What follows belongs to an exercise in optimizing a design on an open flow for small area; a production flow would make more cautious choices.
The RTL was checked by simulation tests, not by an equivalence proof against the original design.
The series may have gaps, and a smaller design here may also do less where the tests do not look.
No activity file was given, so power comes from the tool's default toggle rates.

Figure 1. Register map, names as in the netlist (run 1).
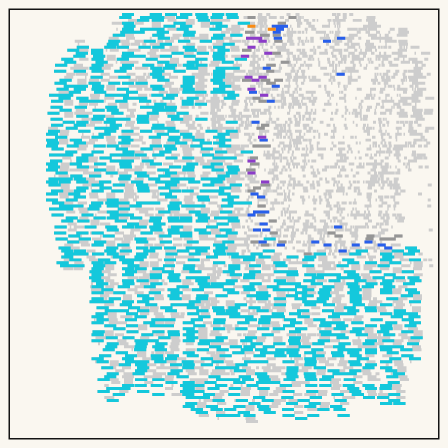
Figure 2. Clock tree branches (run 1).
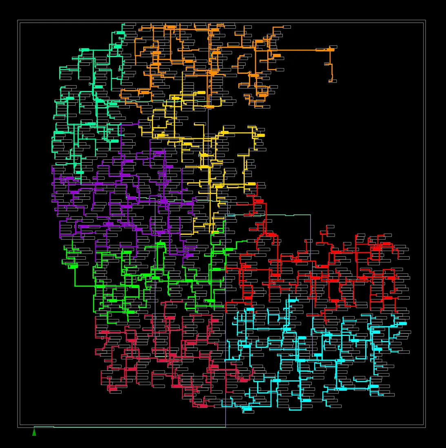
Figure 3. Cells coloured by class (run 1).
Bar = 100 um.
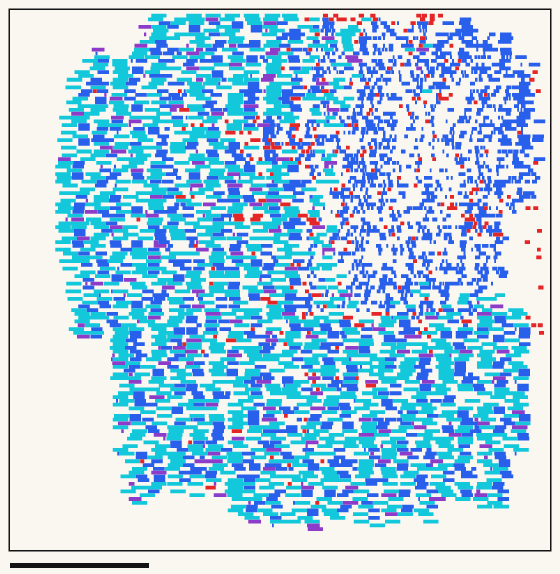
<file path="config.mk">
export PLATFORM = sky130hd
export DESIGN_NAME = regfile_top
export DESIGN_NICKNAME = regfile_top
export VERILOG_FILES = /design/flow/design.v
export SDC_FILE = /design/flow/constraint.sdc
export NUM_CORES = 4
export LEC_CHECK = 0
export CAP_MARGIN = 20
export CORE_MARGIN = 2
export CORE_UTILIZATION = 40
export SLEW_MARGIN = 20
</file>
<file path="constraint.sdc">
create_clock -name core_clock -period 5.0 [get_ports {clk}]
set_input_delay 1.0000 -clock core_clock [delete_from_list [all_inputs] [get_ports {clk}]]
set_output_delay 1.0000 -clock core_clock [all_outputs]
set_load 0.01 [all_outputs]
</file>
<file path="design.v">
localparam[3:0] AND_OP = 4'b0000;
localparam[3:0] OR_OP = 4'b0001;
localparam[3:0] ADD_OP = 4'b0010;
localparam[3:0] SUB_OP = 4'b0110;
localparam[3:0] LESS_OP = 4'b0111;
localparam[3:0] RIGHT_L_OP = 4'b1000;
localparam[3:0] LEFT_L_OP = 4'b1001;
localparam[3:0] RIGHT_AR_OP = 4'b1010;
localparam[3:0] XOR_OP = 4'b1101;
`timescale 1 ns / 1 ps 
module OneShot(clk, rst, in, os);
	input wire logic clk;        
	input wire logic rst;        
	input wire logic in;         
	output logic os;             
	logic [1:0] state, next_state;
	localparam ZERO = 2'b00;
	localparam INC = 2'b01;
	localparam ONE = 2'b10;
	always_ff@(posedge clk)
		if (rst)
			state <= ZERO;
		else
			state <= next_state;
	always_comb begin
		next_state = state;
		case(state)
			ZERO:
				if (in)
					next_state = INC;
			INC:
				if (in)
					next_state = ONE;
				else
					next_state = ZERO;
			ONE:
				if (!in)
					next_state = ZERO;			         
		endcase
	end
	assign os = (state == INC);
endmodule
`timescale 1 ns / 1 ps 
module alu(op1, op2, alu_op, zero, result);
	input wire logic [31:0] op1, op2;
	input wire logic [3:0] alu_op;
	output logic zero;
	output logic [31:0] result;
	always_comb 
	begin
	   case (alu_op)
	   	   default : result = op1 + op2;
	       ADD_OP :  result = op1 + op2;
	       SUB_OP :  result = op1 - op2;
	       AND_OP :  result = op1 & op2;
	       OR_OP : result = op1 | op2;
	       XOR_OP : result = op1 ^ op2;
	       LESS_OP : result = $signed(op1) < $signed(op2);
	       LEFT_L_OP : result = op1 << op2[4:0];
	       RIGHT_L_OP : result = op1 >> op2[4:0];
	       RIGHT_AR_OP : result = $unsigned($signed(op1) >>> op2[4:0]);
	   endcase
	   if(!result)
	       zero = 1;
	   else
	       zero = 0;
	end
endmodule
`timescale 1 ns / 1 ps 
module regfile(clk, readReg1, readReg2, writeReg, writeData, write, readData1, readData2);
	input wire logic clk, write;
	input wire logic [4:0] readReg1, readReg2, writeReg;
	input wire logic [31:0] writeData;
	output logic [31:0] readData1, readData2;
	logic [31:0] register[31:0];
	localparam registerSize = 32;
	 always_ff@ (posedge clk) begin
	   readData1 <= (readReg1 == 0) ? 32'd0 : register[readReg1];
	   readData2 <= (readReg2 == 0) ? 32'd0 : register[readReg2];
	   if (write && writeReg != 0) begin
	     register[writeReg] <= writeData;
	     if (readReg1 == writeReg)
	         readData1 <= writeData;
	     if (readReg2 == writeReg)
	         readData2 <= writeData;
	   end
	 end	
endmodule
`timescale 1 ns / 1 ps 
module regfile_top(clk, btnc, btnl, btnu, btnd, sw, led);
	input wire logic clk, btnc, btnl, btnu, btnd;
	input wire logic [15:0] sw;
	output logic [15:0] led;
	logic [14:0] Address_register;
	logic btnc_d, btnc_one;
	logic [31:0] regReadDataA, regReadDataB, writeData_in;
	logic zero_throw;
	logic [31:0] result;
    always_ff@ (posedge clk) begin
        btnc_d <= btnc;
        if(btnu) 
            Address_register <= 0;
        else if(btnl)
            Address_register <= sw[14:0];
        else
            Address_register <= Address_register;       
    end
    OneShot osc (.clk(clk), .rst(btnu), .in(btnc_d), .os(btnc_one));
    always_comb begin
        if(sw[15])
            writeData_in = {{17{sw[14]}}, sw[14:0]};
        else
            writeData_in = result;
    end
    regfile masterReg (.clk(clk), .readReg1(Address_register[4:0]), 
    .readReg2(Address_register[9:5]), .writeReg(Address_register[14:10]), 
    .writeData(writeData_in), .write(btnc_one), .readData1(regReadDataA), 
    .readData2(regReadDataB));
    alu ALU1 (.op1(regReadDataA), .op2(regReadDataB), .alu_op(sw[3:0]), 
    .zero(zero_throw), .result(result));
    always_comb begin
        if(!btnd)
            led = regReadDataA[15:0];
        else
            led = regReadDataA[31:16];
    end
endmodule
</file>
<file path="run.sh">
#!/bin/bash
# synth_recipe.tcl (not shown) runs the flow's synth.tcl, then flattens the netlist and writes it again
# the make line also repeats each setting of config.mk as NAME=value (left out here)
make -C /OpenROAD-flow-scripts/flow DESIGN_CONFIG=/design/flow/config.mk WORK_HOME=/design/flow/orfs CLKGATE_MAP_FILE= SYNTH_SCRIPT=/design/flow/synth_recipe.tcl finish
</file>
==> metrics.yaml, run 1 <==
outcome:
  status: "finished clean"
worst_setup_path:
  start_kind: "register"
  critPathCaptureType: "register"
  critPathMaxFanout: 32
  crit_required_ns: 5.45
  r2r_slack_ns: 0.42
  critical_path_class: "reg -> reg"
  crit_arrival_ns: 5.03
floorplan:
  io_pins: 37
  core_area_um2: 147500
  die_w_um: 388.9
  rows: 141
  dieArea_um2: 151200
  dieHeight_um: 388.9
  initial_utilization: 0.4017
synthesis:
  seq_area_frac_synth: 0.5501
  netlist_area_um2: 59250
  synth_cell_types: 91
  synth_edf_count: 1024
  synthCells: 3568
  async_flop_share: 0
  yosysTopAreaCell: "edfxtp_1"
  synth_top_area_share: 0.5190
  yosys_warnings: 4
  ys.flop_type: "edfxtp_1"
  syn_avg_cell_area_um2: 16.61
  ys_ff_latch: 1116
  synth_area_leaders: "edfxtp_1, mux4_2, dfxtp_1, ha_1, mux2i_1"
sta:
  slew_violations: 0
  slew_headroom: 0.2523
  worstMarginPinSlew_ns: 1.090
  min_period_ns: 4.578
  fin_crit_sh: 0.9156
  report.final.hold_viol_count: 0
  tns_ns: 0
  postLayoutSetupSlackWorst_ns: 0.4218
  max_freq_mhz: 218.4
  fin_worst_skew_ns: 0.06007
  setup-violations-final: 0
  rsz0062_at_grt: "false"
global_routing:
  first_global_vias: 37130
  grt_pass1_wl_mm: 278.0
  grt_max_degree: 84
  antenna_found_initial: 4
  grt_overflow_total: 0
  track_usage: 0.2572
finish:
  fillCellCount: 12690
  drive_above_1_share: 0.3149
  final_common_cell: "edfxtp_1"
  synthToLayoutAreaGrowth_pct: 13.29
  nNetsFinal: 3800
  layout_common_cells: "edfxtp_1, mux4_2, buf_4"
clock_tree:
  cts_resized: 0
  cts_buffer_depth: 3
  clk_latency_ns: 0.76
  clk_pin_slew_worst_paths_ns: 0.06
  cts_tree: "done"
  post_cts_buffers: 0
  cts_hold_buf: 0
place:
  gp_congestion: 0.9962
  place_hpwl_mm: 124.5
  portBuffers: 36
  post-place-ws_ns: 0.03060
power_and_ir_drop:
  power_density_nw_per_um2: 403.6
  p_leak_nw: 21.09
  p_int_mw: 18.56
  clkPwrFrac: 0.315
  swShare: 0.3151
  switchingPower_mw: 8.535
  p_comb_frac: 0.264
  ir_worst_vdd_mv: 0.2891
  power_frac_seq: 0.421
  p_total_mw: 27.09
drt:
  drt_iter0_markers: 4778
  drc: 0
  via_count: 37250
  routed_wl_mm: 194.8
  antenna_left: 0
  vias_per_cell: 6.538
  drtPass1Iterations: 9
  wl_per_cell_um: 34.19
min_path:
  min_path_type: "reg -> reg"
job:
  maxCapViolCount: 0
About Figure 1:
- blue: masterReg.readData1 (placed flops 32)
- orange: osc.state (placed flops 2)
- cyan: masterReg.register (placed flops 1,024; where all over the die)
- purple: Address_register (placed flops 15; where north)

About Figure 2:
cts bufs inserted: 113
H-tree depth: 3
total clock sinks: 1,116
FFs & Latches: 1,116
clock root cell: clkbuf_16

About Figure 3:
- red: other buffers and delay cells (cells 252; share of their area 3.6%)
- blue: all other logic (cells 2,193; share of their area 40%)
- purple: clock drivers and dummy loads (cells 205; share of their area 5.8%)
- cyan: flip-flops (cells 1,116; share of their area 50%)

-- run 1: through the flow --
stage | std cells | hold WS [ns] | area, um2 | utilization
2_1_floorplan | 3599 | 0.4791 | 59370 | -
3_3_place_gp | 5491 | 0.5030 | 63360 | 0.4296
3_5_place_dp | 5491 | 0.5120 | 63370 | 0.4296
4_1_cts | 5696 | 0.5210 | 67120 | 0.4551
5_1_grt | 5696 | 0.5776 | 67120 | 0.4551
6_report | 5697 | 0.5211 | 67120 | 0.4551
-- run 1: power by group through the flow --
stage                     combinational (mW)  clock (mW)  sequential (mW)
after floorplan                         4.45           0             11.4
after global placement                  7.06           0             11.6
after detailed placement                7.00           0             11.6
after CTS                               7.03        8.69             11.4
after global routing                    7.56        9.05             11.4
final                                   7.14        8.54             11.4
-- run 1: flip-flops by register name (all words and copies together), names as in the netlist, named ones only --
name                 count
masterReg.readData1     32
Address_register        15
masterReg.register    1024
masterReg.readData2     32
osc.state                2
btnc_d                   1
-- run 1: cell type report --
cell class | instances | area, um2 | share of cell area
clock inverters | 61 | 713.2 | 0.01063
multi-input cells | 2080 | 25530 | 0.3804
clock buffers | 144 | 3035 | 0.04522
well taps | 1930 | 2415 | 0.03598
diodes | 1 | 2.502 | 0.00003728
repair buffers | 252 | 2357 | 0.03512
flip-flops and latches | 1116 | 32640 | 0.4863
inverters | 113 | 424.2 | 0.006319
-- run 1: routing by layer --
| layer | track usage | share of wire |
|---|---|---|
| met3 | 0.04139 | 0.088 |
| met2 | 0.4161 | 0.48 |
| met5 | 0 | 0.00013 |
| met1 | 0.3528 | 0.39 |
| met4 | 0.09415 | 0.038 |
-- run 1: synth_stat cells (all sizes together), types with 17 or more instances --
master	count
a21o	17
a21oi	133
mux2i	126
nand2	128
edfxtp	1024
nand3	32
clkbuf	197
nor3	45
dfxtp	92
mux4	707
nor2	182
a211oi	24
o211ai	29
a22oi	22
ha	101
o21ai	118
buf	93
inv	111
o22ai	50
o2bb2ai	17
-- run 1: critical path, stage by stage (launching register included) --
cell and delay [ns]:
dfxtp_1 0.44, inv_1 0.11, ha_1 0.22, fa_1 0.40
or2_2 0.33, a221oi_1 0.46, o211ai_1 0.26, a21oi_1 0.29
o21ai_0 0.35, a31oi_1 0.46, mux2i_1 0.14, nor3_2 0.48
nor2_2 0.05, buf_4 0.25
-- run 1: final timing paths --
| kind | from | end | cells past startpoint |
|---|---|---|---|
| worst max-delay path | masterReg.readData1[0]$_DFF_P_ | masterReg.register[7][26]$_DFFE_PP_ | 13 |
| worst max register to register | masterReg.readData1[0]$_DFF_P_ | masterReg.register[7][26]$_DFFE_PP_ | 13 |
| worst min-delay path | btnc_d$_DFF_P_ | osc.state[1]$_SDFFE_PP0P_ | 2 |
| worst min register to register | btnc_d$_DFF_P_ | osc.state[1]$_SDFFE_PP0P_ | 2 |
-- run 1: kinds of logic after synthesis --
family | count (synthesis) | synth area share
xor gates and xnor gates | 20 | 0.002957
other | 1 | 0.00006329
muxes | 844 | 0.2926
AOI/OAI and AO/OA | 589 | 0.06686
adders and majority gates | 103 | 0.02200
buffers and inverters | 403 | 0.02674
and+or+nand+nor | 492 | 0.03867
DFF | 1116 | 0.5501
==> run 2, diff against run 1 <==
--- a/design.v
+++ b/design.v
@@ -7,38 +7,17 @@
 localparam[3:0] LEFT_L_OP = 4'b1001;
 localparam[3:0] RIGHT_AR_OP = 4'b1010;
 localparam[3:0] XOR_OP = 4'b1101;
-`timescale 1 ns / 1 ps 
+`timescale 1 ns / 1 ps
 module OneShot(clk, rst, in, os);
-	input wire logic clk;        
-	input wire logic rst;        
-	input wire logic in;         
-	output logic os;             
-	logic [1:0] state, next_state;
-	localparam ZERO = 2'b00;
-	localparam INC = 2'b01;
-	localparam ONE = 2'b10;
-	always_ff@(posedge clk)
-		if (rst)
-			state <= ZERO;
-		else
-			state <= next_state;
-	always_comb begin
-		next_state = state;
-		case(state)
-			ZERO:
-				if (in)
-					next_state = INC;
-			INC:
-				if (in)
-					next_state = ONE;
-				else
-					next_state = ZERO;
-			ONE:
-				if (!in)
-					next_state = ZERO;			         
-		endcase
+	input wire logic clk;
+	input wire logic rst;
+	input wire logic in;
+	output logic os;
+	logic nz;
+	always_ff @(posedge clk) begin
+		nz <= !rst && in;
+		os <= !rst && in && !nz;
 	end
-	assign os = (state == INC);
 endmodule
 `timescale 1 ns / 1 ps 
 module alu(op1, op2, alu_op, zero, result);
@@ -66,25 +45,27 @@
 	       zero = 0;
 	end
 endmodule
-`timescale 1 ns / 1 ps 
+`timescale 1 ns / 1 ps
 module regfile(clk, readReg1, readReg2, writeReg, writeData, write, readData1, readData2);
 	input wire logic clk, write;
 	input wire logic [4:0] readReg1, readReg2, writeReg;
 	input wire logic [31:0] writeData;
 	output logic [31:0] readData1, readData2;
-	logic [31:0] register[31:0];
-	localparam registerSize = 32;
-	 always_ff@ (posedge clk) begin
-	   readData1 <= (readReg1 == 0) ? 32'd0 : register[readReg1];
-	   readData2 <= (readReg2 == 0) ? 32'd0 : register[readReg2];
-	   if (write && writeReg != 0) begin
-	     register[writeReg] <= writeData;
-	     if (readReg1 == writeReg)
-	         readData1 <= writeData;
-	     if (readReg2 == writeReg)
-	         readData2 <= writeData;
-	   end
-	 end	
+	logic [31:0] register[31:1];    
+	always_ff @(posedge clk) begin
+		for (int i = 1; i < 32; i++)
+			if (write && writeReg == i)
+				register[i] <= ~writeData;
+		readData1 <= rdport(readReg1);
+		readData2 <= rdport(readReg2);
+	end
+	function automatic logic [31:0] rdport(input logic [4:0] r);
+		logic [31:0] acc;
+		acc = 32'd0;
+		for (int i = 1; i < 32; i++)
+			acc = acc | ({32{r == i}} & ~register[i]);
+		rdport = (write && writeReg != 5'd0 && writeReg == r) ? writeData : acc;
+	endfunction
 endmodule
 `timescale 1 ns / 1 ps 
 module regfile_top(clk, btnc, btnl, btnu, btnd, sw, led);
--- a/config.mk
+++ b/config.mk
@@ -7,5 +7,7 @@
 export LEC_CHECK = 0
 export CAP_MARGIN = 20
 export CORE_MARGIN = 2
-export CORE_UTILIZATION = 40
+export CORE_UTILIZATION = 50
+export CTS_CLUSTER_DIAMETER = 80
+export CTS_CLUSTER_SIZE = 24
 export SLEW_MARGIN = 20
Figure 4. Routed clock nets over the placement (run 2).
Bar = 100 um.
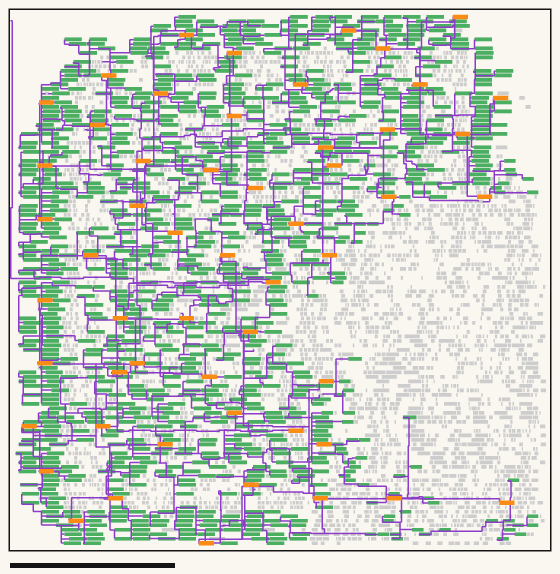
- orange: cells driving clock nets (count 54)
- green: flip-flops (count 1,074)
- purple: clock wires (length 11,500 um)
- flops lie: all over the die
clock latency (worst-skew pair): 0.75 ns
clock skew: 0.03287 ns
Clk. pwr: 5.14 mW
Clock power frac: 0.244

==> metrics.yaml, run 2 <==
clock_tree:
  cts_buffer_depth: 3
  cts_max_level: 2
  cts_hold_buf: 0
  cts_buffers: 54
  cts_tree: "done"
  cts_resized: 0
  clk_pin_slew_worst_paths_ns: 0.10
  clockRootBuffer: "clkbuf_16"
  post_cts_buffers: 0
sta:
  worstMarginPinSlew_ns: 1.338
  report.final.hold_viol_count: 0
  setup-violations-final: 0
  postLayoutSetupSlackWorst_ns: 0.3354
  tns_ns: 0
  fin_crit_sh: 0.9329
  slew_violations: 0
  min_period_ns: 4.665
  rsz0062_at_grt: "false"
  max_freq_mhz: 214.4
  slew_headroom: 0.1046
worst_setup_path:
  critPathMaxFanout: 12
  critical_path_class: "reg -> reg"
  cpMostUsedCell: "buf_4"
  critPathCaptureType: "register"
  crit_required_ns: 5.51
  start_kind: "register"
  cp_cell_sequence: "nor2b_1 -> nand2_2 -> buf_4 -> o22ai_1 -> nor4_1 -> nand2_1 -> nor3_1 -> buf_4 -> a21oi_1"
  slowest_delay_ns: 0.90
  crit_buf_inv: 2
  cpLargestDelayFamily: "simple AND/OR/NAND/NOR gates"
  crit_slowest_cell: "a21oi_1"
  crit_arrival_ns: 5.18
power_and_ir_drop:
  ir_worst_vdd_mv: 0.3748
  p_total_mw: 21.08
  switchingPower_mw: 6.865
  swShare: 0.3257
  p_int_mw: 14.21
  p_comb_frac: 0.254
  power_frac_seq: 0.502
  p_leak_nw: 19.21
  power_density_nw_per_um2: 363.1
finish:
  largest_register_ffs: 992
  largest-register: "masterReg.register"
  synthToLayoutAreaGrowth_pct: 11.62
  multi_input_area_um2: 19360
  reg_top3: "masterReg.register (992), masterReg.readData1 (32), masterReg.readData2 (32)"
  seqCellArea_um2: 31440
  final_common_cell: "edfxtp_1"
  nNetsFinal: 4659
  stdcell_area_um2: 58050
  drive_above_1_share: 0.1418
  layout_common_cells: "edfxtp_1, o22ai_1, nor2_1"
  fillCellCount: 8645
synthesis:
  async_flop_share: 0
  ys_ff_latch: 1074
  synthCells: 4426
  seq_area_frac_synth: 0.6043
  synth_top_area_share: 0.5728
  netlist_area_um2: 52010
  synth_area_leaders: "edfxtp_1, o22ai_1, nor2_1, dfxtp_1, mux4_2"
  synth_cell_types: 96
  syn_avg_cell_area_um2: 11.75
  ys.flop_type: "edfxtp_1"
  synthTopCellsByCount: "edfxtp_1, o22ai_1, nor2_1, a21oi_1, nand2_1"
  synth_edf_count: 992
  yosysTopAreaCell: "edfxtp_1"
  yosys_warnings: 5
  yosysMostFrequentCell: "edfxtp_1"
drt:
  drc: 0
  drtPass1Iterations: 10
  routed_wl_mm: 271.7
  drt_iter0_markers: 10850
  vias_per_cell: 8.174
  via_count: 48800
  wl_per_cell_um: 45.52
  antenna_left: 0
floorplan:
  dieArea_um2: 106600
  rows: 118
  io_pins: 37
  dieHeight_um: 326.5
  initial_utilization: 0.5032
  die_w_um: 326.5
  core_area_um2: 103300
place:
  placed_area_um2: 56370
  place_hpwl_mm: 168.2
  gp_congestion: 1.082
  portBuffers: 36
  post-place-ws_ns: 0.04250
global_routing:
  grt_max_degree: 58
  grt_overflow_total: 0
  first_global_vias: 43780
  antenna_found_initial: 23
  track_usage: 0.4933
  grt_pass1_wl_mm: 361.4
min_path:
  min_path_type: "reg -> reg"
outcome:
  status: "finished clean"
job:
  maxCapViolCount: 0
Figure 5. Clock tree branches (run 2).
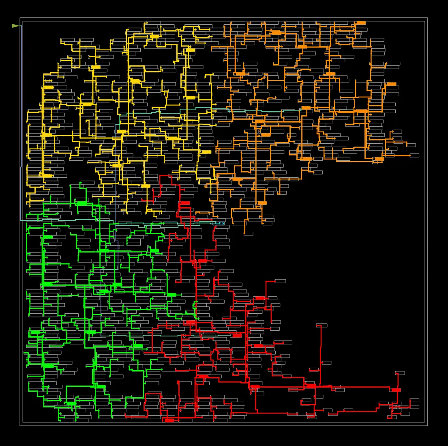
FFs & Latches: 1,074
total clock sinks: 1,074

-- run 2: cell count changes after synthesis, sizes merged, moves of 66 or more --
cell / previous run / this run
o22ai: 50 / 961
mux4: 707 / 66
nor2: 182 / 450
nor4: 16 / 158
nand3: 32 / 121
mux2i: 126 / 60
-- run 2: final timing paths --
| kind | startpoint | end | slack [ns] | depth (start not counted) |
|---|---|---|---|---|
| max | Address_register[1]$_SDFFE_PP0P_ | masterReg.readData1[2]$_DFF_P_ | 0.34 | 9 |
| min | osc.nz$_DFF_P_ | osc.os$_DFF_P_ | 0.46 | 1 |
| max reg2reg | Address_register[1]$_SDFFE_PP0P_ | masterReg.readData1[2]$_DFF_P_ | 0.34 | 9 |
| min reg2reg | osc.nz$_DFF_P_ | osc.os$_DFF_P_ | 0.46 | 1 |
-- run 2: logic make-up (layout without fill, tap and decap cells) --
kind of cell,after synthesis,count (layout),synth area share
compound gates,1496,1496,0.1845
xor+xnor,39,39,0.006568
fa+ha+maj,99,99,0.02411
buf+inv,429,580,0.03308
flops,1074,1074,0.6043
mux,140,140,0.04359
other cells,0,13,0
simple gates,1149,1149,0.1038
-- run 2: worst register-to-register path, stage by stage (launching register included) --
cell and delay [ns]:
dfxtp_1 0.58, nor2b_1 0.87, nand2_2 0.86, buf_4 0.51, o22ai_1 0.26, nor4_1 0.10, nand2_1 0.08, nor3_1 0.09
buf_4 0.21, a21oi_1 0.90
-- run 2: routing by layer --
metal / wire length (um) / global-route usage
met1: 88430 / 0.6189
met2: 105000 / 0.6730
met3: 51520 / 0.2368
met4: 26440 / 0.3295
met5: 358 / 0.007098
-- run 2: final cells by class --
type,count,share of cell area
sequential,1074,0.5416
clock buffer,83,0.02567
antenna,13,0.0005604
tap,1380,0.02974
clock inverter,11,0.002263
multi-input combinational,2923,0.3335
inverter,95,0.006143
timing repair buffer,391,0.06048
-- run 2: power groups by stage --
stage          clock (mW)  combinational, mW  sequential [mW]
2_1_floorplan           0               3.01             10.7
3_3_place_gp            0               5.07             10.8
3_5_place_dp            0               5.05             10.8
4_1_cts              5.06               5.07             10.6
5_1_grt              5.35               5.53             10.6
6_report             5.14               5.35             10.6
-- run 2: stage by stage --
stage                     hold slack [ns]    util  cells
after global routing               0.4734  0.5614   5957
final                              0.4620  0.5617   5970
after global placement             0.4450  0.5441   5857
after CTS                          0.4612  0.5611   5956
after floorplan                    0.3674       -   4426
after detailed placement           0.4566  0.5454   5862
## Run 3: files that changed since run 2, shown whole
==> design.v <==
localparam[3:0] AND_OP = 4'b0000;
localparam[3:0] OR_OP = 4'b0001;
localparam[3:0] ADD_OP = 4'b0010;
localparam[3:0] SUB_OP = 4'b0110;
localparam[3:0] LESS_OP = 4'b0111;
localparam[3:0] RIGHT_L_OP = 4'b1000;
localparam[3:0] LEFT_L_OP = 4'b1001;
localparam[3:0] RIGHT_AR_OP = 4'b1010;
localparam[3:0] XOR_OP = 4'b1101;
`timescale 1 ns / 1 ps
module OneShot(clk, rst, in, os);
	input wire logic clk;
	input wire logic rst;
	input wire logic in;
	output logic os;
	logic nz;
	always_ff @(posedge clk) begin
		nz <= !rst && in;
		os <= !rst && in && !nz;
	end
endmodule
`timescale 1 ns / 1 ps
module alu(op1, op2, alu_op, zero, result);
	input wire logic [31:0] op1, op2;
	input wire logic [3:0] alu_op;
	output logic zero;
	output logic [31:0] result;
	logic sub, left, arith;
	logic [31:0] bx, sum, ain, sh, shrev;
	logic slt;
	assign sub   = (alu_op == SUB_OP) || (alu_op == LESS_OP);
	assign left  = (alu_op == LEFT_L_OP);
	assign arith = (alu_op == RIGHT_AR_OP);
	assign bx  = op2 ^ {32{sub}};
	assign sum = op1 + bx + {31'd0, sub};
	assign slt = (op1[31] ^ op2[31]) ? op1[31] : sum[31];
	always_comb begin
		for (int i = 0; i < 32; i++) ain[i] = left ? op1[31-i] : op1[i];
	end
	assign sh = $unsigned($signed({arith & op1[31], ain}) >>> op2[4:0]);
	always_comb begin
		for (int i = 0; i < 32; i++) shrev[i] = sh[31-i];
	end
	always_comb begin
		case (alu_op)
			AND_OP:      result = op1 & op2;
			OR_OP:       result = op1 | op2;
			XOR_OP:      result = op1 ^ op2;
			LESS_OP:     result = {31'd0, slt};
			RIGHT_L_OP:  result = sh;
			RIGHT_AR_OP: result = sh;
			LEFT_L_OP:   result = shrev;
			default:     result = sum;
		endcase
		zero = (result == 32'd0);
	end
endmodule
`timescale 1 ns / 1 ps
module regfile(clk, readReg1, readReg2, writeReg, writeData, write, readData1, readData2);
	input wire logic clk, write;
	input wire logic [4:0] readReg1, readReg2, writeReg;
	input wire logic [31:0] writeData;
	output logic [31:0] readData1, readData2;
	function automatic logic [4:0] add31(input logic [4:0] a, input logic [4:0] b);
		logic [5:0] s;
		s = {1'b0, a} + {1'b0, b};
		add31 = s[4:0] + {4'd0, s[5]};
	endfunction
	logic [31:0] row[0:30];         
	logic [4:0] z;                  
	logic wr;                       
	logic pv;                       
	logic [4:0] pa;                 
	logic [31:0] pd;                
	logic [4:0] prow;               
	logic commit;                   
	logic [15:0] en;                
	logic [31:0] rd1, rd2;          
	logic fw1, fw2;                 
	assign wr = write && writeReg != 5'd0;
	assign prow = add31(pa, z);
	assign commit = pv && prow[0];
	always_comb
		for (int k = 0; k < 16; k++)
			en[k] = commit && prow[4:1] == k;
	always_ff @(posedge clk) begin
		z <= add31(z, 5'd30);
		pv <= wr || (pv && !prow[0]);
		if (wr) begin
			pa <= writeReg;
			pd <= ~writeData;
		end
		for (int k = 0; k < 31; k++) begin
			if (k % 2 == 0)
				row[k] <= en[k/2] ? pd : row[(k + 1) % 31];
			else
				row[k] <= row[k + 1];
		end
		rd1 <= rdport(readReg1);
		rd2 <= rdport(readReg2);
		fw1 <= wr && writeReg == readReg1;
		fw2 <= wr && writeReg == readReg2;
	end
	assign readData1 = fw1 ? ~pd : rd1;
	assign readData2 = fw2 ? ~pd : rd2;
	function automatic logic [31:0] rdport(input logic [4:0] r);
		logic [4:0] rr;
		logic hit;
		logic [31:0] acc;
		rr = add31(r, z);
		hit = pv && pa == r;
		acc = {32{hit}} & ~pd;
		for (int k = 0; k < 31; k++)
			acc = acc | ({32{r != 5'd0 && !hit && rr == (k == 0 ? 5'd31 : k)}} & ~row[k]);
		rdport = acc;
	endfunction
endmodule
`timescale 1 ns / 1 ps
module regfile_top(clk, btnc, btnl, btnu, btnd, sw, led);
	input wire logic clk, btnc, btnl, btnu, btnd;
	input wire logic [15:0] sw;
	output logic [15:0] led;
	logic [14:0] Address_register;
	logic btnc_d, btnc_one;
	logic [31:0] regReadDataA, regReadDataB, writeData_in;
	logic zero_throw;
	logic [31:0] result;
	always_ff @(posedge clk) begin
		btnc_d <= btnc;
		if (btnu)
			Address_register <= 0;
		else if (btnl)
			Address_register <= sw[14:0];
	end
	OneShot osc (.clk(clk), .rst(btnu), .in(btnc_d), .os(btnc_one));
	assign writeData_in = sw[15] ? {{17{sw[14]}}, sw[14:0]} : result;
	regfile masterReg (.clk(clk), .readReg1(Address_register[4:0]), .readReg2(Address_register[9:5]),
		.writeReg(Address_register[14:10]), .writeData(writeData_in),
		.write(btnc_one), .readData1(regReadDataA), .readData2(regReadDataB));
	alu ALU1 (.op1(regReadDataA), .op2(regReadDataB), .alu_op(sw[3:0]),
		.zero(zero_throw), .result(result));
	assign led = btnd ? regReadDataA[31:16] : regReadDataA[15:0];
endmodule
==> config.mk <==
export PLATFORM = sky130hd
export DESIGN_NAME = regfile_top
export DESIGN_NICKNAME = regfile_top
export VERILOG_FILES = /design/flow/design.v
export SDC_FILE = /design/flow/constraint.sdc
export NUM_CORES = 4
export LEC_CHECK = 0
export CAP_MARGIN = 20
export CORE_MARGIN = 2
export CORE_UTILIZATION = 40
export CTS_CLUSTER_DIAMETER = 100
export CTS_CLUSTER_SIZE = 30
export SLEW_MARGIN = 20
Figure 6. Register map, names as in the netlist (run 3).
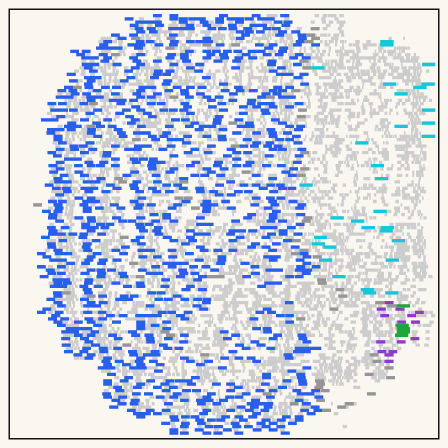
- purple: Address_register (placed flops 15; where south-east)
- blue: masterReg.row (placed flops 992)
- green: masterReg.pa (placed flops 5; where south-east)
- cyan: masterReg.pd (placed flops 32)
Final Util: 0.4603
Seq. cell area: 22,770 um2
Seq. pwr: 10.3 mW
sequential portion of the cell area: 0.4002

==> metrics.yaml, run 3 <==
outcome:
  status: "finished clean"
drt:
  drt_iter0_markers: 8025
  wl_per_cell_um: 39.00
  antenna_left: 0
  drtPass1Iterations: 9
  routed_wl_mm: 267.6
  drc: 0
  vias_per_cell: 7.185
  via_count: 49300
finish:
  largest_register_ffs: 992
  layout_common_cells: "dfxtp_1, o22ai_1, mux2_2"
  nNetsFinal: 5347
  largest-register: "masterReg.row"
  synthToLayoutAreaGrowth_pct: 14.25
  fillCellCount: 11780
  drive_above_1_share: 0.2184
  final_common_cell: "dfxtp_1"
global_routing:
  antenna_found_initial: 15
  grt_max_degree: 49
  grt_pass1_wl_mm: 365.8
  track_usage: 0.4059
  first_global_vias: 46180
  grt_overflow_total: 0
synthesis:
  synthTopCellsByCount: "dfxtp_1, o22ai_1, mux2_2, nor2_1, clkbuf_1"
  synth_top_area_share: 0.4349
  yosys_warnings: 5
  syn_avg_cell_area_um2: 9.775
  synth_cell_types: 89
  async_flop_share: 0
  ys_ff_latch: 1119
  synthCells: 5096
  synth_area_leaders: "dfxtp_1, mux2_2, o22ai_1, ha_1, nor2_1"
  yosysTopAreaCell: "dfxtp_1"
  netlist_area_um2: 49810
  synth_edf_count: 37
  yosysMostFrequentCell: "dfxtp_1"
  ys.flop_type: "dfxtp_1"
  seq_area_frac_synth: 0.4572
worst_setup_path:
  start_kind: "register"
  critPathCaptureType: "register"
  critPathMaxFanout: 14
  slowest_delay_ns: 0.60
  cpMostUsedCell: "ha_1"
  crit_required_ns: 5.52
  critical_path_class: "reg -> reg"
  crit_buf_inv: 2
  cpLargestDelayFamily: "simple AND/OR/NAND/NOR gates"
  cp_cell_sequence: "ha_1 -> o21ai_0 -> nor2_1 -> o21ai_0 -> nand2b_1 -> ha_1 -> ha_1 -> xnor2_1 -> nor3_2 -> buf_4 -> nand3_2 -> buf_4 -> o22ai_1 -> nor4_1 -> o211ai_1 -> or4_1"
  r2r_slack_ns: 0.15
  crit_arrival_ns: 5.37
  crit_slowest_cell: "or4_1"
clock_tree:
  cts_tree: "done"
  cts_buffer_depth: 3
  cts_buffers: 48
  cts_max_level: 2
  clockRootBuffer: "clkbuf_16"
  clk_pin_slew_worst_paths_ns: 0.12
  clock-sinks: 1119
power_and_ir_drop:
  ir_worst_vdd_mv: 0.2911
  p_leak_nw: 23.32
  power_density_nw_per_um2: 367.3
sta:
  fin_crit_sh: 0.9700
  rsz0062_at_grt: "false"
  setup-violations-final: 0
  slew_violations: 0
  postLayoutSetupSlackWorst_ns: 0.1498
  tns_ns: 0
  worstMarginPinSlew_ns: 1.196
  max_freq_mhz: 206.2
  slew_headroom: 0.1990
  report.final.hold_viol_count: 0
  min_period_ns: 4.850
floorplan:
  die_w_um: 356.9
  core_area_um2: 123600
  io_pins: 37
  initial_utilization: 0.4029
  rows: 129
  dieArea_um2: 127400
  dieHeight_um: 356.9
min_path:
  min_path_type: "reg -> reg"
place:
  post-place-ws_ns: 0.1446
  portBuffers: 36
  place_hpwl_mm: 179.3
  gp_congestion: 1.090
job:
  maxCapViolCount: 0
Figure 7. Routed clock nets over the placement (run 3).
Bar = 100 um.
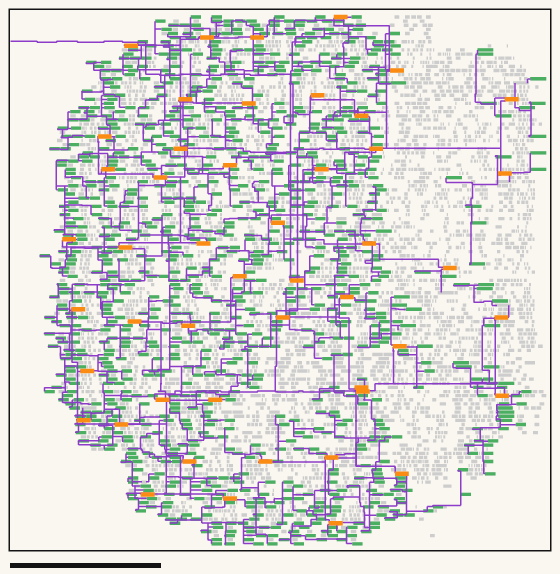
- purple: clock wires (length 12,000 um)
- green: flip-flops (count 1,119)
- orange: cells driving clock nets (count 48)
- routed clock nets: 49
clock latency (worst-skew pair): 0.73 ns
Clock power frac: 0.241
clock skew: 0.04365 ns

-- run 3: cell count changes after synthesis, sizes merged, moves of 42 or more --
cell	previous run	this run
buf	153	93
dfxtp	82	1082
nand2b	15	59
o22a	9	57
mux2	14	533
edfxtp	992	37
mux2i	60	117
mux4	66	4
clkbuf	181	306
nor2	450	338
xnor2	29	71
o21ai	94	141
a21oi	192	105
o22ai	961	847
-- run 3: report_power, final --
group / leakage, nW / internal [mW] / switching [mW]
sequential: 9.32 / 9.64 / 0.709
combinational: 13.3 / 2.00 / 3.51
clock: 0.702 / 1.87 / 3.16
-- run 3: cell families (layout without fill, tap and decap cells) --
family / Yosys count / in the layout / synth area share
AOI/OAI and AO/OA: 1506 / 1506 / 0.2006
DFF: 1119 / 1119 / 0.4572
and+or+nand+nor: 1078 / 1078 / 0.1071
muxes: 654 / 654 / 0.1458
buffers and inverters: 519 / 638 / 0.04062
adders and majority gates: 123 / 123 / 0.03150
xor gates and xnor gates: 97 / 97 / 0.01721
other: 0 / 9 / 0
-- run 3: layout make-up --
type / instances / area, um2 / share of cell area
multi-input cells: 3458 / 25560 / 0.4492
flip-flops and latches: 1119 / 22770 / 0.4002
repair buffers: 456 / 4593 / 0.08071
well taps: 1637 / 2048 / 0.03599
clock buffers: 50 / 1230 / 0.02161
inverters: 120 / 450.4 / 0.007915
clock inverters: 12 / 227.7 / 0.004001
diodes: 9 / 22.52 / 0.0003958
-- run 3: stage by stage --
stage	hold slack, ns	util	std cells	power (mW)	area [um2]
after detailed placement	0.3560	0.4472	6777	15.65	55290
after global routing	0.3624	0.4601	6852	21.40	56890
after global placement	0.3538	0.4470	6777	15.68	55270
after floorplan	0.3437	-	5096	13.14	49810
after CTS	0.3554	0.4590	6839	20.48	56740
final	0.3601	0.4603	6861	20.90	56910
-- run 3: path summary, 6_finish.rpt --
path,start,to,cells after the start
max,masterReg.z[3]$_DFF_P_,masterReg.rd1[21]$_DFF_P_,16
min,masterReg.row[28][26]$_DFF_P_,masterReg.row[27][26]$_DFF_P_,0
max reg2reg,masterReg.z[3]$_DFF_P_,masterReg.rd1[21]$_DFF_P_,16
min reg2reg,masterReg.row[28][26]$_DFF_P_,masterReg.row[27][26]$_DFF_P_,0
-- run 3: metal layers --
layer | routed length, um | vias to the layer above | GRT usage
met5 | 193 | - | 0
met4 | 27750 | 20 | 0.3142
met3 | 40200 | 1602 | 0.1715
met2 | 104500 | 4724 | 0.5691
met1 | 94890 | 23380 | 0.4882
li1 | - | 19570 | -
-- run 3: what timing repair did --
| action | in CTS | in global routing |
|---|---|---|
| buffers inserted | 0 | 13 |
| resized for setup | 0 | 7 |
| setup endpoints to repair | 0 | 22 |
| hold buffers | 0 | 0 |
==> run 4, diff against run 3 <==
--- a/config.mk
+++ b/config.mk
@@ -8,6 +8,4 @@
 export CAP_MARGIN = 20
 export CORE_MARGIN = 2
 export CORE_UTILIZATION = 40
-export CTS_CLUSTER_DIAMETER = 100
-export CTS_CLUSTER_SIZE = 30
 export SLEW_MARGIN = 20
Figure 8. Routed clock nets over the placement (run 4).
Bar = 100 um.
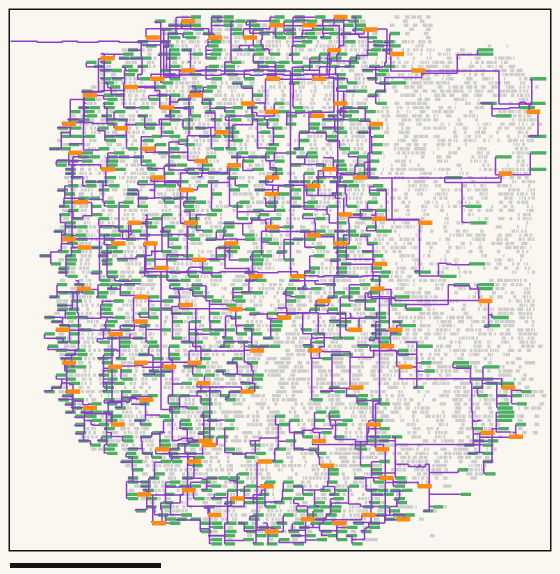
- green: flip-flops (count 1,119)
- purple: clock wires (length 14,000 um)
- orange: cells driving clock nets (count 115)
- routed clock nets: 116
clock skew: 0.04254 ns
Clk. pwr: 9.09 mW
Clock power frac: 0.364

==> metrics.yaml, run 4 <==
outcome:
  status: "finished clean"
synthesis:
  synth_edf_count: 37
  synthCells: 5096
  syn_avg_cell_area_um2: 9.775
  yosysMostFrequentCell: "dfxtp_1"
  synth_area_leaders: "dfxtp_1, mux2_2, o22ai_1, ha_1, nor2_1"
  seq_area_frac_synth: 0.4572
  async_flop_share: 0
  ys_ff_latch: 1119
  netlist_area_um2: 49810
  synth_cell_types: 89
  yosysTopAreaCell: "dfxtp_1"
  synth_top_area_share: 0.4349
  ys.flop_type: "dfxtp_1"
  synthTopCellsByCount: "dfxtp_1, o22ai_1, mux2_2, nor2_1, clkbuf_1"
power_and_ir_drop:
  ir_worst_vdd_mv: 0.3131
  p_leak_nw: 24.53
  power_density_nw_per_um2: 420.6
floorplan:
  initial_utilization: 0.4029
  core_area_um2: 123600
  rows: 129
  die_w_um: 356.9
  dieHeight_um: 356.9
  dieArea_um2: 127400
  io_pins: 37
job:
  maxCapViolCount: 0
sta:
  slew_headroom: 0.2185
  postLayoutSetupSlackWorst_ns: 0.1900
  min_period_ns: 4.810
  tns_ns: 0
  slew_violations: 0
  max_freq_mhz: 207.9
  fin_crit_sh: 0.9620
  rsz0062_at_grt: "false"
  report.final.hold_viol_count: 0
global_routing:
  grt_pass1_wl_mm: 369.8
  track_usage: 0.4106
  grt_overflow_total: 0
  grt_max_degree: 49
  antenna_found_initial: 16
drt:
  via_count: 49710
  vias_per_cell: 7.093
  drtPass1Iterations: 8
  wl_per_cell_um: 38.54
  drt_iter0_markers: 8062
  routed_wl_mm: 270.1
  antenna_left: 0
min_path:
  hp-start: "masterReg.row[26][12]$_DFF_P_"
  min_path_type: "reg -> reg"
  min_path_cells: 0
  whs_endpoint: "masterReg.row[25][12]$_DFF_P_"
worst_setup_path:
  reg2reg_from: "masterReg.z[3]$_DFF_P_"
  crit_arrival_ns: 5.46
  critPathCaptureType: "register"
  critPathMaxFanout: 10
  crit_required_ns: 5.65
  r2r_slack_ns: 0.19
  start_kind: "register"
  critical_path_class: "reg -> reg"
  worstReg2RegEnd: "masterReg.rd1[14]$_DFF_P_"
clock_tree:
  clockRootBuffer: "clkbuf_16"
  clk_latency_ns: 0.77
  cts_buffers: 115
  clock-sinks: 1119
  clk_pin_slew_worst_paths_ns: 0.06
finish:
  final_common_cell: "dfxtp_1"
  drive_above_1_share: 0.2347
  largest_register_ffs: 992
  nNetsFinal: 5412
  fillCellCount: 11550
  synthToLayoutAreaGrowth_pct: 19.21
  largest-register: "masterReg.row"
place:
  gp_congestion: 1.090
  post-place-ws_ns: 0.1446
  portBuffers: 36
Figure 9. Cells coloured by class (run 4).
Bar = 100 um.
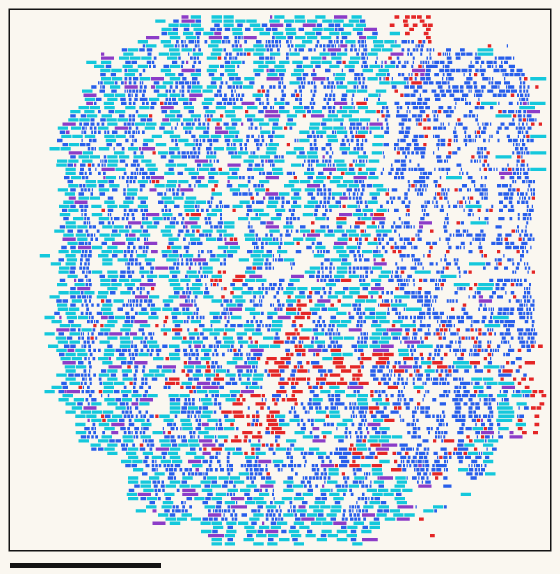
- purple: clock drivers and dummy loads (cells 213; share of their area 6.9%)
- blue: all other logic (cells 3,578; share of their area 45%)
- cyan: flip-flops (cells 1,119; share of their area 40%)
- red: other buffers and delay cells (cells 454; share of their area 8.0%)

## run 4: cell counts after synthesis
Identical to the previous run, type by type.
## run 4: how the worst max path moves through the flow
stage,from,endpoint,slack [ns],cells after the start
final,masterReg.z[3]$_DFF_P_,masterReg.rd1[14]$_DFF_P_,0.19,15
after global placement,masterReg.z[3]$_DFF_P_,masterReg.rd1[15]$_DFF_P_,0.15,15
after CTS,masterReg.z[3]$_DFF_P_,masterReg.rd1[15]$_DFF_P_,0.13,15
after floorplan,sw[3],masterReg.pd[29]$_DFFE_PP_,0.14,15
after detailed placement,masterReg.z[3]$_DFF_P_,masterReg.rd1[15]$_DFF_P_,0.14,15
after global routing,Address_register[7]$_SDFFE_PP0P_,masterReg.rd2[4]$_DFF_P_,0.002,17
## run 4: stage by stage
stage	std cells	util	cell area, um2	hold slack [ns]
after floorplan	5096	-	49810	0.3437
after global placement	6777	0.4470	55270	0.3538
after detailed placement	6777	0.4472	55290	0.3560
after CTS	6990	0.4789	59210	0.3575
after global routing	7001	0.4801	59360	0.3580
final	7008	0.4803	59380	0.3564
## run 4: where the power goes
part           total [mW]  internal [mW]  leakage [nW]  switching (mW)
sequential           10.4           9.65          9.32           0.711
combinational        5.53           2.01          13.3            3.52
clock                9.09           5.16          1.92            3.93
## run 4: worst max-delay path, stage by stage (launching register included)
cell and delay, ns:
dfxtp_1 0.40, ha_1 0.49, o21ai_0 0.18, nor2_1 0.30, o21ai_0 0.13, nand2b_1 0.09
ha_1 0.23, ha_1 0.29, nand4_1 0.19, o221ai_1 0.81, nand2_2 0.53, buf_4 0.35
buf_4 0.23, o22ai_1 0.17, nor4_1 0.07, nand3_1 0.24
## run 4: timing repair
item | in CTS | in global routing
endpoints found under the setup margin | 0 | 21
hold buffers | 0 | 0
gates resized for setup | 0 | 9
buffers inserted | 0 | 11
## run 4: layout make-up
type	count	area [um2]	share of cell area
inverter	120	450.4	0.007585
clock buffer	168	3338	0.05622
antenna	7	17.52	0.0002950
timing repair buffer	454	4591	0.07731
multi-input combinational	3458	25570	0.4306
sequential	1119	22770	0.3835
clock inverter	45	589.3	0.009924
tap	1637	2048	0.03449
## run 4: cells by family after synthesis
logic type,Yosys count,share of synthesized area
compound gates,1506,0.2006
flops,1119,0.4572
simple gates,1078,0.1071
mux,654,0.1458
buf+inv,519,0.04062
fa+ha+maj,123,0.03150
xor+xnor,97,0.01721
## run 4: layer usage
layer  track usage  wire length [um]  up-vias
li1              -                 -    19770
met1        0.4901             94990    23550
met2        0.5751            106300     4757
met3        0.1793             41460     1611
met4        0.3196             27030       16
met5             0               284        -
==> run 5, diff against run 4 <==
--- a/config.mk
+++ b/config.mk
@@ -7,5 +7,6 @@
 export LEC_CHECK = 0
 export CAP_MARGIN = 20
 export CORE_MARGIN = 2
-export CORE_UTILIZATION = 40
+export CORE_UTILIZATION = 60
+export GPL_TIMING_DRIVEN = 0
 export SLEW_MARGIN = 20
==> metrics.yaml, run 5 <==
outcome:
  status: "aborted with a tool error"
  haltStage: "global routing"
  firstError: "[ERROR GRT-0116] Global routing finished with congestion. Check the congestion regions in the DRC Viewer."
global_routing:
  first_global_vias: 54420
  grt_pass1_wl_mm: 465.2
  track_usage: 0.7837
  grt_max_degree: 22
  grt_overflow_total: 4
clock_tree:
  cts_buffers: 110
  clockRootBuffer: "clkbuf_16"
  cts_max_level: 3
  cts_buffer_depth: 3
  clock-sinks: 1119
  cts_hold_buf: 0
synthesis:
  syn_avg_cell_area_um2: 9.775
  ys.flop_type: "dfxtp_1"
  ys_ff_latch: 1119
  yosysTopAreaCell: "dfxtp_1"
  async_flop_share: 0
  netlist_area_um2: 49810
  yosysMostFrequentCell: "dfxtp_1"
  synthTopCellsByCount: "dfxtp_1, o22ai_1, mux2_2, nor2_1, clkbuf_1"
  synth_area_leaders: "dfxtp_1, mux2_2, o22ai_1, ha_1, nor2_1"
  synth_top_area_share: 0.4349
  synthCells: 5096
  seq_area_frac_synth: 0.4572
  yosys_warnings: 5
  synth_cell_types: 89
  synth_edf_count: 37
floorplan:
  die_w_um: 292.1
  dieHeight_um: 292.1
  io_pins: 37
  rows: 105
  initial_utilization: 0.6066
place:
  portBuffers: 33
  place_inst: 6227
  place_hpwl_mm: 215.6
  gp_congestion: 1.265
## run 5: cell counts after synthesis
No cell type changed its count.
## run 5: stage by stage
stage	setup WS (ns)	cell area [um2]	utilization
floorplan	0.1389	49810	-
global placement	-3.105	51480	0.6270
detailed placement	-1.916	52220	0.6359
CTS	-0.03350	57700	0.7027
## run 5: worst max path at each step
stage | to
floorplan | masterReg.pd[29]$_DFFE_PP_
global placement | masterReg.rd1[13]$_DFF_P_
detailed placement | masterReg.rd2[17]$_DFF_P_
CTS | masterReg.rd2[17]$_DFF_P_
## run 5: routing by layer
metal,GRT usage,GRT overflow
met4,0.7538,2
met5,0.4663,0
met2,0.9156,2
met3,0.6572,0
met1,0.7929,0
## run 5: timing repair
action	in CTS
pin swaps	16
setup buffers	22
endpoints found under the setup margin	99
resized for setup	398
## run 5: cells by family after synthesis
logic type | count (synthesis) | share of synthesized area
AOI/OAI and AO/OA | 1506 | 0.2006
xor gates and xnor gates | 97 | 0.01721
adders and majority gates | 123 | 0.03150
buffers and inverters | 519 | 0.04062
DFF | 1119 | 0.4572
muxes | 654 | 0.1458
and+or+nand+nor | 1078 | 0.1071
## run 5: power by group through the flow
stage	Clock, mW	Sequential (mW)	Combinational, mW
floorplan	0	10.1	3.01
CTS	8.86	10.2	5.18
detailed placement	0	10.4	5.02
global placement	0	10.4	4.96
==> run 6, diff against run 5 <==
--- a/config.mk
+++ b/config.mk
@@ -7,6 +7,7 @@
 export LEC_CHECK = 0
 export CAP_MARGIN = 20
 export CORE_MARGIN = 2
-export CORE_UTILIZATION = 60
-export GPL_TIMING_DRIVEN = 0
+export CORE_UTILIZATION = 40
+export CTS_CLUSTER_DIAMETER = 80
+export CTS_CLUSTER_SIZE = 24
 export SLEW_MARGIN = 20
Figure 10. Cells coloured by class (run 6).
Bar = 100 um.
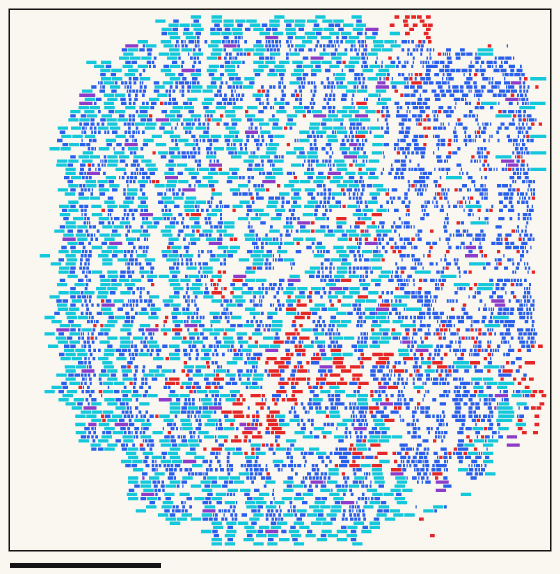
- purple: clock drivers and dummy loads (cells 80; share of their area 3.2%)
- cyan: flip-flops (cells 1,119; share of their area 41%)
- red: other buffers and delay cells (cells 454; share of their area 8.3%)
- blue: all other logic (cells 3,578; share of their area 47%)
sequential portion of the cell area: 0.3980
core area: 123,600 um2
Final Util: 0.4628

==> metrics.yaml, run 6 <==
worst_setup_path:
  critPathCaptureType: "register"
  critical_path_class: "reg -> reg"
  critPathMaxFanout: 12
  crit_arrival_ns: 5.35
  crit_required_ns: 5.52
  start_kind: "register"
clock_tree:
  clockRootBuffer: "clkbuf_16"
  clk_latency_ns: 0.75
  clk_pin_slew_worst_paths_ns: 0.10
  cts_buffer_depth: 3
  cts_buffers: 59
  cts_hold_buf: 0
  cts_max_level: 2
  cts_tree: "done"
  clock-sinks: 1119
global_routing:
  track_usage: 0.4072
  grt_max_degree: 49
  use_met3: 0.1677
  grt-busiest-layer: "met2"
  grt_use_met1: 0.4927
  grt_overflow_total: 0
  grt_pass1_wl_mm: 367.0
  antenna_found_initial: 22
  first_global_vias: 46270
  use_met2: 0.5707
power_and_ir_drop:
  power_frac_seq: 0.482
  ir_worst_vdd_mv: 0.3040
  p_total_mw: 21.45
  swShare: 0.3503
  switchingPower_mw: 7.516
  p_int_mw: 13.94
  p_comb_frac: 0.257
  p_leak_nw: 23.47
  clkPwrFrac: 0.260
  power_density_nw_per_um2: 375.0
place:
  gp_congestion: 1.090
  post-place-ws_ns: 0.1446
  portBuffers: 36
  place_inst: 6777
  place_hpwl_mm: 179.3
finish:
  fillCellCount: 11720
  largest-register: "masterReg.row"
  largest_register_ffs: 992
  synthToLayoutAreaGrowth_pct: 14.87
  drive_above_1_share: 0.2198
  layout_common_cells: "dfxtp_1, o22ai_1, mux2_2"
  final_cells: 6882
  final_common_cell: "dfxtp_1"
  nNetsFinal: 5356
drt:
  routed_wl_mm: 268.8
  via_count: 49520
  wl_per_cell_um: 39.05
  drtPass1Iterations: 10
  vias_per_cell: 7.196
  antenna_left: 0
  drc: 0
  drt_iter0_markers: 8445
floorplan:
  initial_utilization: 0.4029
  die_w_um: 356.9
  rows: 129
  io_pins: 37
  dieArea_um2: 127400
  dieHeight_um: 356.9
job:
  maxCapViolCount: 0
synthesis:
  syn_avg_cell_area_um2: 9.775
  async_flop_share: 0
  yosysTopAreaCell: "dfxtp_1"
  ys.flop_type: "dfxtp_1"
  ys_ff_latch: 1119
  synth_area_leaders: "dfxtp_1, mux2_2, o22ai_1, ha_1, nor2_1"
  yosys_warnings: 5
  synth_edf_count: 37
  synth_top_area_share: 0.4349
  seq_area_frac_synth: 0.4572
  synth_cell_types: 89
  synthTopCellsByCount: "dfxtp_1, o22ai_1, mux2_2, nor2_1, clkbuf_1"
  synthCells: 5096
  netlist_area_um2: 49810
  yosysMostFrequentCell: "dfxtp_1"
outcome:
  status: "finished clean"
sta:
  max_freq_mhz: 206.8
  fin_worst_skew_ns: 0.05411
  postLayoutSetupSlackWorst_ns: 0.1651
  report.final.hold_viol_count: 0
  min_period_ns: 4.835
  slew_headroom: 0.2220
  worstMarginPinSlew_ns: 1.157
  slew_violations: 0
  setup-violations-final: 0
  fin_crit_sh: 0.9670
min_path:
  min_path_type: "reg -> reg"
Figure 11. Register map, names as in the netlist (run 6).
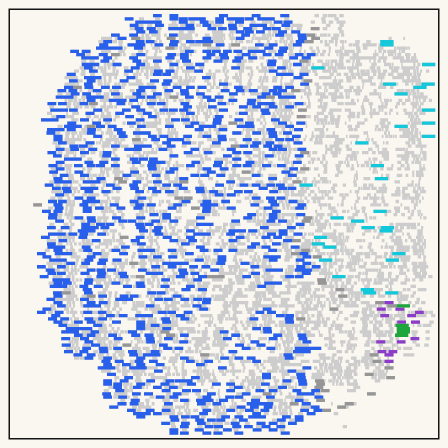
- purple: Address_register (placed flops 15; where south-east)
- blue: masterReg.row (placed flops 992)
- cyan: masterReg.pd (placed flops 32)
- green: masterReg.pa (placed flops 5; where south-east)

## run 6: cell counts after synthesis
Identical to the previous run, type by type.
## run 6: stage by stage
| step | utilization | setup TNS, ns | hold slack [ns] | cell area [um2] |
|---|---|---|---|---|
| floorplan | - | 0 | 0.3437 | 49810 |
| global placement | 0.4470 | 0 | 0.3538 | 55270 |
| detailed placement | 0.4472 | 0 | 0.3560 | 55290 |
| CTS | 0.4614 | 0 | 0.3540 | 57050 |
| global route | 0.4625 | -0.01496 | 0.3579 | 57190 |
| finish | 0.4628 | 0 | 0.3557 | 57220 |
## run 6: final cells by class
cell class | count | area [um2] | area share
antenna | 14 | 35.03 | 0.0006123
clock buffer | 66 | 1513 | 0.02644
clock inverter | 14 | 247.7 | 0.004330
inverter | 120 | 450.4 | 0.007872
multi-input combinational | 3458 | 25570 | 0.4469
sequential | 1119 | 22770 | 0.3980
tap | 1637 | 2048 | 0.03580
timing repair buffer | 454 | 4578 | 0.08001
## run 6: logic make-up after synthesis
group | share of synthesized area
adders and majority gates | 0.03150
and+or+nand+nor | 0.1071
DFF | 0.4572
AOI/OAI and AO/OA | 0.2006
muxes | 0.1458
buffers and inverters | 0.04062
xor gates and xnor gates | 0.01721
## run 6: metal layers
| metal | wire length, um | vias to the layer above |
|---|---|---|
| met5 | 167 | - |
| met4 | 27160 | 18 |
| met3 | 40190 | 1625 |
| met2 | 105800 | 4769 |
| met1 | 95410 | 23510 |
| li1 | - | 19600 |
## run 6: path summary, 6_finish.rpt
check | endpoint | start | slack [ns] | depth (start not counted)
worst min-delay path | masterReg.row[23][2]$_DFF_P_ | masterReg.row[24][2]$_DFF_P_ | 0.36 | 0
worst max-delay path | masterReg.rd2[9]$_DFF_P_ | Address_register[7]$_SDFFE_PP0P_ | 0.17 | 15
worst max register to register | masterReg.rd2[9]$_DFF_P_ | Address_register[7]$_SDFFE_PP0P_ | 0.17 | 15
worst min register to register | masterReg.row[23][2]$_DFF_P_ | masterReg.row[24][2]$_DFF_P_ | 0.36 | 0
## run 6: critical path, stage by stage, from the launching register on
cell and delay [ns]:
dfxtp_1 0.48, ha_1 0.35, o21ai_0 0.20, nor2_1 0.24
o21ai_0 0.12, nand2b_1 0.09, ha_1 0.21, and2_1 0.25
nand2_1 0.12, a311oi_1 0.36, nor3_2 0.19, o21ai_4 0.80
buf_4 0.45, o22ai_1 0.14, nor4_1 0.33, nand2_1 0.28
## run 6: power groups by stage
stage	registers, mW	logic (mW)	clock network (mW)
2_1_floorplan	10.1	3.01	0
3_3_place_gp	10.5	5.19	0
3_5_place_dp	10.5	5.17	0
4_1_cts	10.3	5.21	5.56
5_1_grt	10.4	5.73	5.86
6_report	10.3	5.52	5.58
## run 6: repair_timing
item | 4_1_cts | 5_1_grt
buffers inserted | 0 | 11
setup endpoints to repair | 0 | 20
gates resized for setup | 0 | 8
==> run 7, diff against run 6 <==
--- a/design.v
+++ b/design.v
@@ -56,10 +56,13 @@
 	end
 endmodule
 `timescale 1 ns / 1 ps
-module regfile(clk, readReg1, readReg2, writeReg, writeData, write, readData1, readData2);
+module regfile(clk, readReg1, readReg2, writeReg, writeData, write, readData1, readData2,
+	loadReg, newReg1, newReg2);
 	input wire logic clk, write;
 	input wire logic [4:0] readReg1, readReg2, writeReg;
 	input wire logic [31:0] writeData;
+	input wire logic loadReg;               
+	input wire logic [4:0] newReg1, newReg2;
 	output logic [31:0] readData1, readData2;
 	function automatic logic [4:0] add31(input logic [4:0] a, input logic [4:0] b);
 		logic [5:0] s;
@@ -76,6 +79,7 @@
 	logic commit;                   
 	logic [15:0] en;                
 	logic [31:0] rd1, rd2;          
+	logic [4:0] rrow1, rrow2;       
 	logic fw1, fw2;                 
 	assign wr = write && writeReg != 5'd0;
 	assign prow = add31(pa, z);
@@ -96,18 +100,18 @@
 			else
 				row[k] <= row[k + 1];
 		end
-		rd1 <= rdport(readReg1);
-		rd2 <= rdport(readReg2);
+		rd1 <= rdport(readReg1, rrow1);
+		rd2 <= rdport(readReg2, rrow2);
+		rrow1 <= loadReg ? add31(newReg1, add31(z, 5'd30)) : add31(rrow1, 5'd30);
+		rrow2 <= loadReg ? add31(newReg2, add31(z, 5'd30)) : add31(rrow2, 5'd30);
 		fw1 <= wr && writeReg == readReg1;
 		fw2 <= wr && writeReg == readReg2;
 	end
 	assign readData1 = fw1 ? ~pd : rd1;
 	assign readData2 = fw2 ? ~pd : rd2;
-	function automatic logic [31:0] rdport(input logic [4:0] r);
-		logic [4:0] rr;
+	function automatic logic [31:0] rdport(input logic [4:0] r, input logic [4:0] rr);
 		logic hit;
 		logic [31:0] acc;
-		rr = add31(r, z);
 		hit = pv && pa == r;
 		acc = {32{hit}} & ~pd;
 		for (int k = 0; k < 31; k++)
@@ -136,7 +140,8 @@
 	assign writeData_in = sw[15] ? {{17{sw[14]}}, sw[14:0]} : result;
 	regfile masterReg (.clk(clk), .readReg1(Address_register[4:0]), .readReg2(Address_register[9:5]),
 		.writeReg(Address_register[14:10]), .writeData(writeData_in),
-		.write(btnc_one), .readData1(regReadDataA), .readData2(regReadDataB));
+		.write(btnc_one), .readData1(regReadDataA), .readData2(regReadDataB),
+		.loadReg(btnl && !btnu), .newReg1(sw[4:0]), .newReg2(sw[9:5]));
 	alu ALU1 (.op1(regReadDataA), .op2(regReadDataB), .alu_op(sw[3:0]),
 		.zero(zero_throw), .result(result));
 	assign led = btnd ? regReadDataA[31:16] : regReadDataA[15:0];
--- a/config.mk
+++ b/config.mk
@@ -5,9 +5,9 @@
 export SDC_FILE = /design/flow/constraint.sdc
 export NUM_CORES = 4
 export LEC_CHECK = 0
-export CAP_MARGIN = 20
+export CAP_MARGIN = 0
 export CORE_MARGIN = 2
 export CORE_UTILIZATION = 40
 export CTS_CLUSTER_DIAMETER = 80
 export CTS_CLUSTER_SIZE = 24
-export SLEW_MARGIN = 20
+export SLEW_MARGIN = 0
Figure 12. Routed clock nets over the placement (run 7).
Bar = 100 um.
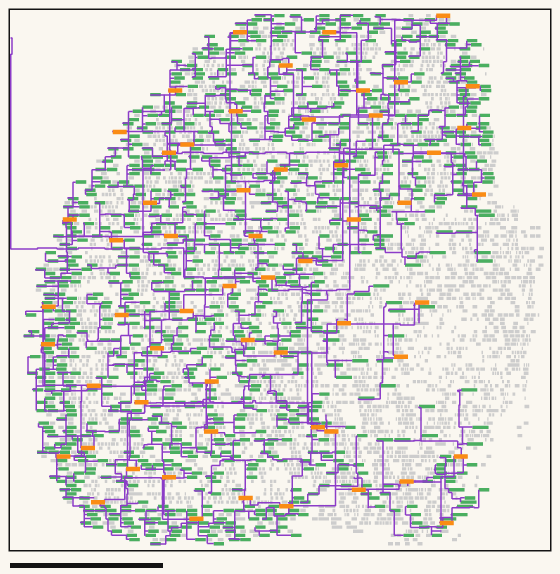
- green: flip-flops (count 1,129)
- orange: cells driving clock nets (count 58)
- purple: clock wires (length 12,400 um)
- flops lie: all over the die

==> metrics.yaml, run 7 <==
worst_setup_path:
  worstReg2RegEnd: "masterReg.row[24][29]$_DFF_P_"
  reg2reg_from: "masterReg.pa[1]$_DFFE_PP_"
  crit_arrival_ns: 3.64
  cpLargestDelayFamily: "buffers and inverters"
  crit_buf_inv: 3
  crit_slowest_cell: "clkdlybuf4s50_1"
  crit_cells: 6
  cp-startpoint: "masterReg.fw1$_DFF_P_"
  crit_required_ns: 4.00
  cp_cell_sequence: "buf_4 -> mux2_2 -> inv_1 -> nor2_1 -> a21oi_1 -> clkdlybuf4s50_1"
  r2r_slack_ns: 0.57
  critical_path_class: "reg -> out"
  critPathMaxFanout: 21
finish:
  layout_common_cells: "dfxtp_1, o22ai_1, mux2_2"
  final_util: 0.4488
  stdcell_area_um2: 54480
  largest-register: "masterReg.row"
  drive_above_1_share: 0.2078
sta:
  tns_ns: 0
  whs_ns: 0.3355
  fin_worst_skew_ns: 0.05711
  setup-violations-final: 0
  max_freq_mhz: 215.7
  fin_crit_sh: 0.9270
outcome:
  status: "finished clean"
floorplan:
  rows: 128
  dieHeight_um: 353.2
  core_area_um2: 121400
  io_pins: 37
  die_w_um: 353.2
  initial_utilization: 0.4018
  dieArea_um2: 124800
global_routing:
  grt_overflow_total: 0
  grt_max_degree: 39
  track_usage: 0.3786
  antenna_found_initial: 16
drt:
  wl_per_cell_um: 37.86
  drc: 0
  via_count: 46650
  drt_iter0_markers: 8372
  antenna_left: 0
power_and_ir_drop:
  power_density_nw_per_um2: 538.9
  ir_worst_vdd_mv: 0.2992
  p_leak_nw: 22.27
synthesis:
  syn_avg_cell_area_um2: 10.03
  synth_area_leaders: "dfxtp_1, mux2_2, o22ai_1, ha_1, mux2i_1"
  synthCells: 4865
  yosys_warnings: 5
  yosysTopAreaCell: "dfxtp_1"
  seq_area_frac_synth: 0.4710
  yosysMostFrequentCell: "dfxtp_1"
  synth_cell_types: 76
  ys_ff_latch: 1129
  ys.flop_type: "dfxtp_1"
clock_tree:
  clk_pin_slew_worst_paths_ns: 0.10
  post_cts_buffers: 0
  clockRootBuffer: "clkbuf_16"
  cts_hold_buf: 0
  cts_tree: "done"
  clk_latency_ns: 0.76
place:
  portBuffers: 36
  gp_congestion: 1.014
  placed_area_um2: 52710
  place_hpwl_mm: 162.5
Figure 13. Clock tree branches (run 7).
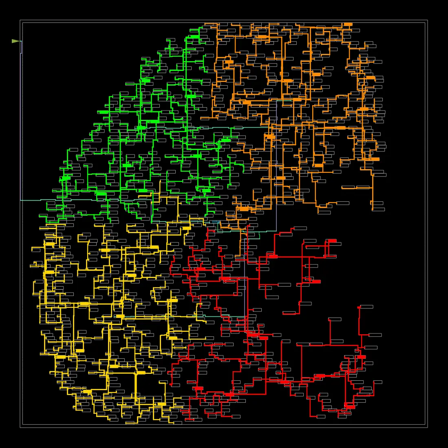
cts bufs inserted: 58
total clock sinks: 1,129
H-tree depth: 2

run 7: cell count changes in the layout (fill, tap and decap cells not counted), sizes merged, moves of 27 or more:
cell	previous run	this run
nor2	338	231
inv	125	156
o22ai	847	773
o21ai	141	114
o22a	57	95
nand3	110	47
and2	30	3
nand2b	59	14
nor3	91	133
buf	418	308
mux2i	117	152
nand2	174	212
o221ai	61	136
run 7: stage by stage:
| stage | instances | power [mW] | setup slack [ns] |
|---|---|---|---|
| global placement | 6444 | 23.20 | 0.1104 |
| global route | 6523 | 30.15 | 0.3797 |
| finish | 6533 | 29.36 | 0.3648 |
| floorplan | 4865 | 18.02 | 0.5051 |
| detailed placement | 6444 | 23.17 | 0.1055 |
| CTS | 6523 | 28.55 | 0.3941 |
run 7: power breakdown:
part           total (mW)  internal [mW]  switching [mW]
Clock                5.54           2.30            3.25
Sequential           10.8           10.0           0.785
Combinational        13.0           4.58            8.44
Total                29.4           16.9            12.5
run 7: how the worst min path moves through the flow:
stage,startpoint,to,slack [ns],cells after the start
finish,masterReg.row[10][14]$_DFF_P_,masterReg.row[9][14]$_DFF_P_,0.34,0
global route,masterReg.row[10][14]$_DFF_P_,masterReg.row[9][14]$_DFF_P_,0.36,0
CTS,masterReg.row[30][22]$_DFF_P_,masterReg.row[29][22]$_DFF_P_,0.35,0
detailed placement,masterReg.row[8][24]$_DFF_P_,masterReg.row[7][24]$_DFF_P_,0.36,0
global placement,masterReg.row[26][27]$_DFF_P_,masterReg.row[25][27]$_DFF_P_,0.36,0
floorplan,masterReg.row[26][2]$_DFF_P_,masterReg.row[25][2]$_DFF_P_,0.35,0
run 7: layer usage:
metal	share of wire	track usage	up-vias
met5	0.00070	0.002642	-
met4	0.088	0.2501	22
met3	0.16	0.1579	1490
met2	0.39	0.5278	4423
met1	0.37	0.4752	22240
li1	-	-	18480
run 7: area by class of cell:
type / count / area, um2 / share of cell area
well taps: 1625 / 2033 / 0.03732
clock inverters: 16 / 230.2 / 0.004226
repair buffers: 344 / 3136 / 0.05755
inverters: 153 / 576.8 / 0.01059
diodes: 10 / 25.02 / 0.0004593
clock buffers: 63 / 1523 / 0.02795
flip-flops and latches: 1129 / 22970 / 0.4217
multi-input cells: 3193 / 23990 / 0.4402
run 7: cells by family (layout without fill, tap and decap cells):
group | count (synthesis) | after routing | synth area share
flops | 1129 | 1129 | 0.4710
fa+ha+maj | 129 | 129 | 0.03371
other cells | 0 | 10 | 0
xor+xnor | 107 | 107 | 0.01921
simple gates | 899 | 899 | 0.08929
buf+inv | 543 | 576 | 0.04386
mux | 674 | 674 | 0.1530
compound gates | 1384 | 1384 | 0.1899
run 7: worst register-to-register path: cells and delay by family (launching register included):
family | cells | cell delay, ns
simple gates | 5 | 1.42
fa+ha+maj | 3 | 0.79
compound gates | 3 | 0.56
flops | 1 | 0.53
buf+inv | 1 | 0.52
mux | 1 | 0.28
xor+xnor | 1 | 0.19
==> run 8, diff against run 7 <==
--- a/config.mk
+++ b/config.mk
@@ -5,9 +5,9 @@
 export SDC_FILE = /design/flow/constraint.sdc
 export NUM_CORES = 4
 export LEC_CHECK = 0
-export CAP_MARGIN = 0
+export CAP_MARGIN = 20
 export CORE_MARGIN = 2
 export CORE_UTILIZATION = 40
 export CTS_CLUSTER_DIAMETER = 80
 export CTS_CLUSTER_SIZE = 24
-export SLEW_MARGIN = 0
+export SLEW_MARGIN = 20
Figure 14. Clock tree branches (run 8).
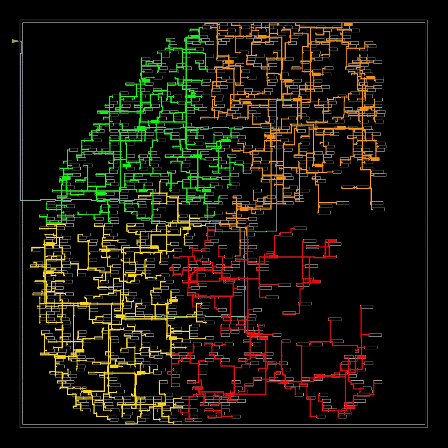
FFs & Latches: 1,129

==> metrics.yaml, run 8 <==
finish:
  nNetsFinal: 5029
  final_cells: 6534
  largest_register_ffs: 992
  largest-register: "masterReg.row"
  final_common_cell: "dfxtp_1"
  drive_above_1_share: 0.2080
  final_util: 0.4489
  layout_common_cells: "dfxtp_1, o22ai_1, mux2_2"
  synthToLayoutAreaGrowth_pct: 11.71
worst_setup_path:
  critical_path_class: "reg -> out"
  rr_worst_depth: 14
  reg2reg_from: "masterReg.pa[1]$_DFFE_PP_"
  worstReg2RegEnd: "masterReg.row[24][29]$_DFF_P_"
  crit_slowest_cell: "clkdlybuf4s50_1"
  start_kind: "register"
  critPathCaptureType: "primary output"
  crit_arrival_ns: 3.64
  r2r_slack_ns: 0.56
  cp_cell_sequence: "buf_4 -> mux2_2 -> inv_1 -> nor2_1 -> a21oi_1 -> clkdlybuf4s50_1"
  crit_required_ns: 4.00
  slowest_delay_ns: 0.65
  critPathMaxFanout: 21
drt:
  antenna_left: 0
  wl_per_cell_um: 37.90
  via_count: 46680
  drc: 0
  drtPass1Iterations: 9
  routed_wl_mm: 247.6
  vias_per_cell: 7.145
  drt_iter0_markers: 8826
sta:
  max_freq_mhz: 215.6
  whs_ns: 0.3445
  slew_violations: 0
  min_period_ns: 4.638
  postLayoutSetupSlackWorst_ns: 0.3617
  rsz0062_at_grt: "false"
  worstMarginPinSlew_ns: 1.217
  fin_worst_skew_ns: 0.05490
  tns_ns: 0
  fin_crit_sh: 0.9277
  report.final.hold_viol_count: 0
  setup-violations-final: 0
  slew_headroom: 0.1861
place:
  post-place-ws_ns: 0.1055
  gp_congestion: 1.014
  portBuffers: 36
  place_hpwl_mm: 162.5
  place_inst: 6444
global_routing:
  grt_pass1_wl_mm: 341.1
  grt_overflow_total: 0
  track_usage: 0.3786
  grt_max_degree: 39
  antenna_found_initial: 16
  first_global_vias: 43940
synthesis:
  syn_avg_cell_area_um2: 10.03
  seq_area_frac_synth: 0.4710
  yosys_warnings: 5
  ys_ff_latch: 1129
  synth_area_leaders: "dfxtp_1, mux2_2, o22ai_1, ha_1, mux2i_1"
  synthCells: 4865
  synthTopCellsByCount: "dfxtp_1, o22ai_1, mux2_2, clkbuf_1, nor2_1"
  synth_top_area_share: 0.4482
  ys.flop_type: "dfxtp_1"
  synth_edf_count: 37
  netlist_area_um2: 48780
  async_flop_share: 0
  yosysTopAreaCell: "dfxtp_1"
  yosysMostFrequentCell: "dfxtp_1"
  synth_cell_types: 76
floorplan:
  io_pins: 37
  dieHeight_um: 353.2
  core_area_um2: 121400
  dieArea_um2: 124800
  die_w_um: 353.2
  initial_utilization: 0.4018
  rows: 128
job:
  maxCapViolCount: 0
clock_tree:
  cts_resized: 0
  post_cts_buffers: 0
  clk_latency_ns: 0.76
  clockRootBuffer: "clkbuf_16"
  cts_tree: "done"
  clk_pin_slew_worst_paths_ns: 0.10
  cts_buffer_depth: 3
  cts_hold_buf: 0
  clock-sinks: 1129
  cts_buffers: 58
  cts_max_level: 2
min_path:
  whs_endpoint: "masterReg.row[9][14]$_DFF_P_"
  hp-start: "masterReg.row[10][14]$_DFF_P_"
  min_path_type: "reg -> reg"
  min_path_cells: 0
outcome:
  status: "finished clean"
power_and_ir_drop:
  ir_worst_vdd_mv: 0.2987
  p_leak_nw: 22.27
  power_density_nw_per_um2: 538.9
Figure 15. Register map, names as in the netlist (run 8).
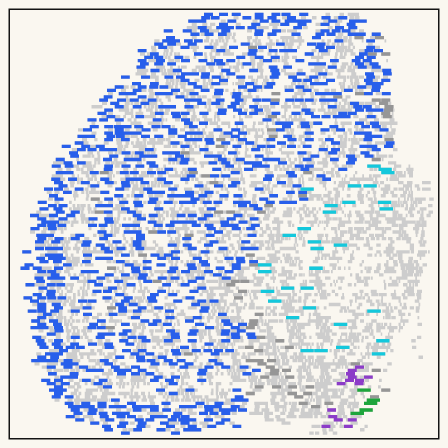
- green: masterReg.pa (placed flops 5; where south-east)
- cyan: masterReg.pd (placed flops 32)
- blue: masterReg.row (placed flops 992; where all over the die)
- purple: Address_register (placed flops 15; where south-east)

run 8: routing by layer:
layer  vias up  GRT usage  wire [um]  share of wire
li1      18470          -          -              -
met1     22230     0.4752      90370           0.36
met2      4484     0.5278      96900           0.39
met3      1484     0.1579      38830           0.16
met4        20     0.2501      21390          0.086
met5         -   0.002642        153        0.00062
run 8: final cells by class:
class,instances,area [um2]
fillers,11490,66900
multi-input cells,3193,23990
flip-flops and latches,1129,22970
repair buffers,344,3136
well taps,1625,2033
clock buffers,63,1523
inverters,153,576.8
clock inverters,16,230.2
diodes,11,27.53
run 8: cells by family (layout without fill, tap and decap cells):
kind of cell	Yosys count	after routing	synth area share
adders and majority gates	129	129	0.03371
muxes	674	674	0.1530
buffers and inverters	543	576	0.04386
other	0	11	0
xor gates and xnor gates	107	107	0.01921
and+or+nand+nor	899	899	0.08929
AOI/OAI and AO/OA	1384	1384	0.1899
DFF	1129	1129	0.4710
run 8: how the worst max path moves through the flow:
stage / from / to / cells after the start
6_report: masterReg.fw1$_DFF_P_ / led[11] / 6
5_1_grt: masterReg.fw2$_DFF_P_ / masterReg.pd[20]$_DFFE_PP_ / 16
4_1_cts: masterReg.fw1$_DFF_P_ / led[11] / 6
3_5_place_dp: sw[1] / masterReg.pd[28]$_DFFE_PP_ / 17
3_3_place_gp: sw[1] / masterReg.pd[28]$_DFFE_PP_ / 17
2_1_floorplan: sw[3] / masterReg.pd[28]$_DFFE_PP_ / 16
run 8: critical path, delay by kind of cell (launching register included):
family                 cells  cell delay [ns]
and+or+nand+nor            1             0.09
muxes                      1             0.49
buffers and inverters      3             1.35
AOI/OAI and AO/OA          1             0.49
DFF                        1             0.50
run 8: power breakdown:
group	leakage [nW]	total [mW]	internal (mW)	switching, mW
Sequential	9.42	10.8	10.0	0.788
Clock	0.859	5.54	2.30	3.25
Combinational	12.0	13.0	4.58	8.44
Total	22.3	29.4	16.9	12.5
run 8: per-stage QoR:
step / cell area [um2] / power [mW]
3_3_place_gp: 52710 / 23.20
4_1_cts: 54460 / 28.55
6_report: 54490 / 29.36
5_1_grt: 54460 / 30.16
2_1_floorplan: 48780 / 18.02
3_5_place_dp: 52710 / 23.17
==> run 9, diff against run 8 <==
--- a/config.mk
+++ b/config.mk
@@ -7,7 +7,7 @@
 export LEC_CHECK = 0
 export CAP_MARGIN = 20
 export CORE_MARGIN = 2
-export CORE_UTILIZATION = 40
+export CORE_UTILIZATION = 35
 export CTS_CLUSTER_DIAMETER = 80
 export CTS_CLUSTER_SIZE = 24
 export SLEW_MARGIN = 20
Figure 16. Cells coloured by class (run 9).
Bar = 100 um.
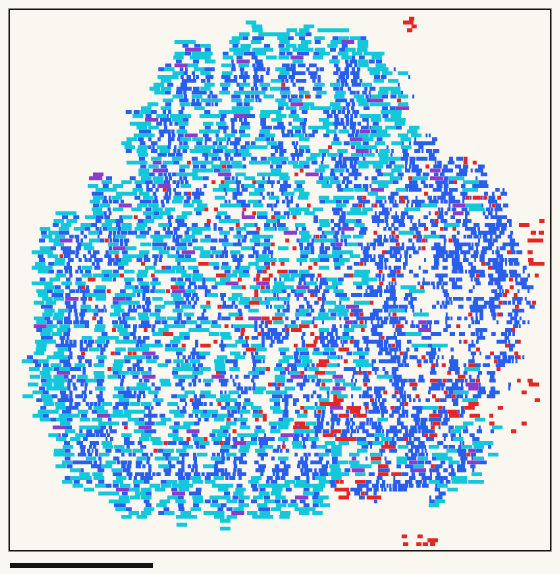
- blue: all other logic (cells 3,346; share of their area 47%)
- red: other buffers and delay cells (cells 322; share of their area 5.8%)
- cyan: flip-flops (cells 1,129; share of their area 44%)
- purple: clock drivers and dummy loads (cells 78; share of their area 3.3%)

==> metrics.yaml, run 9 <==
floorplan:
  dieHeight_um: 377.3
  core_area_um2: 137800
  dieArea_um2: 142400
  rows: 136
  die_w_um: 377.3
  initial_utilization: 0.3539
  io_pins: 37
clock_tree:
  clk_latency_ns: 0.78
  post_cts_buffers: 0
  cts_max_level: 2
  cts_resized: 0
  clockRootBuffer: "clkbuf_16"
  cts_buffer_depth: 3
  cts_hold_buf: 0
  cts_tree: "done"
  clk_pin_slew_worst_paths_ns: 0.10
  clock-sinks: 1129
  cts_buffers: 58
outcome:
  status: "finished clean"
synthesis:
  synth_cell_types: 76
  yosysMostFrequentCell: "dfxtp_1"
  syn_avg_cell_area_um2: 10.03
  synth_top_area_share: 0.4482
  yosys_warnings: 5
  yosysTopAreaCell: "dfxtp_1"
  netlist_area_um2: 48780
  synth_edf_count: 37
  ys_ff_latch: 1129
  synth_area_leaders: "dfxtp_1, mux2_2, o22ai_1, ha_1, mux2i_1"
  ys.flop_type: "dfxtp_1"
  synthTopCellsByCount: "dfxtp_1, o22ai_1, mux2_2, clkbuf_1, nor2_1"
  async_flop_share: 0
  synthCells: 4865
  seq_area_frac_synth: 0.4710
place:
  placed_area_um2: 52820
  place_hpwl_mm: 154.6
  portBuffers: 36
  gp_congestion: 1.012
global_routing:
  track_usage: 0.3310
  grt_overflow_total: 0
  antenna_found_initial: 12
  grt_max_degree: 39
  first_global_vias: 43550
  grt_pass1_wl_mm: 338.5
worst_setup_path:
  rr_worst_depth: 11
  r2r_slack_ns: 0.56
  worstReg2RegEnd: "masterReg.rd1[7]$_DFF_P_"
  critPathCaptureType: "register"
  crit_required_ns: 5.52
  start_kind: "register"
  crit_arrival_ns: 4.96
  critical_path_class: "reg -> reg"
  reg2reg_from: "masterReg.pa[1]$_DFFE_PP_"
  critPathMaxFanout: 19
min_path:
  whs_endpoint: "masterReg.row[19][21]$_DFF_P_"
  min_path_type: "reg -> reg"
  min_path_cells: 0
  hp-start: "masterReg.row[20][21]$_DFF_P_"
drt:
  via_count: 46320
  drc: 0
  antenna_left: 0
  wl_per_cell_um: 36.74
  drtPass1Iterations: 8
  vias_per_cell: 6.936
  drt_iter0_markers: 8571
  routed_wl_mm: 245.3
sta:
  report.final.hold_viol_count: 0
  rsz0062_at_grt: "false"
  tns_ns: 0
  slew_headroom: 0.2338
  slew_violations: 0
  setup-violations-final: 0
  worstMarginPinSlew_ns: 1.145
  fin_worst_skew_ns: 0.05730
  min_period_ns: 4.437
  max_freq_mhz: 225.4
  fin_crit_sh: 0.8875
finish:
  nNetsFinal: 5007
  stdcell_area_um2: 54580
  fillCellCount: 13440
  largest-register: "masterReg.row"
  seqCellArea_um2: 22970
  synthToLayoutAreaGrowth_pct: 11.90
  multi_input_area_um2: 23980
  layout_common_cells: "dfxtp_1, o22ai_1, mux2_2"
  final_common_cell: "dfxtp_1"
  largest_register_ffs: 992
  drive_above_1_share: 0.2045
  final_util: 0.3960
power_and_ir_drop:
  power_density_nw_per_um2: 542.5
  ir_worst_vdd_mv: 0.3612
  p_leak_nw: 22.20
job:
  maxCapViolCount: 0
Figure 17. Clock tree branches (run 9).
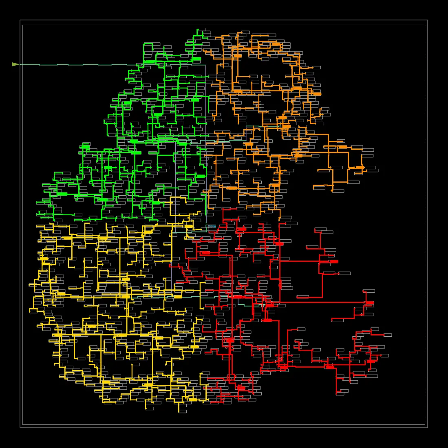

## run 9: cell counts after synthesis
Identical to the previous run, type by type.
## run 9: stage by stage
stage	hold WS, ns	setup WS (ns)	instances	power, mW
final	0.3283	0.5625	6678	29.61
after floorplan	0.3508	0.5051	4865	18.02
after global routing	0.3520	0.3892	6669	30.38
after detailed placement	0.3571	0.06612	6591	23.36
after global placement	0.3545	0.01494	6591	23.39
after CTS	0.3322	0.6350	6669	28.75
## run 9: cell families after synthesis
logic type               after synthesis  share of synthesized area
AO/OA/AOI/OAI                       1384                     0.1899
XOR/XNOR                             107                    0.01921
adder cells (fa/ha/maj)              129                    0.03371
buffers and inverters                543                    0.04386
flip-flops                          1129                     0.4710
multiplexers                         674                     0.1530
AND/OR/NAND/NOR                      899                    0.08929
## run 9: layer usage
metal  global-route usage  share of wire  up-vias
li1                     -              -    18460
met1               0.4158           0.37    22170
met2               0.4721           0.40     4325
met3               0.1360           0.15     1343
met4               0.1949          0.079       16
met5             0.001029        0.00063        -
## run 9: cell type report
type | instances | area share
Multi-Input combinational cell | 3193 | 0.4393
Inverter | 153 | 0.01057
Antenna cell | 9 | 0.0004126
Clock inverter | 15 | 0.004401
Sequential cell | 1129 | 0.4209
Timing Repair Buffer | 322 | 0.05579
Tap cell | 1794 | 0.04112
Clock buffer | 63 | 0.02748
## run 9: worst max-delay path, cell delays in order (launching register included)
cell and delay (ns):
edfxtp_1 0.53, xnor2_1 0.18, nand4_1 0.16, o21ai_0 0.63, nor4_1 0.28, nand2_2 0.88, buf_4 0.32, nor2_1 0.06
nor4_1 0.28, o221ai_1 0.25, nor3_1 0.28, nand4_1 0.34
## run 9: worst max path at each step
stage,startpoint,endpoint,slack [ns],depth (start not counted)
after floorplan,sw[3],masterReg.pd[28]$_DFFE_PP_,0.51,16
after global placement,sw[2],masterReg.pd[28]$_DFFE_PP_,0.01,16
after detailed placement,sw[2],masterReg.pd[28]$_DFFE_PP_,0.07,16
after CTS,masterReg.fw1$_DFF_P_,led[11],0.63,6
after global routing,masterReg.fw2$_DFF_P_,masterReg.pd[30]$_DFFE_PP_,0.39,16
final,masterReg.pa[1]$_DFFE_PP_,masterReg.rd1[7]$_DFF_P_,0.56,11
## run 9: report_power, final
group          switching [mW]  internal (mW)
clock                    3.28           2.27
sequential              0.855           10.0
combinational            8.49           4.69
==> run 10, diff against run 9 <==
--- a/config.mk
+++ b/config.mk
@@ -7,7 +7,8 @@
 export LEC_CHECK = 0
 export CAP_MARGIN = 20
 export CORE_MARGIN = 2
-export CORE_UTILIZATION = 35
+export CORE_UTILIZATION = 50
 export CTS_CLUSTER_DIAMETER = 80
 export CTS_CLUSTER_SIZE = 24
+export PLACE_DENSITY = 0.7
 export SLEW_MARGIN = 20
Figure 18. Cells coloured by class (run 10).
Bar = 100 um.
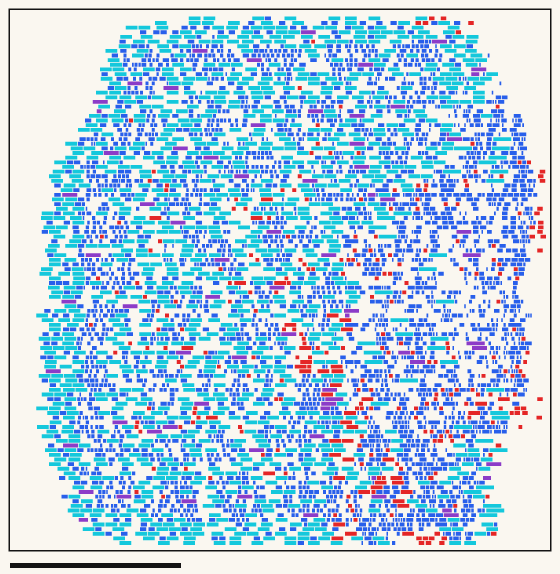
- red: other buffers and delay cells (cells 302; share of their area 5.6%)
- purple: clock drivers and dummy loads (cells 72; share of their area 3.2%)
- cyan: flip-flops (cells 1,129; share of their area 44%)
- blue: all other logic (cells 3,346; share of their area 47%)

==> metrics.yaml, run 10 <==
sta:
  tns_ns: 0
  rsz0062_at_grt: "false"
  report.final.hold_viol_count: 0
  postLayoutSetupSlackWorst_ns: 0.4003
  max_freq_mhz: 217.4
  min_period_ns: 4.600
  slew_violations: 0
  fin_worst_skew_ns: 0.03592
  worstMarginPinSlew_ns: 1.300
  setup-violations-final: 0
  fin_crit_sh: 0.9199
  whs_ns: 0.3550
  slew_headroom: 0.1303
job:
  maxCapViolCount: 0
floorplan:
  die_w_um: 316.3
  initial_utilization: 0.5044
  dieArea_um2: 100100
  io_pins: 37
  core_area_um2: 96710
  dieHeight_um: 316.3
  rows: 114
power_and_ir_drop:
  ir_worst_vdd_mv: 0.3463
  p_leak_nw: 22.05
  power_density_nw_per_um2: 544.8
place:
  place_hpwl_mm: 147.1
  placed_area_um2: 52030
  portBuffers: 36
  place_inst: 6053
  post-place-ws_ns: -0.2765
  gp_congestion: 1.067
global_routing:
  grt_max_degree: 39
  grt-busiest-layer: "met2"
  grt_use_met1: 0.5597
  grt_overflow_total: 0
  use_met2: 0.6211
  grt_pass1_wl_mm: 326.4
  use_met3: 0.2117
  antenna_found_initial: 9
  first_global_vias: 43550
  track_usage: 0.4539
finish:
  final_cells: 6132
  largest_register_ffs: 992
  synthToLayoutAreaGrowth_pct: 10.16
  largest-register: "masterReg.row"
  final_common_cell: "dfxtp_1"
  drive_above_1_share: 0.2000
  nNetsFinal: 4986
  stdcell_area_um2: 53740
  layout_common_cells: "dfxtp_1, o22ai_1, mux2_2"
synthesis:
  yosys_warnings: 5
  syn_avg_cell_area_um2: 10.03
  synth_cell_types: 76
  synth_area_leaders: "dfxtp_1, mux2_2, o22ai_1, ha_1, mux2i_1"
  synthTopCellsByCount: "dfxtp_1, o22ai_1, mux2_2, clkbuf_1, nor2_1"
  synth_top_area_share: 0.4482
  ys.flop_type: "dfxtp_1"
  async_flop_share: 0
  ys_ff_latch: 1129
  yosysMostFrequentCell: "dfxtp_1"
  netlist_area_um2: 48780
  synth_edf_count: 37
  seq_area_frac_synth: 0.4710
  yosysTopAreaCell: "dfxtp_1"
  synthCells: 4865
min_path:
  min_path_cells: 0
  min_path_type: "reg -> reg"
drt:
  antenna_left: 0
  wl_per_cell_um: 38.34
  drtPass1Iterations: 15
  drt_iter0_markers: 9341
  drc: 0
  via_count: 46770
  vias_per_cell: 7.628
  routed_wl_mm: 235.1
worst_setup_path:
  start_kind: "register"
  rr_worst_depth: 16
  critical_path_class: "reg -> reg"
  crit_arrival_ns: 5.14
  critPathCaptureType: "register"
  crit_required_ns: 5.54
  critPathMaxFanout: 11
  r2r_slack_ns: 0.40
outcome:
  status: "finished clean"
clock_tree:
  post_cts_buffers: 0
  cts_buffer_depth: 3
  clock-sinks: 1129
  clockRootBuffer: "clkbuf_16"
  clk_pin_slew_worst_paths_ns: 0.10
  cts_max_level: 2
  cts_buffers: 57
  cts_tree: "done"
  cts_hold_buf: 0
  clk_latency_ns: 0.73
  cts_resized: 0
Figure 19. Register map, names as in the netlist (run 10).
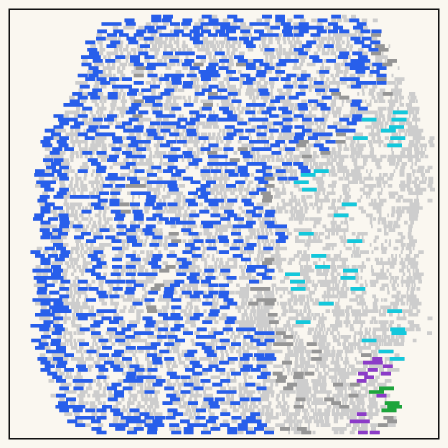
- purple: Address_register (placed flops 15; where south-east)
- green: masterReg.pa (placed flops 5; where south-east)
- blue: masterReg.row (placed flops 992)
- cyan: masterReg.pd (placed flops 32)

==> run 10: stage by stage <==
step / total power, mW / util
2_1_floorplan: 18.02 / -
6_report: 29.28 / 0.5556
3_5_place_dp: 23.10 / 0.5380
4_1_cts: 28.27 / 0.5554
3_3_place_gp: 23.08 / 0.5380
5_1_grt: 29.95 / 0.5555
==> run 10: logic make-up (layout without fill, tap and decap cells) <==
logic type,count (synthesis),in the layout,share of synthesized area
simple gates,899,899,0.08929
xor+xnor,107,107,0.01921
compound gates,1384,1384,0.1899
other cells,0,7,0
fa+ha+maj,129,129,0.03371
buf+inv,543,527,0.04386
flops,1129,1129,0.4710
mux,674,674,0.1530
==> run 10: metal layers <==
layer / share of wire / vias up
met3: 0.17 / 1681
met1: 0.35 / 21910
met4: 0.099 / 18
met5: 0.0012 / -
met2: 0.38 / 4781
li1: - / 18390
==> run 10: area by class of cell <==
type	instances	area (um2)
Tap cell	1276	1597
Multi-Input combinational cell	3193	23960
Sequential cell	1129	22970
Clock inverter	10	185.2
Antenna cell	7	17.52
Clock buffer	62	1496
Timing Repair Buffer	302	2933
Inverter	153	576.8
Fill cell	8548	42970
==> run 10: worst paths after layout <==
| kind | from | to |
|---|---|---|
| worst max-delay path | masterReg.fw2$_DFF_P_ | masterReg.pd[28]$_DFFE_PP_ |
| worst min-delay path | masterReg.row[10][31]$_DFF_P_ | masterReg.row[9][31]$_DFF_P_ |
| worst max register to register | masterReg.fw2$_DFF_P_ | masterReg.pd[28]$_DFFE_PP_ |
| worst min register to register | masterReg.row[10][31]$_DFF_P_ | masterReg.row[9][31]$_DFF_P_ |
==> run 10: report_power, final <==
group / switching (mW) / internal (mW) / leakage [nW] / total [mW]
registers: 0.815 / 10.0 / 9.42 / 10.8
clock network: 3.16 / 2.24 / 0.819 / 5.39
logic: 8.42 / 4.63 / 11.8 / 13.1
==> run 10: worst max-delay path, stage by stage, from the launching register on <==
cell,delay [ns]
dfxtp_2,0.62
buf_4,0.28
mux2i_1,0.52
xnor2_1,0.16
ha_1,0.37
nand2_1,0.11
nor2_1,0.18
a221oi_1,0.10
buf_4,0.16
o21ai_1,0.20
a31oi_1,0.13
buf_4,0.16
o31ai_1,0.68
a31oi_1,0.20
nor2b_1,0.18
xnor2_1,0.13
o311ai_1,0.25
==> run 11, diff against run 10 <==
--- a/config.mk
+++ b/config.mk
@@ -10,5 +10,4 @@
 export CORE_UTILIZATION = 50
 export CTS_CLUSTER_DIAMETER = 80
 export CTS_CLUSTER_SIZE = 24
-export PLACE_DENSITY = 0.7
 export SLEW_MARGIN = 20
Figure 20. Clock tree branches (run 11).
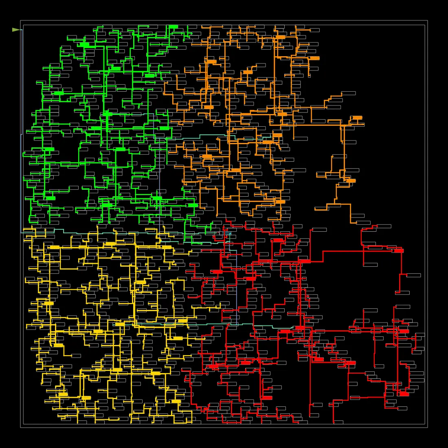
cts bufs inserted: 57

==> metrics.yaml, run 11 <==
worst_setup_path:
  critical_path_class: "reg -> reg"
  rr_worst_depth: 13
  r2r_slack_ns: 0.43
  worstReg2RegEnd: "masterReg.pd[29]$_DFFE_PP_"
  reg2reg_from: "masterReg.pd[4]$_DFFE_PP_"
  crit_required_ns: 5.48
  critPathCaptureType: "register"
  critPathMaxFanout: 11
  start_kind: "register"
  crit_arrival_ns: 5.05
clock_tree:
  cts_max_level: 2
  clk_latency_ns: 0.74
  cts_tree: "done"
  clock-sinks: 1129
  cts_resized: 0
  clk_pin_slew_worst_paths_ns: 0.09
  clockRootBuffer: "clkbuf_16"
  cts_buffer_depth: 3
  post_cts_buffers: 0
  cts_hold_buf: 0
place:
  place_inst: 6072
  place_hpwl_mm: 153.4
  portBuffers: 36
  gp_congestion: 1.076
finish:
  synthToLayoutAreaGrowth_pct: 10.20
  largest_register_ffs: 992
  layout_common_cells: "dfxtp_1, o22ai_1, mux2_2"
  fillCellCount: 8618
  multi_input_area_um2: 23990
  drive_above_1_share: 0.2034
  nNetsFinal: 5005
  final_cells: 6162
  largest-register: "masterReg.row"
  final_common_cell: "dfxtp_1"
synthesis:
  netlist_area_um2: 48780
  async_flop_share: 0
  syn_avg_cell_area_um2: 10.03
  ys.flop_type: "dfxtp_1"
  synth_area_leaders: "dfxtp_1, mux2_2, o22ai_1, ha_1, mux2i_1"
  synth_top_family_by_area: "compound AO/OA/AOI/OAI gates"
  synth_edf_count: 37
  muxShareOfSynthArea: 0.1530
  synthAdderAreaFrac: 0.03371
  yosysMostFrequentCell: "dfxtp_1"
  yosysTopAreaCell: "dfxtp_1"
  synth_simple_gate_area_frac: 0.08929
  synthCells: 4865
  synth_top_area_share: 0.4482
  seq_area_frac_synth: 0.4710
  yosys_warnings: 5
  synth_xor_area_frac: 0.01921
  ys_ff_latch: 1129
  synth_compound_area_frac: 0.1899
  synth_cell_types: 76
  synthTopCellsByCount: "dfxtp_1, o22ai_1, mux2_2, clkbuf_1, nor2_1"
sta:
  max_freq_mhz: 218.7
  slew_headroom: 0.1464
  setup-violations-final: 0
  min_period_ns: 4.572
  worstMarginPinSlew_ns: 1.276
  fin_crit_sh: 0.9144
  slew_violations: 0
  rsz0062_at_grt: "false"
  report.final.hold_viol_count: 0
  fin_worst_skew_ns: 0.02285
drt:
  drc: 0
  drt_iter0_markers: 9137
  wl_per_cell_um: 39.66
  antenna_left: 0
  via_count: 46510
  vias_per_cell: 7.548
  routed_wl_mm: 244.4
  drtPass1Iterations: 12
job:
  maxCapViolCount: 0
power_and_ir_drop:
  p_total_mw: 29.46
  p_leak_nw: 22.14
  power_density_nw_per_um2: 548.1
  ir_worst_vdd_mv: 0.3009
global_routing:
  first_global_vias: 43480
  antenna_found_initial: 16
  grt_pass1_wl_mm: 336.6
  track_usage: 0.4743
  grt_max_degree: 39
  grt_overflow_total: 0
floorplan:
  rows: 114
  initial_utilization: 0.5044
  core_area_um2: 96710
  dieArea_um2: 100100
  die_w_um: 316.3
  dieHeight_um: 316.3
  io_pins: 37
min_path:
  min_path_type: "reg -> reg"
  min_path_cells: 0
  whs_endpoint: "masterReg.row[15][8]$_DFF_P_"
  hp-start: "masterReg.row[16][8]$_DFF_P_"
outcome:
  status: "finished clean"
Figure 21. Register map, names as in the netlist (run 11).
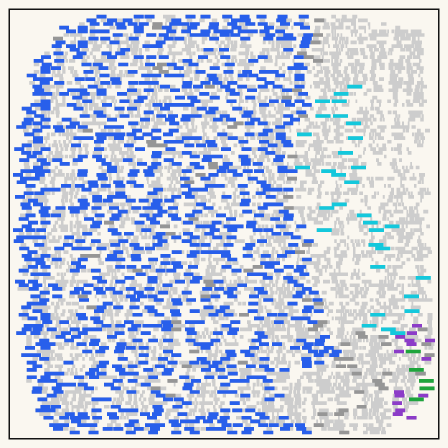
- cyan: masterReg.pd (placed flops 32)
- blue: masterReg.row (placed flops 992)
- green: masterReg.pa (placed flops 5; where south-east)
- purple: Address_register (placed flops 15; where south-east)
- not coloured: 85
Seq. pwr: 10.9 mW
sequential portion of the cell area: 0.4274
Final Util: 0.5559
Seq. cell area: 22,970 um2

==> run 11: cell counts after synthesis <==
Identical to the previous run, type by type.
==> run 11: cell families (layout without fill, tap and decap cells) <==
group / count (synthesis) / in the layout
AO/OA/AOI/OAI: 1384 / 1384
buffers and inverters: 543 / 550
XOR/XNOR: 107 / 107
AND/OR/NAND/NOR: 899 / 899
other: 0 / 14
multiplexers: 674 / 674
flip-flops: 1129 / 1129
adder cells (fa/ha/maj): 129 / 129
==> run 11: critical path, cell delays in order, from the launching register on <==
cell      delay [ns]
edfxtp_1        0.73
inv_1           0.41
mux2_2          0.59
ha_1            0.44
nand4_1         0.11
a211oi_1        0.31
o311ai_1        0.19
a21oi_1         0.35
o21ai_1         0.20
buf_4           0.18
nor2_1          0.26
a31oi_1         0.15
xor2_1          0.16
a22o_1          0.23
==> run 11: worst max-delay path by stage <==
stage | from | endpoint | slack [ns] | cells past startpoint
floorplan | sw[3] | masterReg.pd[28]$_DFFE_PP_ | 0.51 | 16
global placement | sw[3] | masterReg.pd[28]$_DFFE_PP_ | -0.02 | 16
CTS | masterReg.fw2$_DFF_P_ | masterReg.pd[28]$_DFFE_PP_ | 0.57 | 16
detailed placement | sw[3] | masterReg.pd[28]$_DFFE_PP_ | 0.003 | 16
finish | masterReg.pd[4]$_DFFE_PP_ | masterReg.pd[29]$_DFFE_PP_ | 0.43 | 13
global route | masterReg.fw2$_DFF_P_ | masterReg.pd[28]$_DFFE_PP_ | 0.34 | 16
==> run 11: area by class of cell <==
class / count / area share
diodes: 14 / 0.0006517
clock buffers: 64 / 0.02819
clock inverters: 12 / 0.003328
inverters: 153 / 0.01073
multi-input cells: 3193 / 0.4463
flip-flops and latches: 1129 / 0.4274
well taps: 1276 / 0.02970
repair buffers: 321 / 0.05372
==> run 11: metal layers <==
| layer | vias up | global-route usage | wire [um] |
|---|---|---|---|
| li1 | 18440 | - | - |
| met1 | 21990 | 0.5866 | 86780 |
| met2 | 4575 | 0.6561 | 95720 |
| met3 | 1494 | 0.2109 | 39120 |
| met4 | 12 | 0.3268 | 22480 |
| met5 | - | 0.01941 | 287 |
==> run 11: through the flow <==
step	setup TNS, ns	worst slack (ns)	hold slack [ns]	cell area (um2)	util
final	0	0.4278	0.3585	53760	0.5559
after global routing	0	0.3426	0.3628	53720	0.5555
after CTS	0	0.5680	0.3533	53720	0.5554
after detailed placement	0	0.003399	0.3581	52020	0.5379
after global placement	-0.01877	-0.01877	0.3538	52020	0.5379
after floorplan	0	0.5051	0.3508	48780	-
==> run 11: power breakdown <==
part / internal (mW) / switching (mW)
Clock: 2.26 / 3.18
Sequential: 10.0 / 0.849
Combinational: 4.72 / 8.44
==> run 12, diff against run 11 <==
--- a/design.v
+++ b/design.v
@@ -57,10 +57,11 @@
 endmodule
 `timescale 1 ns / 1 ps
 module regfile(clk, readReg1, readReg2, writeReg, writeData, write, readData1, readData2,
-	loadReg, newReg1, newReg2);
+	clearReg, loadReg, newReg1, newReg2);
 	input wire logic clk, write;
 	input wire logic [4:0] readReg1, readReg2, writeReg;
 	input wire logic [31:0] writeData;
+	input wire logic clearReg;              
 	input wire logic loadReg;               
 	input wire logic [4:0] newReg1, newReg2;
 	output logic [31:0] readData1, readData2;
@@ -81,27 +82,40 @@
 	logic [31:0] rd1, rd2;          
 	logic [4:0] rrow1, rrow2;       
 	logic fw1, fw2;                 
+	logic [4:0] nr1, nr2;           
+	logic pvn;                      
+	logic [4:0] pan;                
+	logic hit1, hit2;               
+	logic zr1, zr2;                 
 	assign wr = write && writeReg != 5'd0;
 	assign prow = add31(pa, z);
 	assign commit = pv && prow[0];
 	always_comb
 		for (int k = 0; k < 16; k++)
 			en[k] = commit && prow[4:1] == k;
+	assign nr1 = clearReg ? 5'd0 : loadReg ? newReg1 : readReg1;
+	assign nr2 = clearReg ? 5'd0 : loadReg ? newReg2 : readReg2;
+	assign pvn = wr || (pv && !prow[0]);
+	assign pan = wr ? writeReg : pa;
 	always_ff @(posedge clk) begin
 		z <= add31(z, 5'd30);
-		pv <= wr || (pv && !prow[0]);
+		pv <= pvn;
 		if (wr) begin
 			pa <= writeReg;
 			pd <= ~writeData;
 		end
+		hit1 <= pvn && pan == nr1;
+		hit2 <= pvn && pan == nr2;
+		zr1 <= nr1 == 5'd0;
+		zr2 <= nr2 == 5'd0;
 		for (int k = 0; k < 31; k++) begin
 			if (k % 2 == 0)
 				row[k] <= en[k/2] ? pd : row[(k + 1) % 31];
 			else
 				row[k] <= row[k + 1];
 		end
-		rd1 <= rdport(readReg1, rrow1);
-		rd2 <= rdport(readReg2, rrow2);
+		rd1 <= rdport(rrow1, zr1, hit1);
+		rd2 <= rdport(rrow2, zr2, hit2);
 		rrow1 <= loadReg ? add31(newReg1, add31(z, 5'd30)) : add31(rrow1, 5'd30);
 		rrow2 <= loadReg ? add31(newReg2, add31(z, 5'd30)) : add31(rrow2, 5'd30);
 		fw1 <= wr && writeReg == readReg1;
@@ -109,13 +123,11 @@
 	end
 	assign readData1 = fw1 ? ~pd : rd1;
 	assign readData2 = fw2 ? ~pd : rd2;
-	function automatic logic [31:0] rdport(input logic [4:0] r, input logic [4:0] rr);
-		logic hit;
+	function automatic logic [31:0] rdport(input logic [4:0] rr, input logic zr, input logic hit);
 		logic [31:0] acc;
-		hit = pv && pa == r;
 		acc = {32{hit}} & ~pd;
 		for (int k = 0; k < 31; k++)
-			acc = acc | ({32{r != 5'd0 && !hit && rr == (k == 0 ? 5'd31 : k)}} & ~row[k]);
+			acc = acc | ({32{!zr && !hit && rr == (k == 0 ? 5'd31 : k)}} & ~row[k]);
 		rdport = acc;
 	endfunction
 endmodule
@@ -141,7 +153,7 @@
 	regfile masterReg (.clk(clk), .readReg1(Address_register[4:0]), .readReg2(Address_register[9:5]),
 		.writeReg(Address_register[14:10]), .writeData(writeData_in),
 		.write(btnc_one), .readData1(regReadDataA), .readData2(regReadDataB),
-		.loadReg(btnl && !btnu), .newReg1(sw[4:0]), .newReg2(sw[9:5]));
+		.clearReg(btnu), .loadReg(btnl), .newReg1(sw[4:0]), .newReg2(sw[9:5]));
 	alu ALU1 (.op1(regReadDataA), .op2(regReadDataB), .alu_op(sw[3:0]),
 		.zero(zero_throw), .result(result));
 	assign led = btnd ? regReadDataA[31:16] : regReadDataA[15:0];
Figure 22. Clock tree branches (run 12).
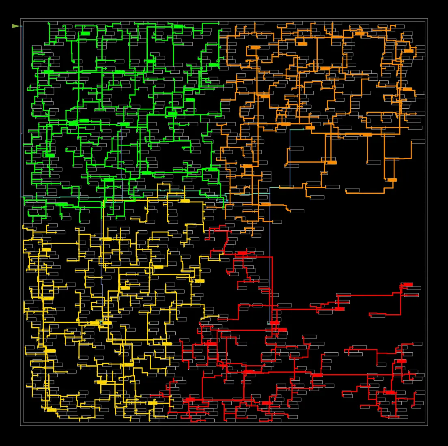
FFs & Latches: 1,133
total clock sinks: 1,133
cts bufs inserted: 58

==> metrics.yaml, run 12 <==
outcome:
  status: "finished clean"
synthesis:
  synthCells: 4986
  yosysTopAreaCell: "dfxtp_1"
  async_flop_share: 0
  netlist_area_um2: 49180
  synth_cell_types: 86
  ys_ff_latch: 1133
  synthTopCellsByCount: "dfxtp_1, o22ai_1, mux2_2, nand2_1, clkbuf_1"
  seq_area_frac_synth: 0.4677
  synth_top_area_share: 0.4482
  yosysMostFrequentCell: "dfxtp_1"
  synth_area_leaders: "dfxtp_1, mux2_2, o22ai_1, o221ai_1, o22a_1"
  synth_edf_count: 32
  syn_avg_cell_area_um2: 9.864
  yosys_warnings: 5
  ys.flop_type: "dfxtp_1"
clock_tree:
  clk_pin_slew_worst_paths_ns: 0.11
  cts_tree: "done"
  cts_max_level: 2
  post_cts_buffers: 0
  clockRootBuffer: "clkbuf_16"
  clk_latency_ns: 0.76
  cts_hold_buf: 0
  cts_resized: 0
  cts_buffer_depth: 3
global_routing:
  grt_pass1_wl_mm: 351.6
  track_usage: 0.4880
  antenna_found_initial: 12
  first_global_vias: 44480
  grt_max_degree: 54
  grt_overflow_total: 0
power_and_ir_drop:
  p_int_mw: 17.43
  p_leak_nw: 21.64
  switchingPower_mw: 12.35
  power_density_nw_per_um2: 554.5
  swShare: 0.4147
  power_frac_seq: 0.428
  p_comb_frac: 0.386
  ir_worst_vdd_mv: 0.3550
  clkPwrFrac: 0.187
sta:
  slew_violations: 0
  report.final.hold_viol_count: 0
  tns_ns: 0
  fin_worst_skew_ns: 0.04431
  fin_crit_sh: 0.9156
  max_freq_mhz: 218.4
  slew_headroom: 0.1066
  rsz0062_at_grt: "false"
  setup-violations-final: 0
  min_period_ns: 4.578
  worstMarginPinSlew_ns: 1.335
floorplan:
  dieHeight_um: 317.6
  io_pins: 37
  initial_utilization: 0.5019
  dieArea_um2: 100900
  die_w_um: 317.6
worst_setup_path:
  crit_required_ns: 4.00
  reg2reg_from: "masterReg.pd[2]$_DFFE_PP_"
  critPathMaxFanout: 29
  crit_arrival_ns: 3.58
  critPathCaptureType: "primary output"
  critical_path_class: "reg -> out"
  cp-startpoint: "masterReg.fw1$_DFF_P_"
  start_kind: "register"
finish:
  final_common_cell: "dfxtp_1"
  nNetsFinal: 5060
  largest-register: "masterReg.row"
  layout_common_cells: "dfxtp_1, o22ai_1, mux2_2"
  final_cells: 6219
  largest_register_ffs: 992
  drive_above_1_share: 0.1646
  synthToLayoutAreaGrowth_pct: 9.212
  fillCellCount: 8867
drt:
  drtPass1Iterations: 12
  vias_per_cell: 7.667
  via_count: 47680
  antenna_left: 0
  drc: 0
  routed_wl_mm: 256.6
  drt_iter0_markers: 9453
  wl_per_cell_um: 41.26
job:
  maxCapViolCount: 0
place:
  portBuffers: 36
  gp_congestion: 1.041
  place_inst: 6137
  placed_area_um2: 51950
  place_hpwl_mm: 158.3
min_path:
  hp-start: "masterReg.row[28][5]$_DFF_P_"
  min_path_type: "reg -> reg"
Figure 23. Cells coloured by class (run 12).
Bar = 100 um.
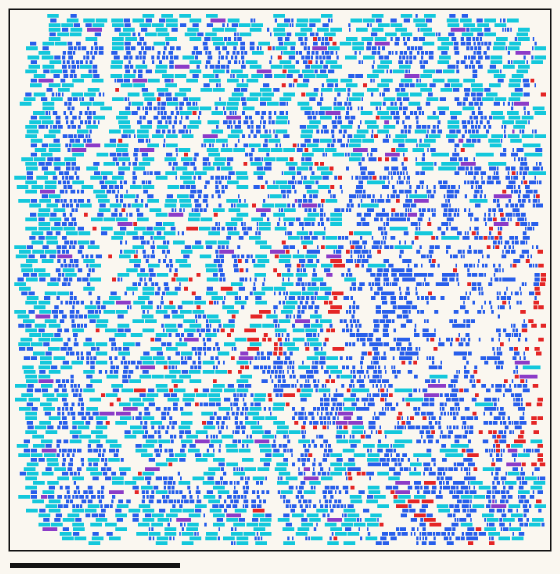
- blue: all other logic (cells 3,455; share of their area 48%)
- red: other buffers and delay cells (cells 262; share of their area 4.5%)
- purple: clock drivers and dummy loads (cells 77; share of their area 3.3%)
- cyan: flip-flops (cells 1,133; share of their area 44%)
Final Util: 0.5481
final instance area: 53,710 um2
sequential portion of the cell area: 0.4283
core area: 97,990 um2
number of cell rows: 115

## run 12: stage by stage
step	utilization	power [mW]	hold WS, ns	setup slack (ns)
after floorplan	-	18.85	0.3507	0.4918
after global placement	0.5302	23.64	0.3539	0.1628
after detailed placement	0.5302	23.56	0.3564	0.1505
after CTS	0.5480	28.92	0.3617	0.5149
after global routing	0.5480	30.54	0.3722	0.1724
final	0.5481	29.78	0.3561	0.4220
## run 12: layout make-up
cell class / count / area, um2 / area share
sequential: 1133 / 23000 / 0.4283
multi-input combinational: 3324 / 24480 / 0.4558
inverter: 131 / 494.2 / 0.009202
timing repair buffer: 262 / 2370 / 0.04412
antenna: 5 / 12.51 / 0.0002330
tap: 1287 / 1610 / 0.02998
clock inverter: 12 / 198.9 / 0.003704
clock buffer: 65 / 1540 / 0.02868
## run 12: worst paths after layout
kind / endpoint / slack [ns] / depth (start not counted)
min: masterReg.row[27][5]$_DFF_P_ / 0.36 / 0
max: led[12] / 0.42 / 5
min reg2reg: masterReg.row[27][5]$_DFF_P_ / 0.36 / 0
max reg2reg: masterReg.pd[30]$_DFFE_PP_ / 0.43 / 15
## run 12: power groups by stage
stage                     Clock (mW)  Sequential [mW]  Combinational [mW]
after floorplan                    0             11.9                6.93
after global placement             0             12.8                10.8
after detailed placement           0             12.8                10.8
after CTS                       5.48             12.6                10.9
after global routing            5.82             12.8                11.9
final                           5.56             12.7                11.5
## run 12: cell families after synthesis
group | after synthesis | synth area share
AO/OA/AOI/OAI | 1542 | 0.2189
multiplexers | 508 | 0.1181
AND/OR/NAND/NOR | 1038 | 0.09983
adder cells (fa/ha/maj) | 129 | 0.03343
buffers and inverters | 529 | 0.04272
flip-flops | 1133 | 0.4677
XOR/XNOR | 107 | 0.01934
## run 12: routing by layer
metal	share of wire	routed length [um]	up-vias	track usage
met1	0.37	93810	22550	0.6246
met5	0.00025	63	-	0
li1	-	-	18710	-
met2	0.38	96820	4844	0.6565
met4	0.089	22750	10	0.3223
met3	0.17	43160	1568	0.2193
## run 12: worst max-delay path, stage by stage (launching register included)
cell             delay [ns]
dfxtp_2                0.89
buf_12                 0.34
nor2b_1                0.15
a21oi_1                0.53
a21oi_1                0.29
clkdlybuf4s50_1        0.57
==> run 13, diff against run 12 <==
--- a/config.mk
+++ b/config.mk
@@ -8,6 +8,6 @@
 export CAP_MARGIN = 20
 export CORE_MARGIN = 2
 export CORE_UTILIZATION = 50
-export CTS_CLUSTER_DIAMETER = 80
-export CTS_CLUSTER_SIZE = 24
+export CTS_CLUSTER_DIAMETER = 90
+export CTS_CLUSTER_SIZE = 28
 export SLEW_MARGIN = 20
Figure 24. Cells coloured by class (run 13).
Bar = 100 um.
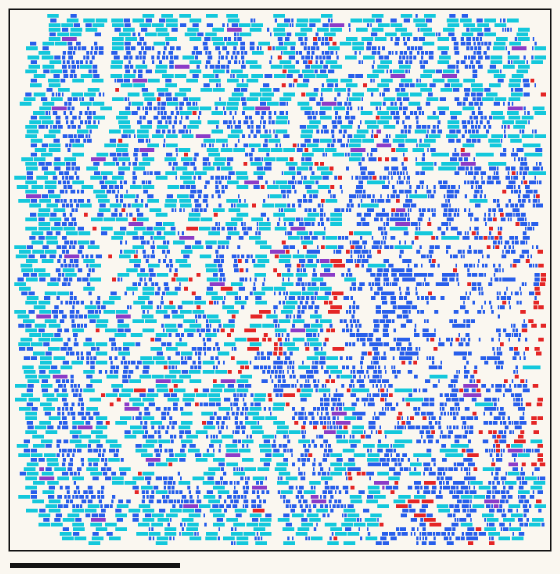
- cyan: flip-flops (cells 1,133; share of their area 44%)
- blue: all other logic (cells 3,455; share of their area 48%)
- red: other buffers and delay cells (cells 262; share of their area 4.6%)
- purple: clock drivers and dummy loads (cells 63; share of their area 2.7%)
Final Util: 0.5447
final instance area: 53,380 um2
sequential portion of the cell area: 0.4310

==> metrics.yaml, run 13 <==
floorplan:
  initial_utilization: 0.5019
  dieArea_um2: 100900
  core_area_um2: 97990
  die_w_um: 317.6
worst_setup_path:
  crit_required_ns: 5.45
  r2r_slack_ns: 0.46
  critPathMaxFanout: 11
  crit_slowest_cell: "edfxtp_1"
  start_kind: "register"
  cp-startpoint: "masterReg.pd[2]$_DFFE_PP_"
  critical_path_class: "reg -> reg"
  crit_buf_inv: 3
  cpLargestDelayFamily: "compound AO/OA/AOI/OAI gates"
  cp_cell_sequence: "inv_1 -> mux2i_4 -> inv_1 -> xnor2_1 -> ha_1 -> nor2b_1 -> o31a_1 -> a221oi_1 -> buf_4 -> a21oi_1 -> o21ba_2 -> o211ai_1 -> a21oi_1 -> a211oi_1 -> o41ai_1"
  crit_arrival_ns: 4.99
  slowest_delay_ns: 0.76
outcome:
  status: "finished clean"
synthesis:
  synthTopCellsByCount: "dfxtp_1, o22ai_1, mux2_2, nand2_1, clkbuf_1"
  seq_area_frac_synth: 0.4677
  synth_top_area_share: 0.4482
  syn_avg_cell_area_um2: 9.864
  ys_ff_latch: 1133
  synth_cell_types: 86
  synth_edf_count: 32
  async_flop_share: 0
  ys.flop_type: "dfxtp_1"
  yosys_warnings: 5
  synth_area_leaders: "dfxtp_1, mux2_2, o22ai_1, o221ai_1, o22a_1"
drt:
  via_count: 47640
  drc: 0
  drt_iter0_markers: 9477
  vias_per_cell: 7.676
  routed_wl_mm: 255.4
  antenna_left: 0
clock_tree:
  cts_resized: 0
  cts_max_level: 2
  cts_buffer_depth: 3
  clock-sinks: 1133
  cts_buffers: 49
  clk_pin_slew_worst_paths_ns: 0.11
sta:
  tns_ns: 0
  slew_violations: 0
  worstMarginPinSlew_ns: 1.241
  rsz0062_at_grt: "false"
place:
  gp_congestion: 1.041
  portBuffers: 36
  place_hpwl_mm: 158.3
finish:
  largest_register_ffs: 992
  final_common_cell: "dfxtp_1"
  synthToLayoutAreaGrowth_pct: 8.538
  nNetsFinal: 5051
  layout_common_cells: "dfxtp_1, o22ai_1, mux2_2"
  fillCellCount: 8891
power_and_ir_drop:
  swShare: 0.4168
  power_frac_seq: 0.436
  p_int_mw: 17.03
global_routing:
  antenna_found_initial: 13
  grt_pass1_wl_mm: 350.4
  first_global_vias: 44290
  grt_overflow_total: 0
job:
  maxCapViolCount: 0
Figure 25. Register map, names as in the netlist (run 13).
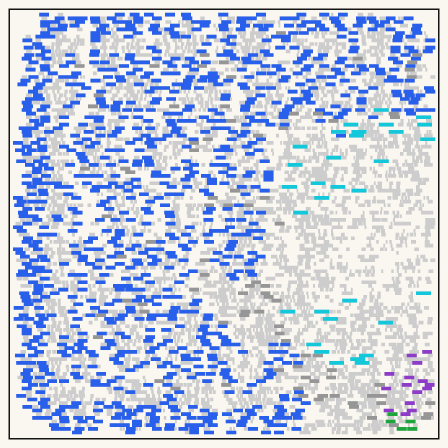
- cyan: masterReg.pd (placed flops 32)
- purple: Address_register (placed flops 15; where south-east)
- green: masterReg.pa (placed flops 5; where south-east)
- blue: masterReg.row (placed flops 992; where all over the die)
- not coloured: 89
Seq. pwr: 12.7 mW
Seq. cell area: 23,000 um2

[run 13: changes by cell type in the layout (fill, tap and decap cells not counted)]
cell / previous run / this run
inv_8: 3 / 0
inv_6: 1 / 3
clkbuf_1: 3 / 2
diode_2: 5 / 7
inv_12: 1 / 3
clkbuf_8: 2 / 1
clkbuf_16: 60 / 49
clkinv_16: 3 / 1
[run 13: power groups by stage]
stage	sequential, mW	combinational, mW	clock, mW
finish	12.7	11.5	4.99
global route	12.8	11.9	5.24
CTS	12.6	10.9	4.94
detailed placement	12.8	10.8	0
global placement	12.8	10.8	0
floorplan	11.9	6.93	0
[run 13: area by class of cell]
class                   count  area, um2  share of cell area
clock inverters            11      155.1            0.002907
repair buffers            262       2370             0.04440
multi-input cells        3324      24480              0.4586
diodes                      7      17.52           0.0003282
clock buffers              52       1247             0.02337
flip-flops and latches   1133      23000              0.4310
well taps                1287       1610             0.03017
inverters                 131      494.2            0.009259
[run 13: per-stage QoR]
stage | cells | power [mW] | hold slack, ns | setup slack, ns
6_report | 6207 | 29.20 | 0.3564 | 0.4609
3_3_place_gp | 6137 | 23.64 | 0.3539 | 0.1628
5_1_grt | 6200 | 29.95 | 0.3617 | 0.1856
3_5_place_dp | 6137 | 23.56 | 0.3564 | 0.1505
2_1_floorplan | 4986 | 18.85 | 0.3507 | 0.4918
4_1_cts | 6200 | 28.38 | 0.3586 | 0.5483
[run 13: worst min-delay path by stage]
stage | endpoint | slack, ns | cells past startpoint
after floorplan | masterReg.row[17][11]$_DFF_P_ | 0.35 | 0
after global placement | masterReg.row[1][0]$_DFF_P_ | 0.35 | 0
after detailed placement | masterReg.row[9][12]$_DFF_P_ | 0.36 | 0
after CTS | masterReg.row[15][23]$_DFF_P_ | 0.36 | 0
after global routing | masterReg.row[11][0]$_DFF_P_ | 0.36 | 0
final | masterReg.row[15][23]$_DFF_P_ | 0.36 | 0
[run 13: logic make-up (layout without fill, tap and decap cells)]
kind of cell / count (synthesis) / after routing / share of synthesized area
compound gates: 1542 / 1542 / 0.2189
xor+xnor: 107 / 107 / 0.01934
fa+ha+maj: 129 / 129 / 0.03343
buf+inv: 529 / 456 / 0.04272
flops: 1133 / 1133 / 0.4677
mux: 508 / 508 / 0.1181
other cells: 0 / 7 / 0
simple gates: 1038 / 1038 / 0.09983
[run 13: routing by layer]
metal / part of all wire / vias to the layer above / track usage
met4: 0.085 / 14 / 0.3131
met1: 0.37 / 22560 / 0.6250
met2: 0.38 / 4838 / 0.6553
met3: 0.17 / 1549 / 0.2170
li1: - / 18690 / -
met5: 0.00040 / - / 0

## re-timing with driven ports
Ports are ideal in the flow. The routed layouts listed here were re-timed in OpenROAD.
Step 1: set_driving_cell puts a clkbuf_16 on clk and a buf_2 on each other input, an assumption about the parent block.
Step 2 adds t to the input delays and takes it off the output delays; t is the mean of the earliest and latest rising clock arrival at the registers after step 1. Input paths then give back, and output paths get back, about the clock's delay inside the block.
Slacks: ideal ports / drivers / drivers and shift; pairs: ideal ports / drivers.
| run | t (ns) | setup slack, ns | hold slack, ns | worst register clock-pin slew, ns |
|---|---|---|---|---|
| run 1 | 0.810 | 0.422 / 0.422 / 0.012 | 0.521 / 0.521 / 0.521 | 0.07 / 0.07 |
| run 2 | 0.802 | 0.335 / 0.335 / -0.266 | 0.462 / 0.462 / 0.462 | 0.11 / 0.11 |
| run 3 | 0.784 | 0.150 / 0.150 / -0.013 | 0.360 / 0.360 / 0.360 | 0.12 / 0.12 |
| run 4 | 0.832 | 0.190 / 0.190 / -0.211 | 0.356 / 0.356 / 0.356 | 0.07 / 0.07 |
| run 6 | 0.808 | 0.165 / 0.165 / -0.108 | 0.356 / 0.356 / 0.356 | 0.11 / 0.11 |
| run 7 | 0.804 | 0.365 / 0.295 / 0.074 | 0.335 / 0.335 / 0.335 | 0.10 / 0.10 |
| run 8 | 0.802 | 0.362 / 0.290 / 0.066 | 0.345 / 0.345 / 0.345 | 0.11 / 0.11 |
| run 9 | 0.825 | 0.563 / 0.563 / 0.008 | 0.328 / 0.328 / 0.328 | 0.10 / 0.10 |
| run 10 | 0.778 | 0.400 / 0.332 / -0.290 | 0.355 / 0.355 / 0.355 | 0.10 / 0.10 |
| run 11 | 0.796 | 0.428 / 0.428 / -0.055 | 0.359 / 0.359 / 0.359 | 0.10 / 0.10 |
| run 12 | 0.803 | 0.422 / 0.354 / 0.053 | 0.356 / 0.356 / 0.356 | 0.11 / 0.11 |
| run 13 | 0.776 | 0.461 / 0.418 / 0.055 | 0.356 / 0.356 / 0.356 | 0.12 / 0.12 |
With both steps, setup timing fails in 6 of these runs, where it was met with ideal ports. The setup slack of run 10, which loses most, moves by -0.068 ns with the drivers and by -0.690 ns with both steps.
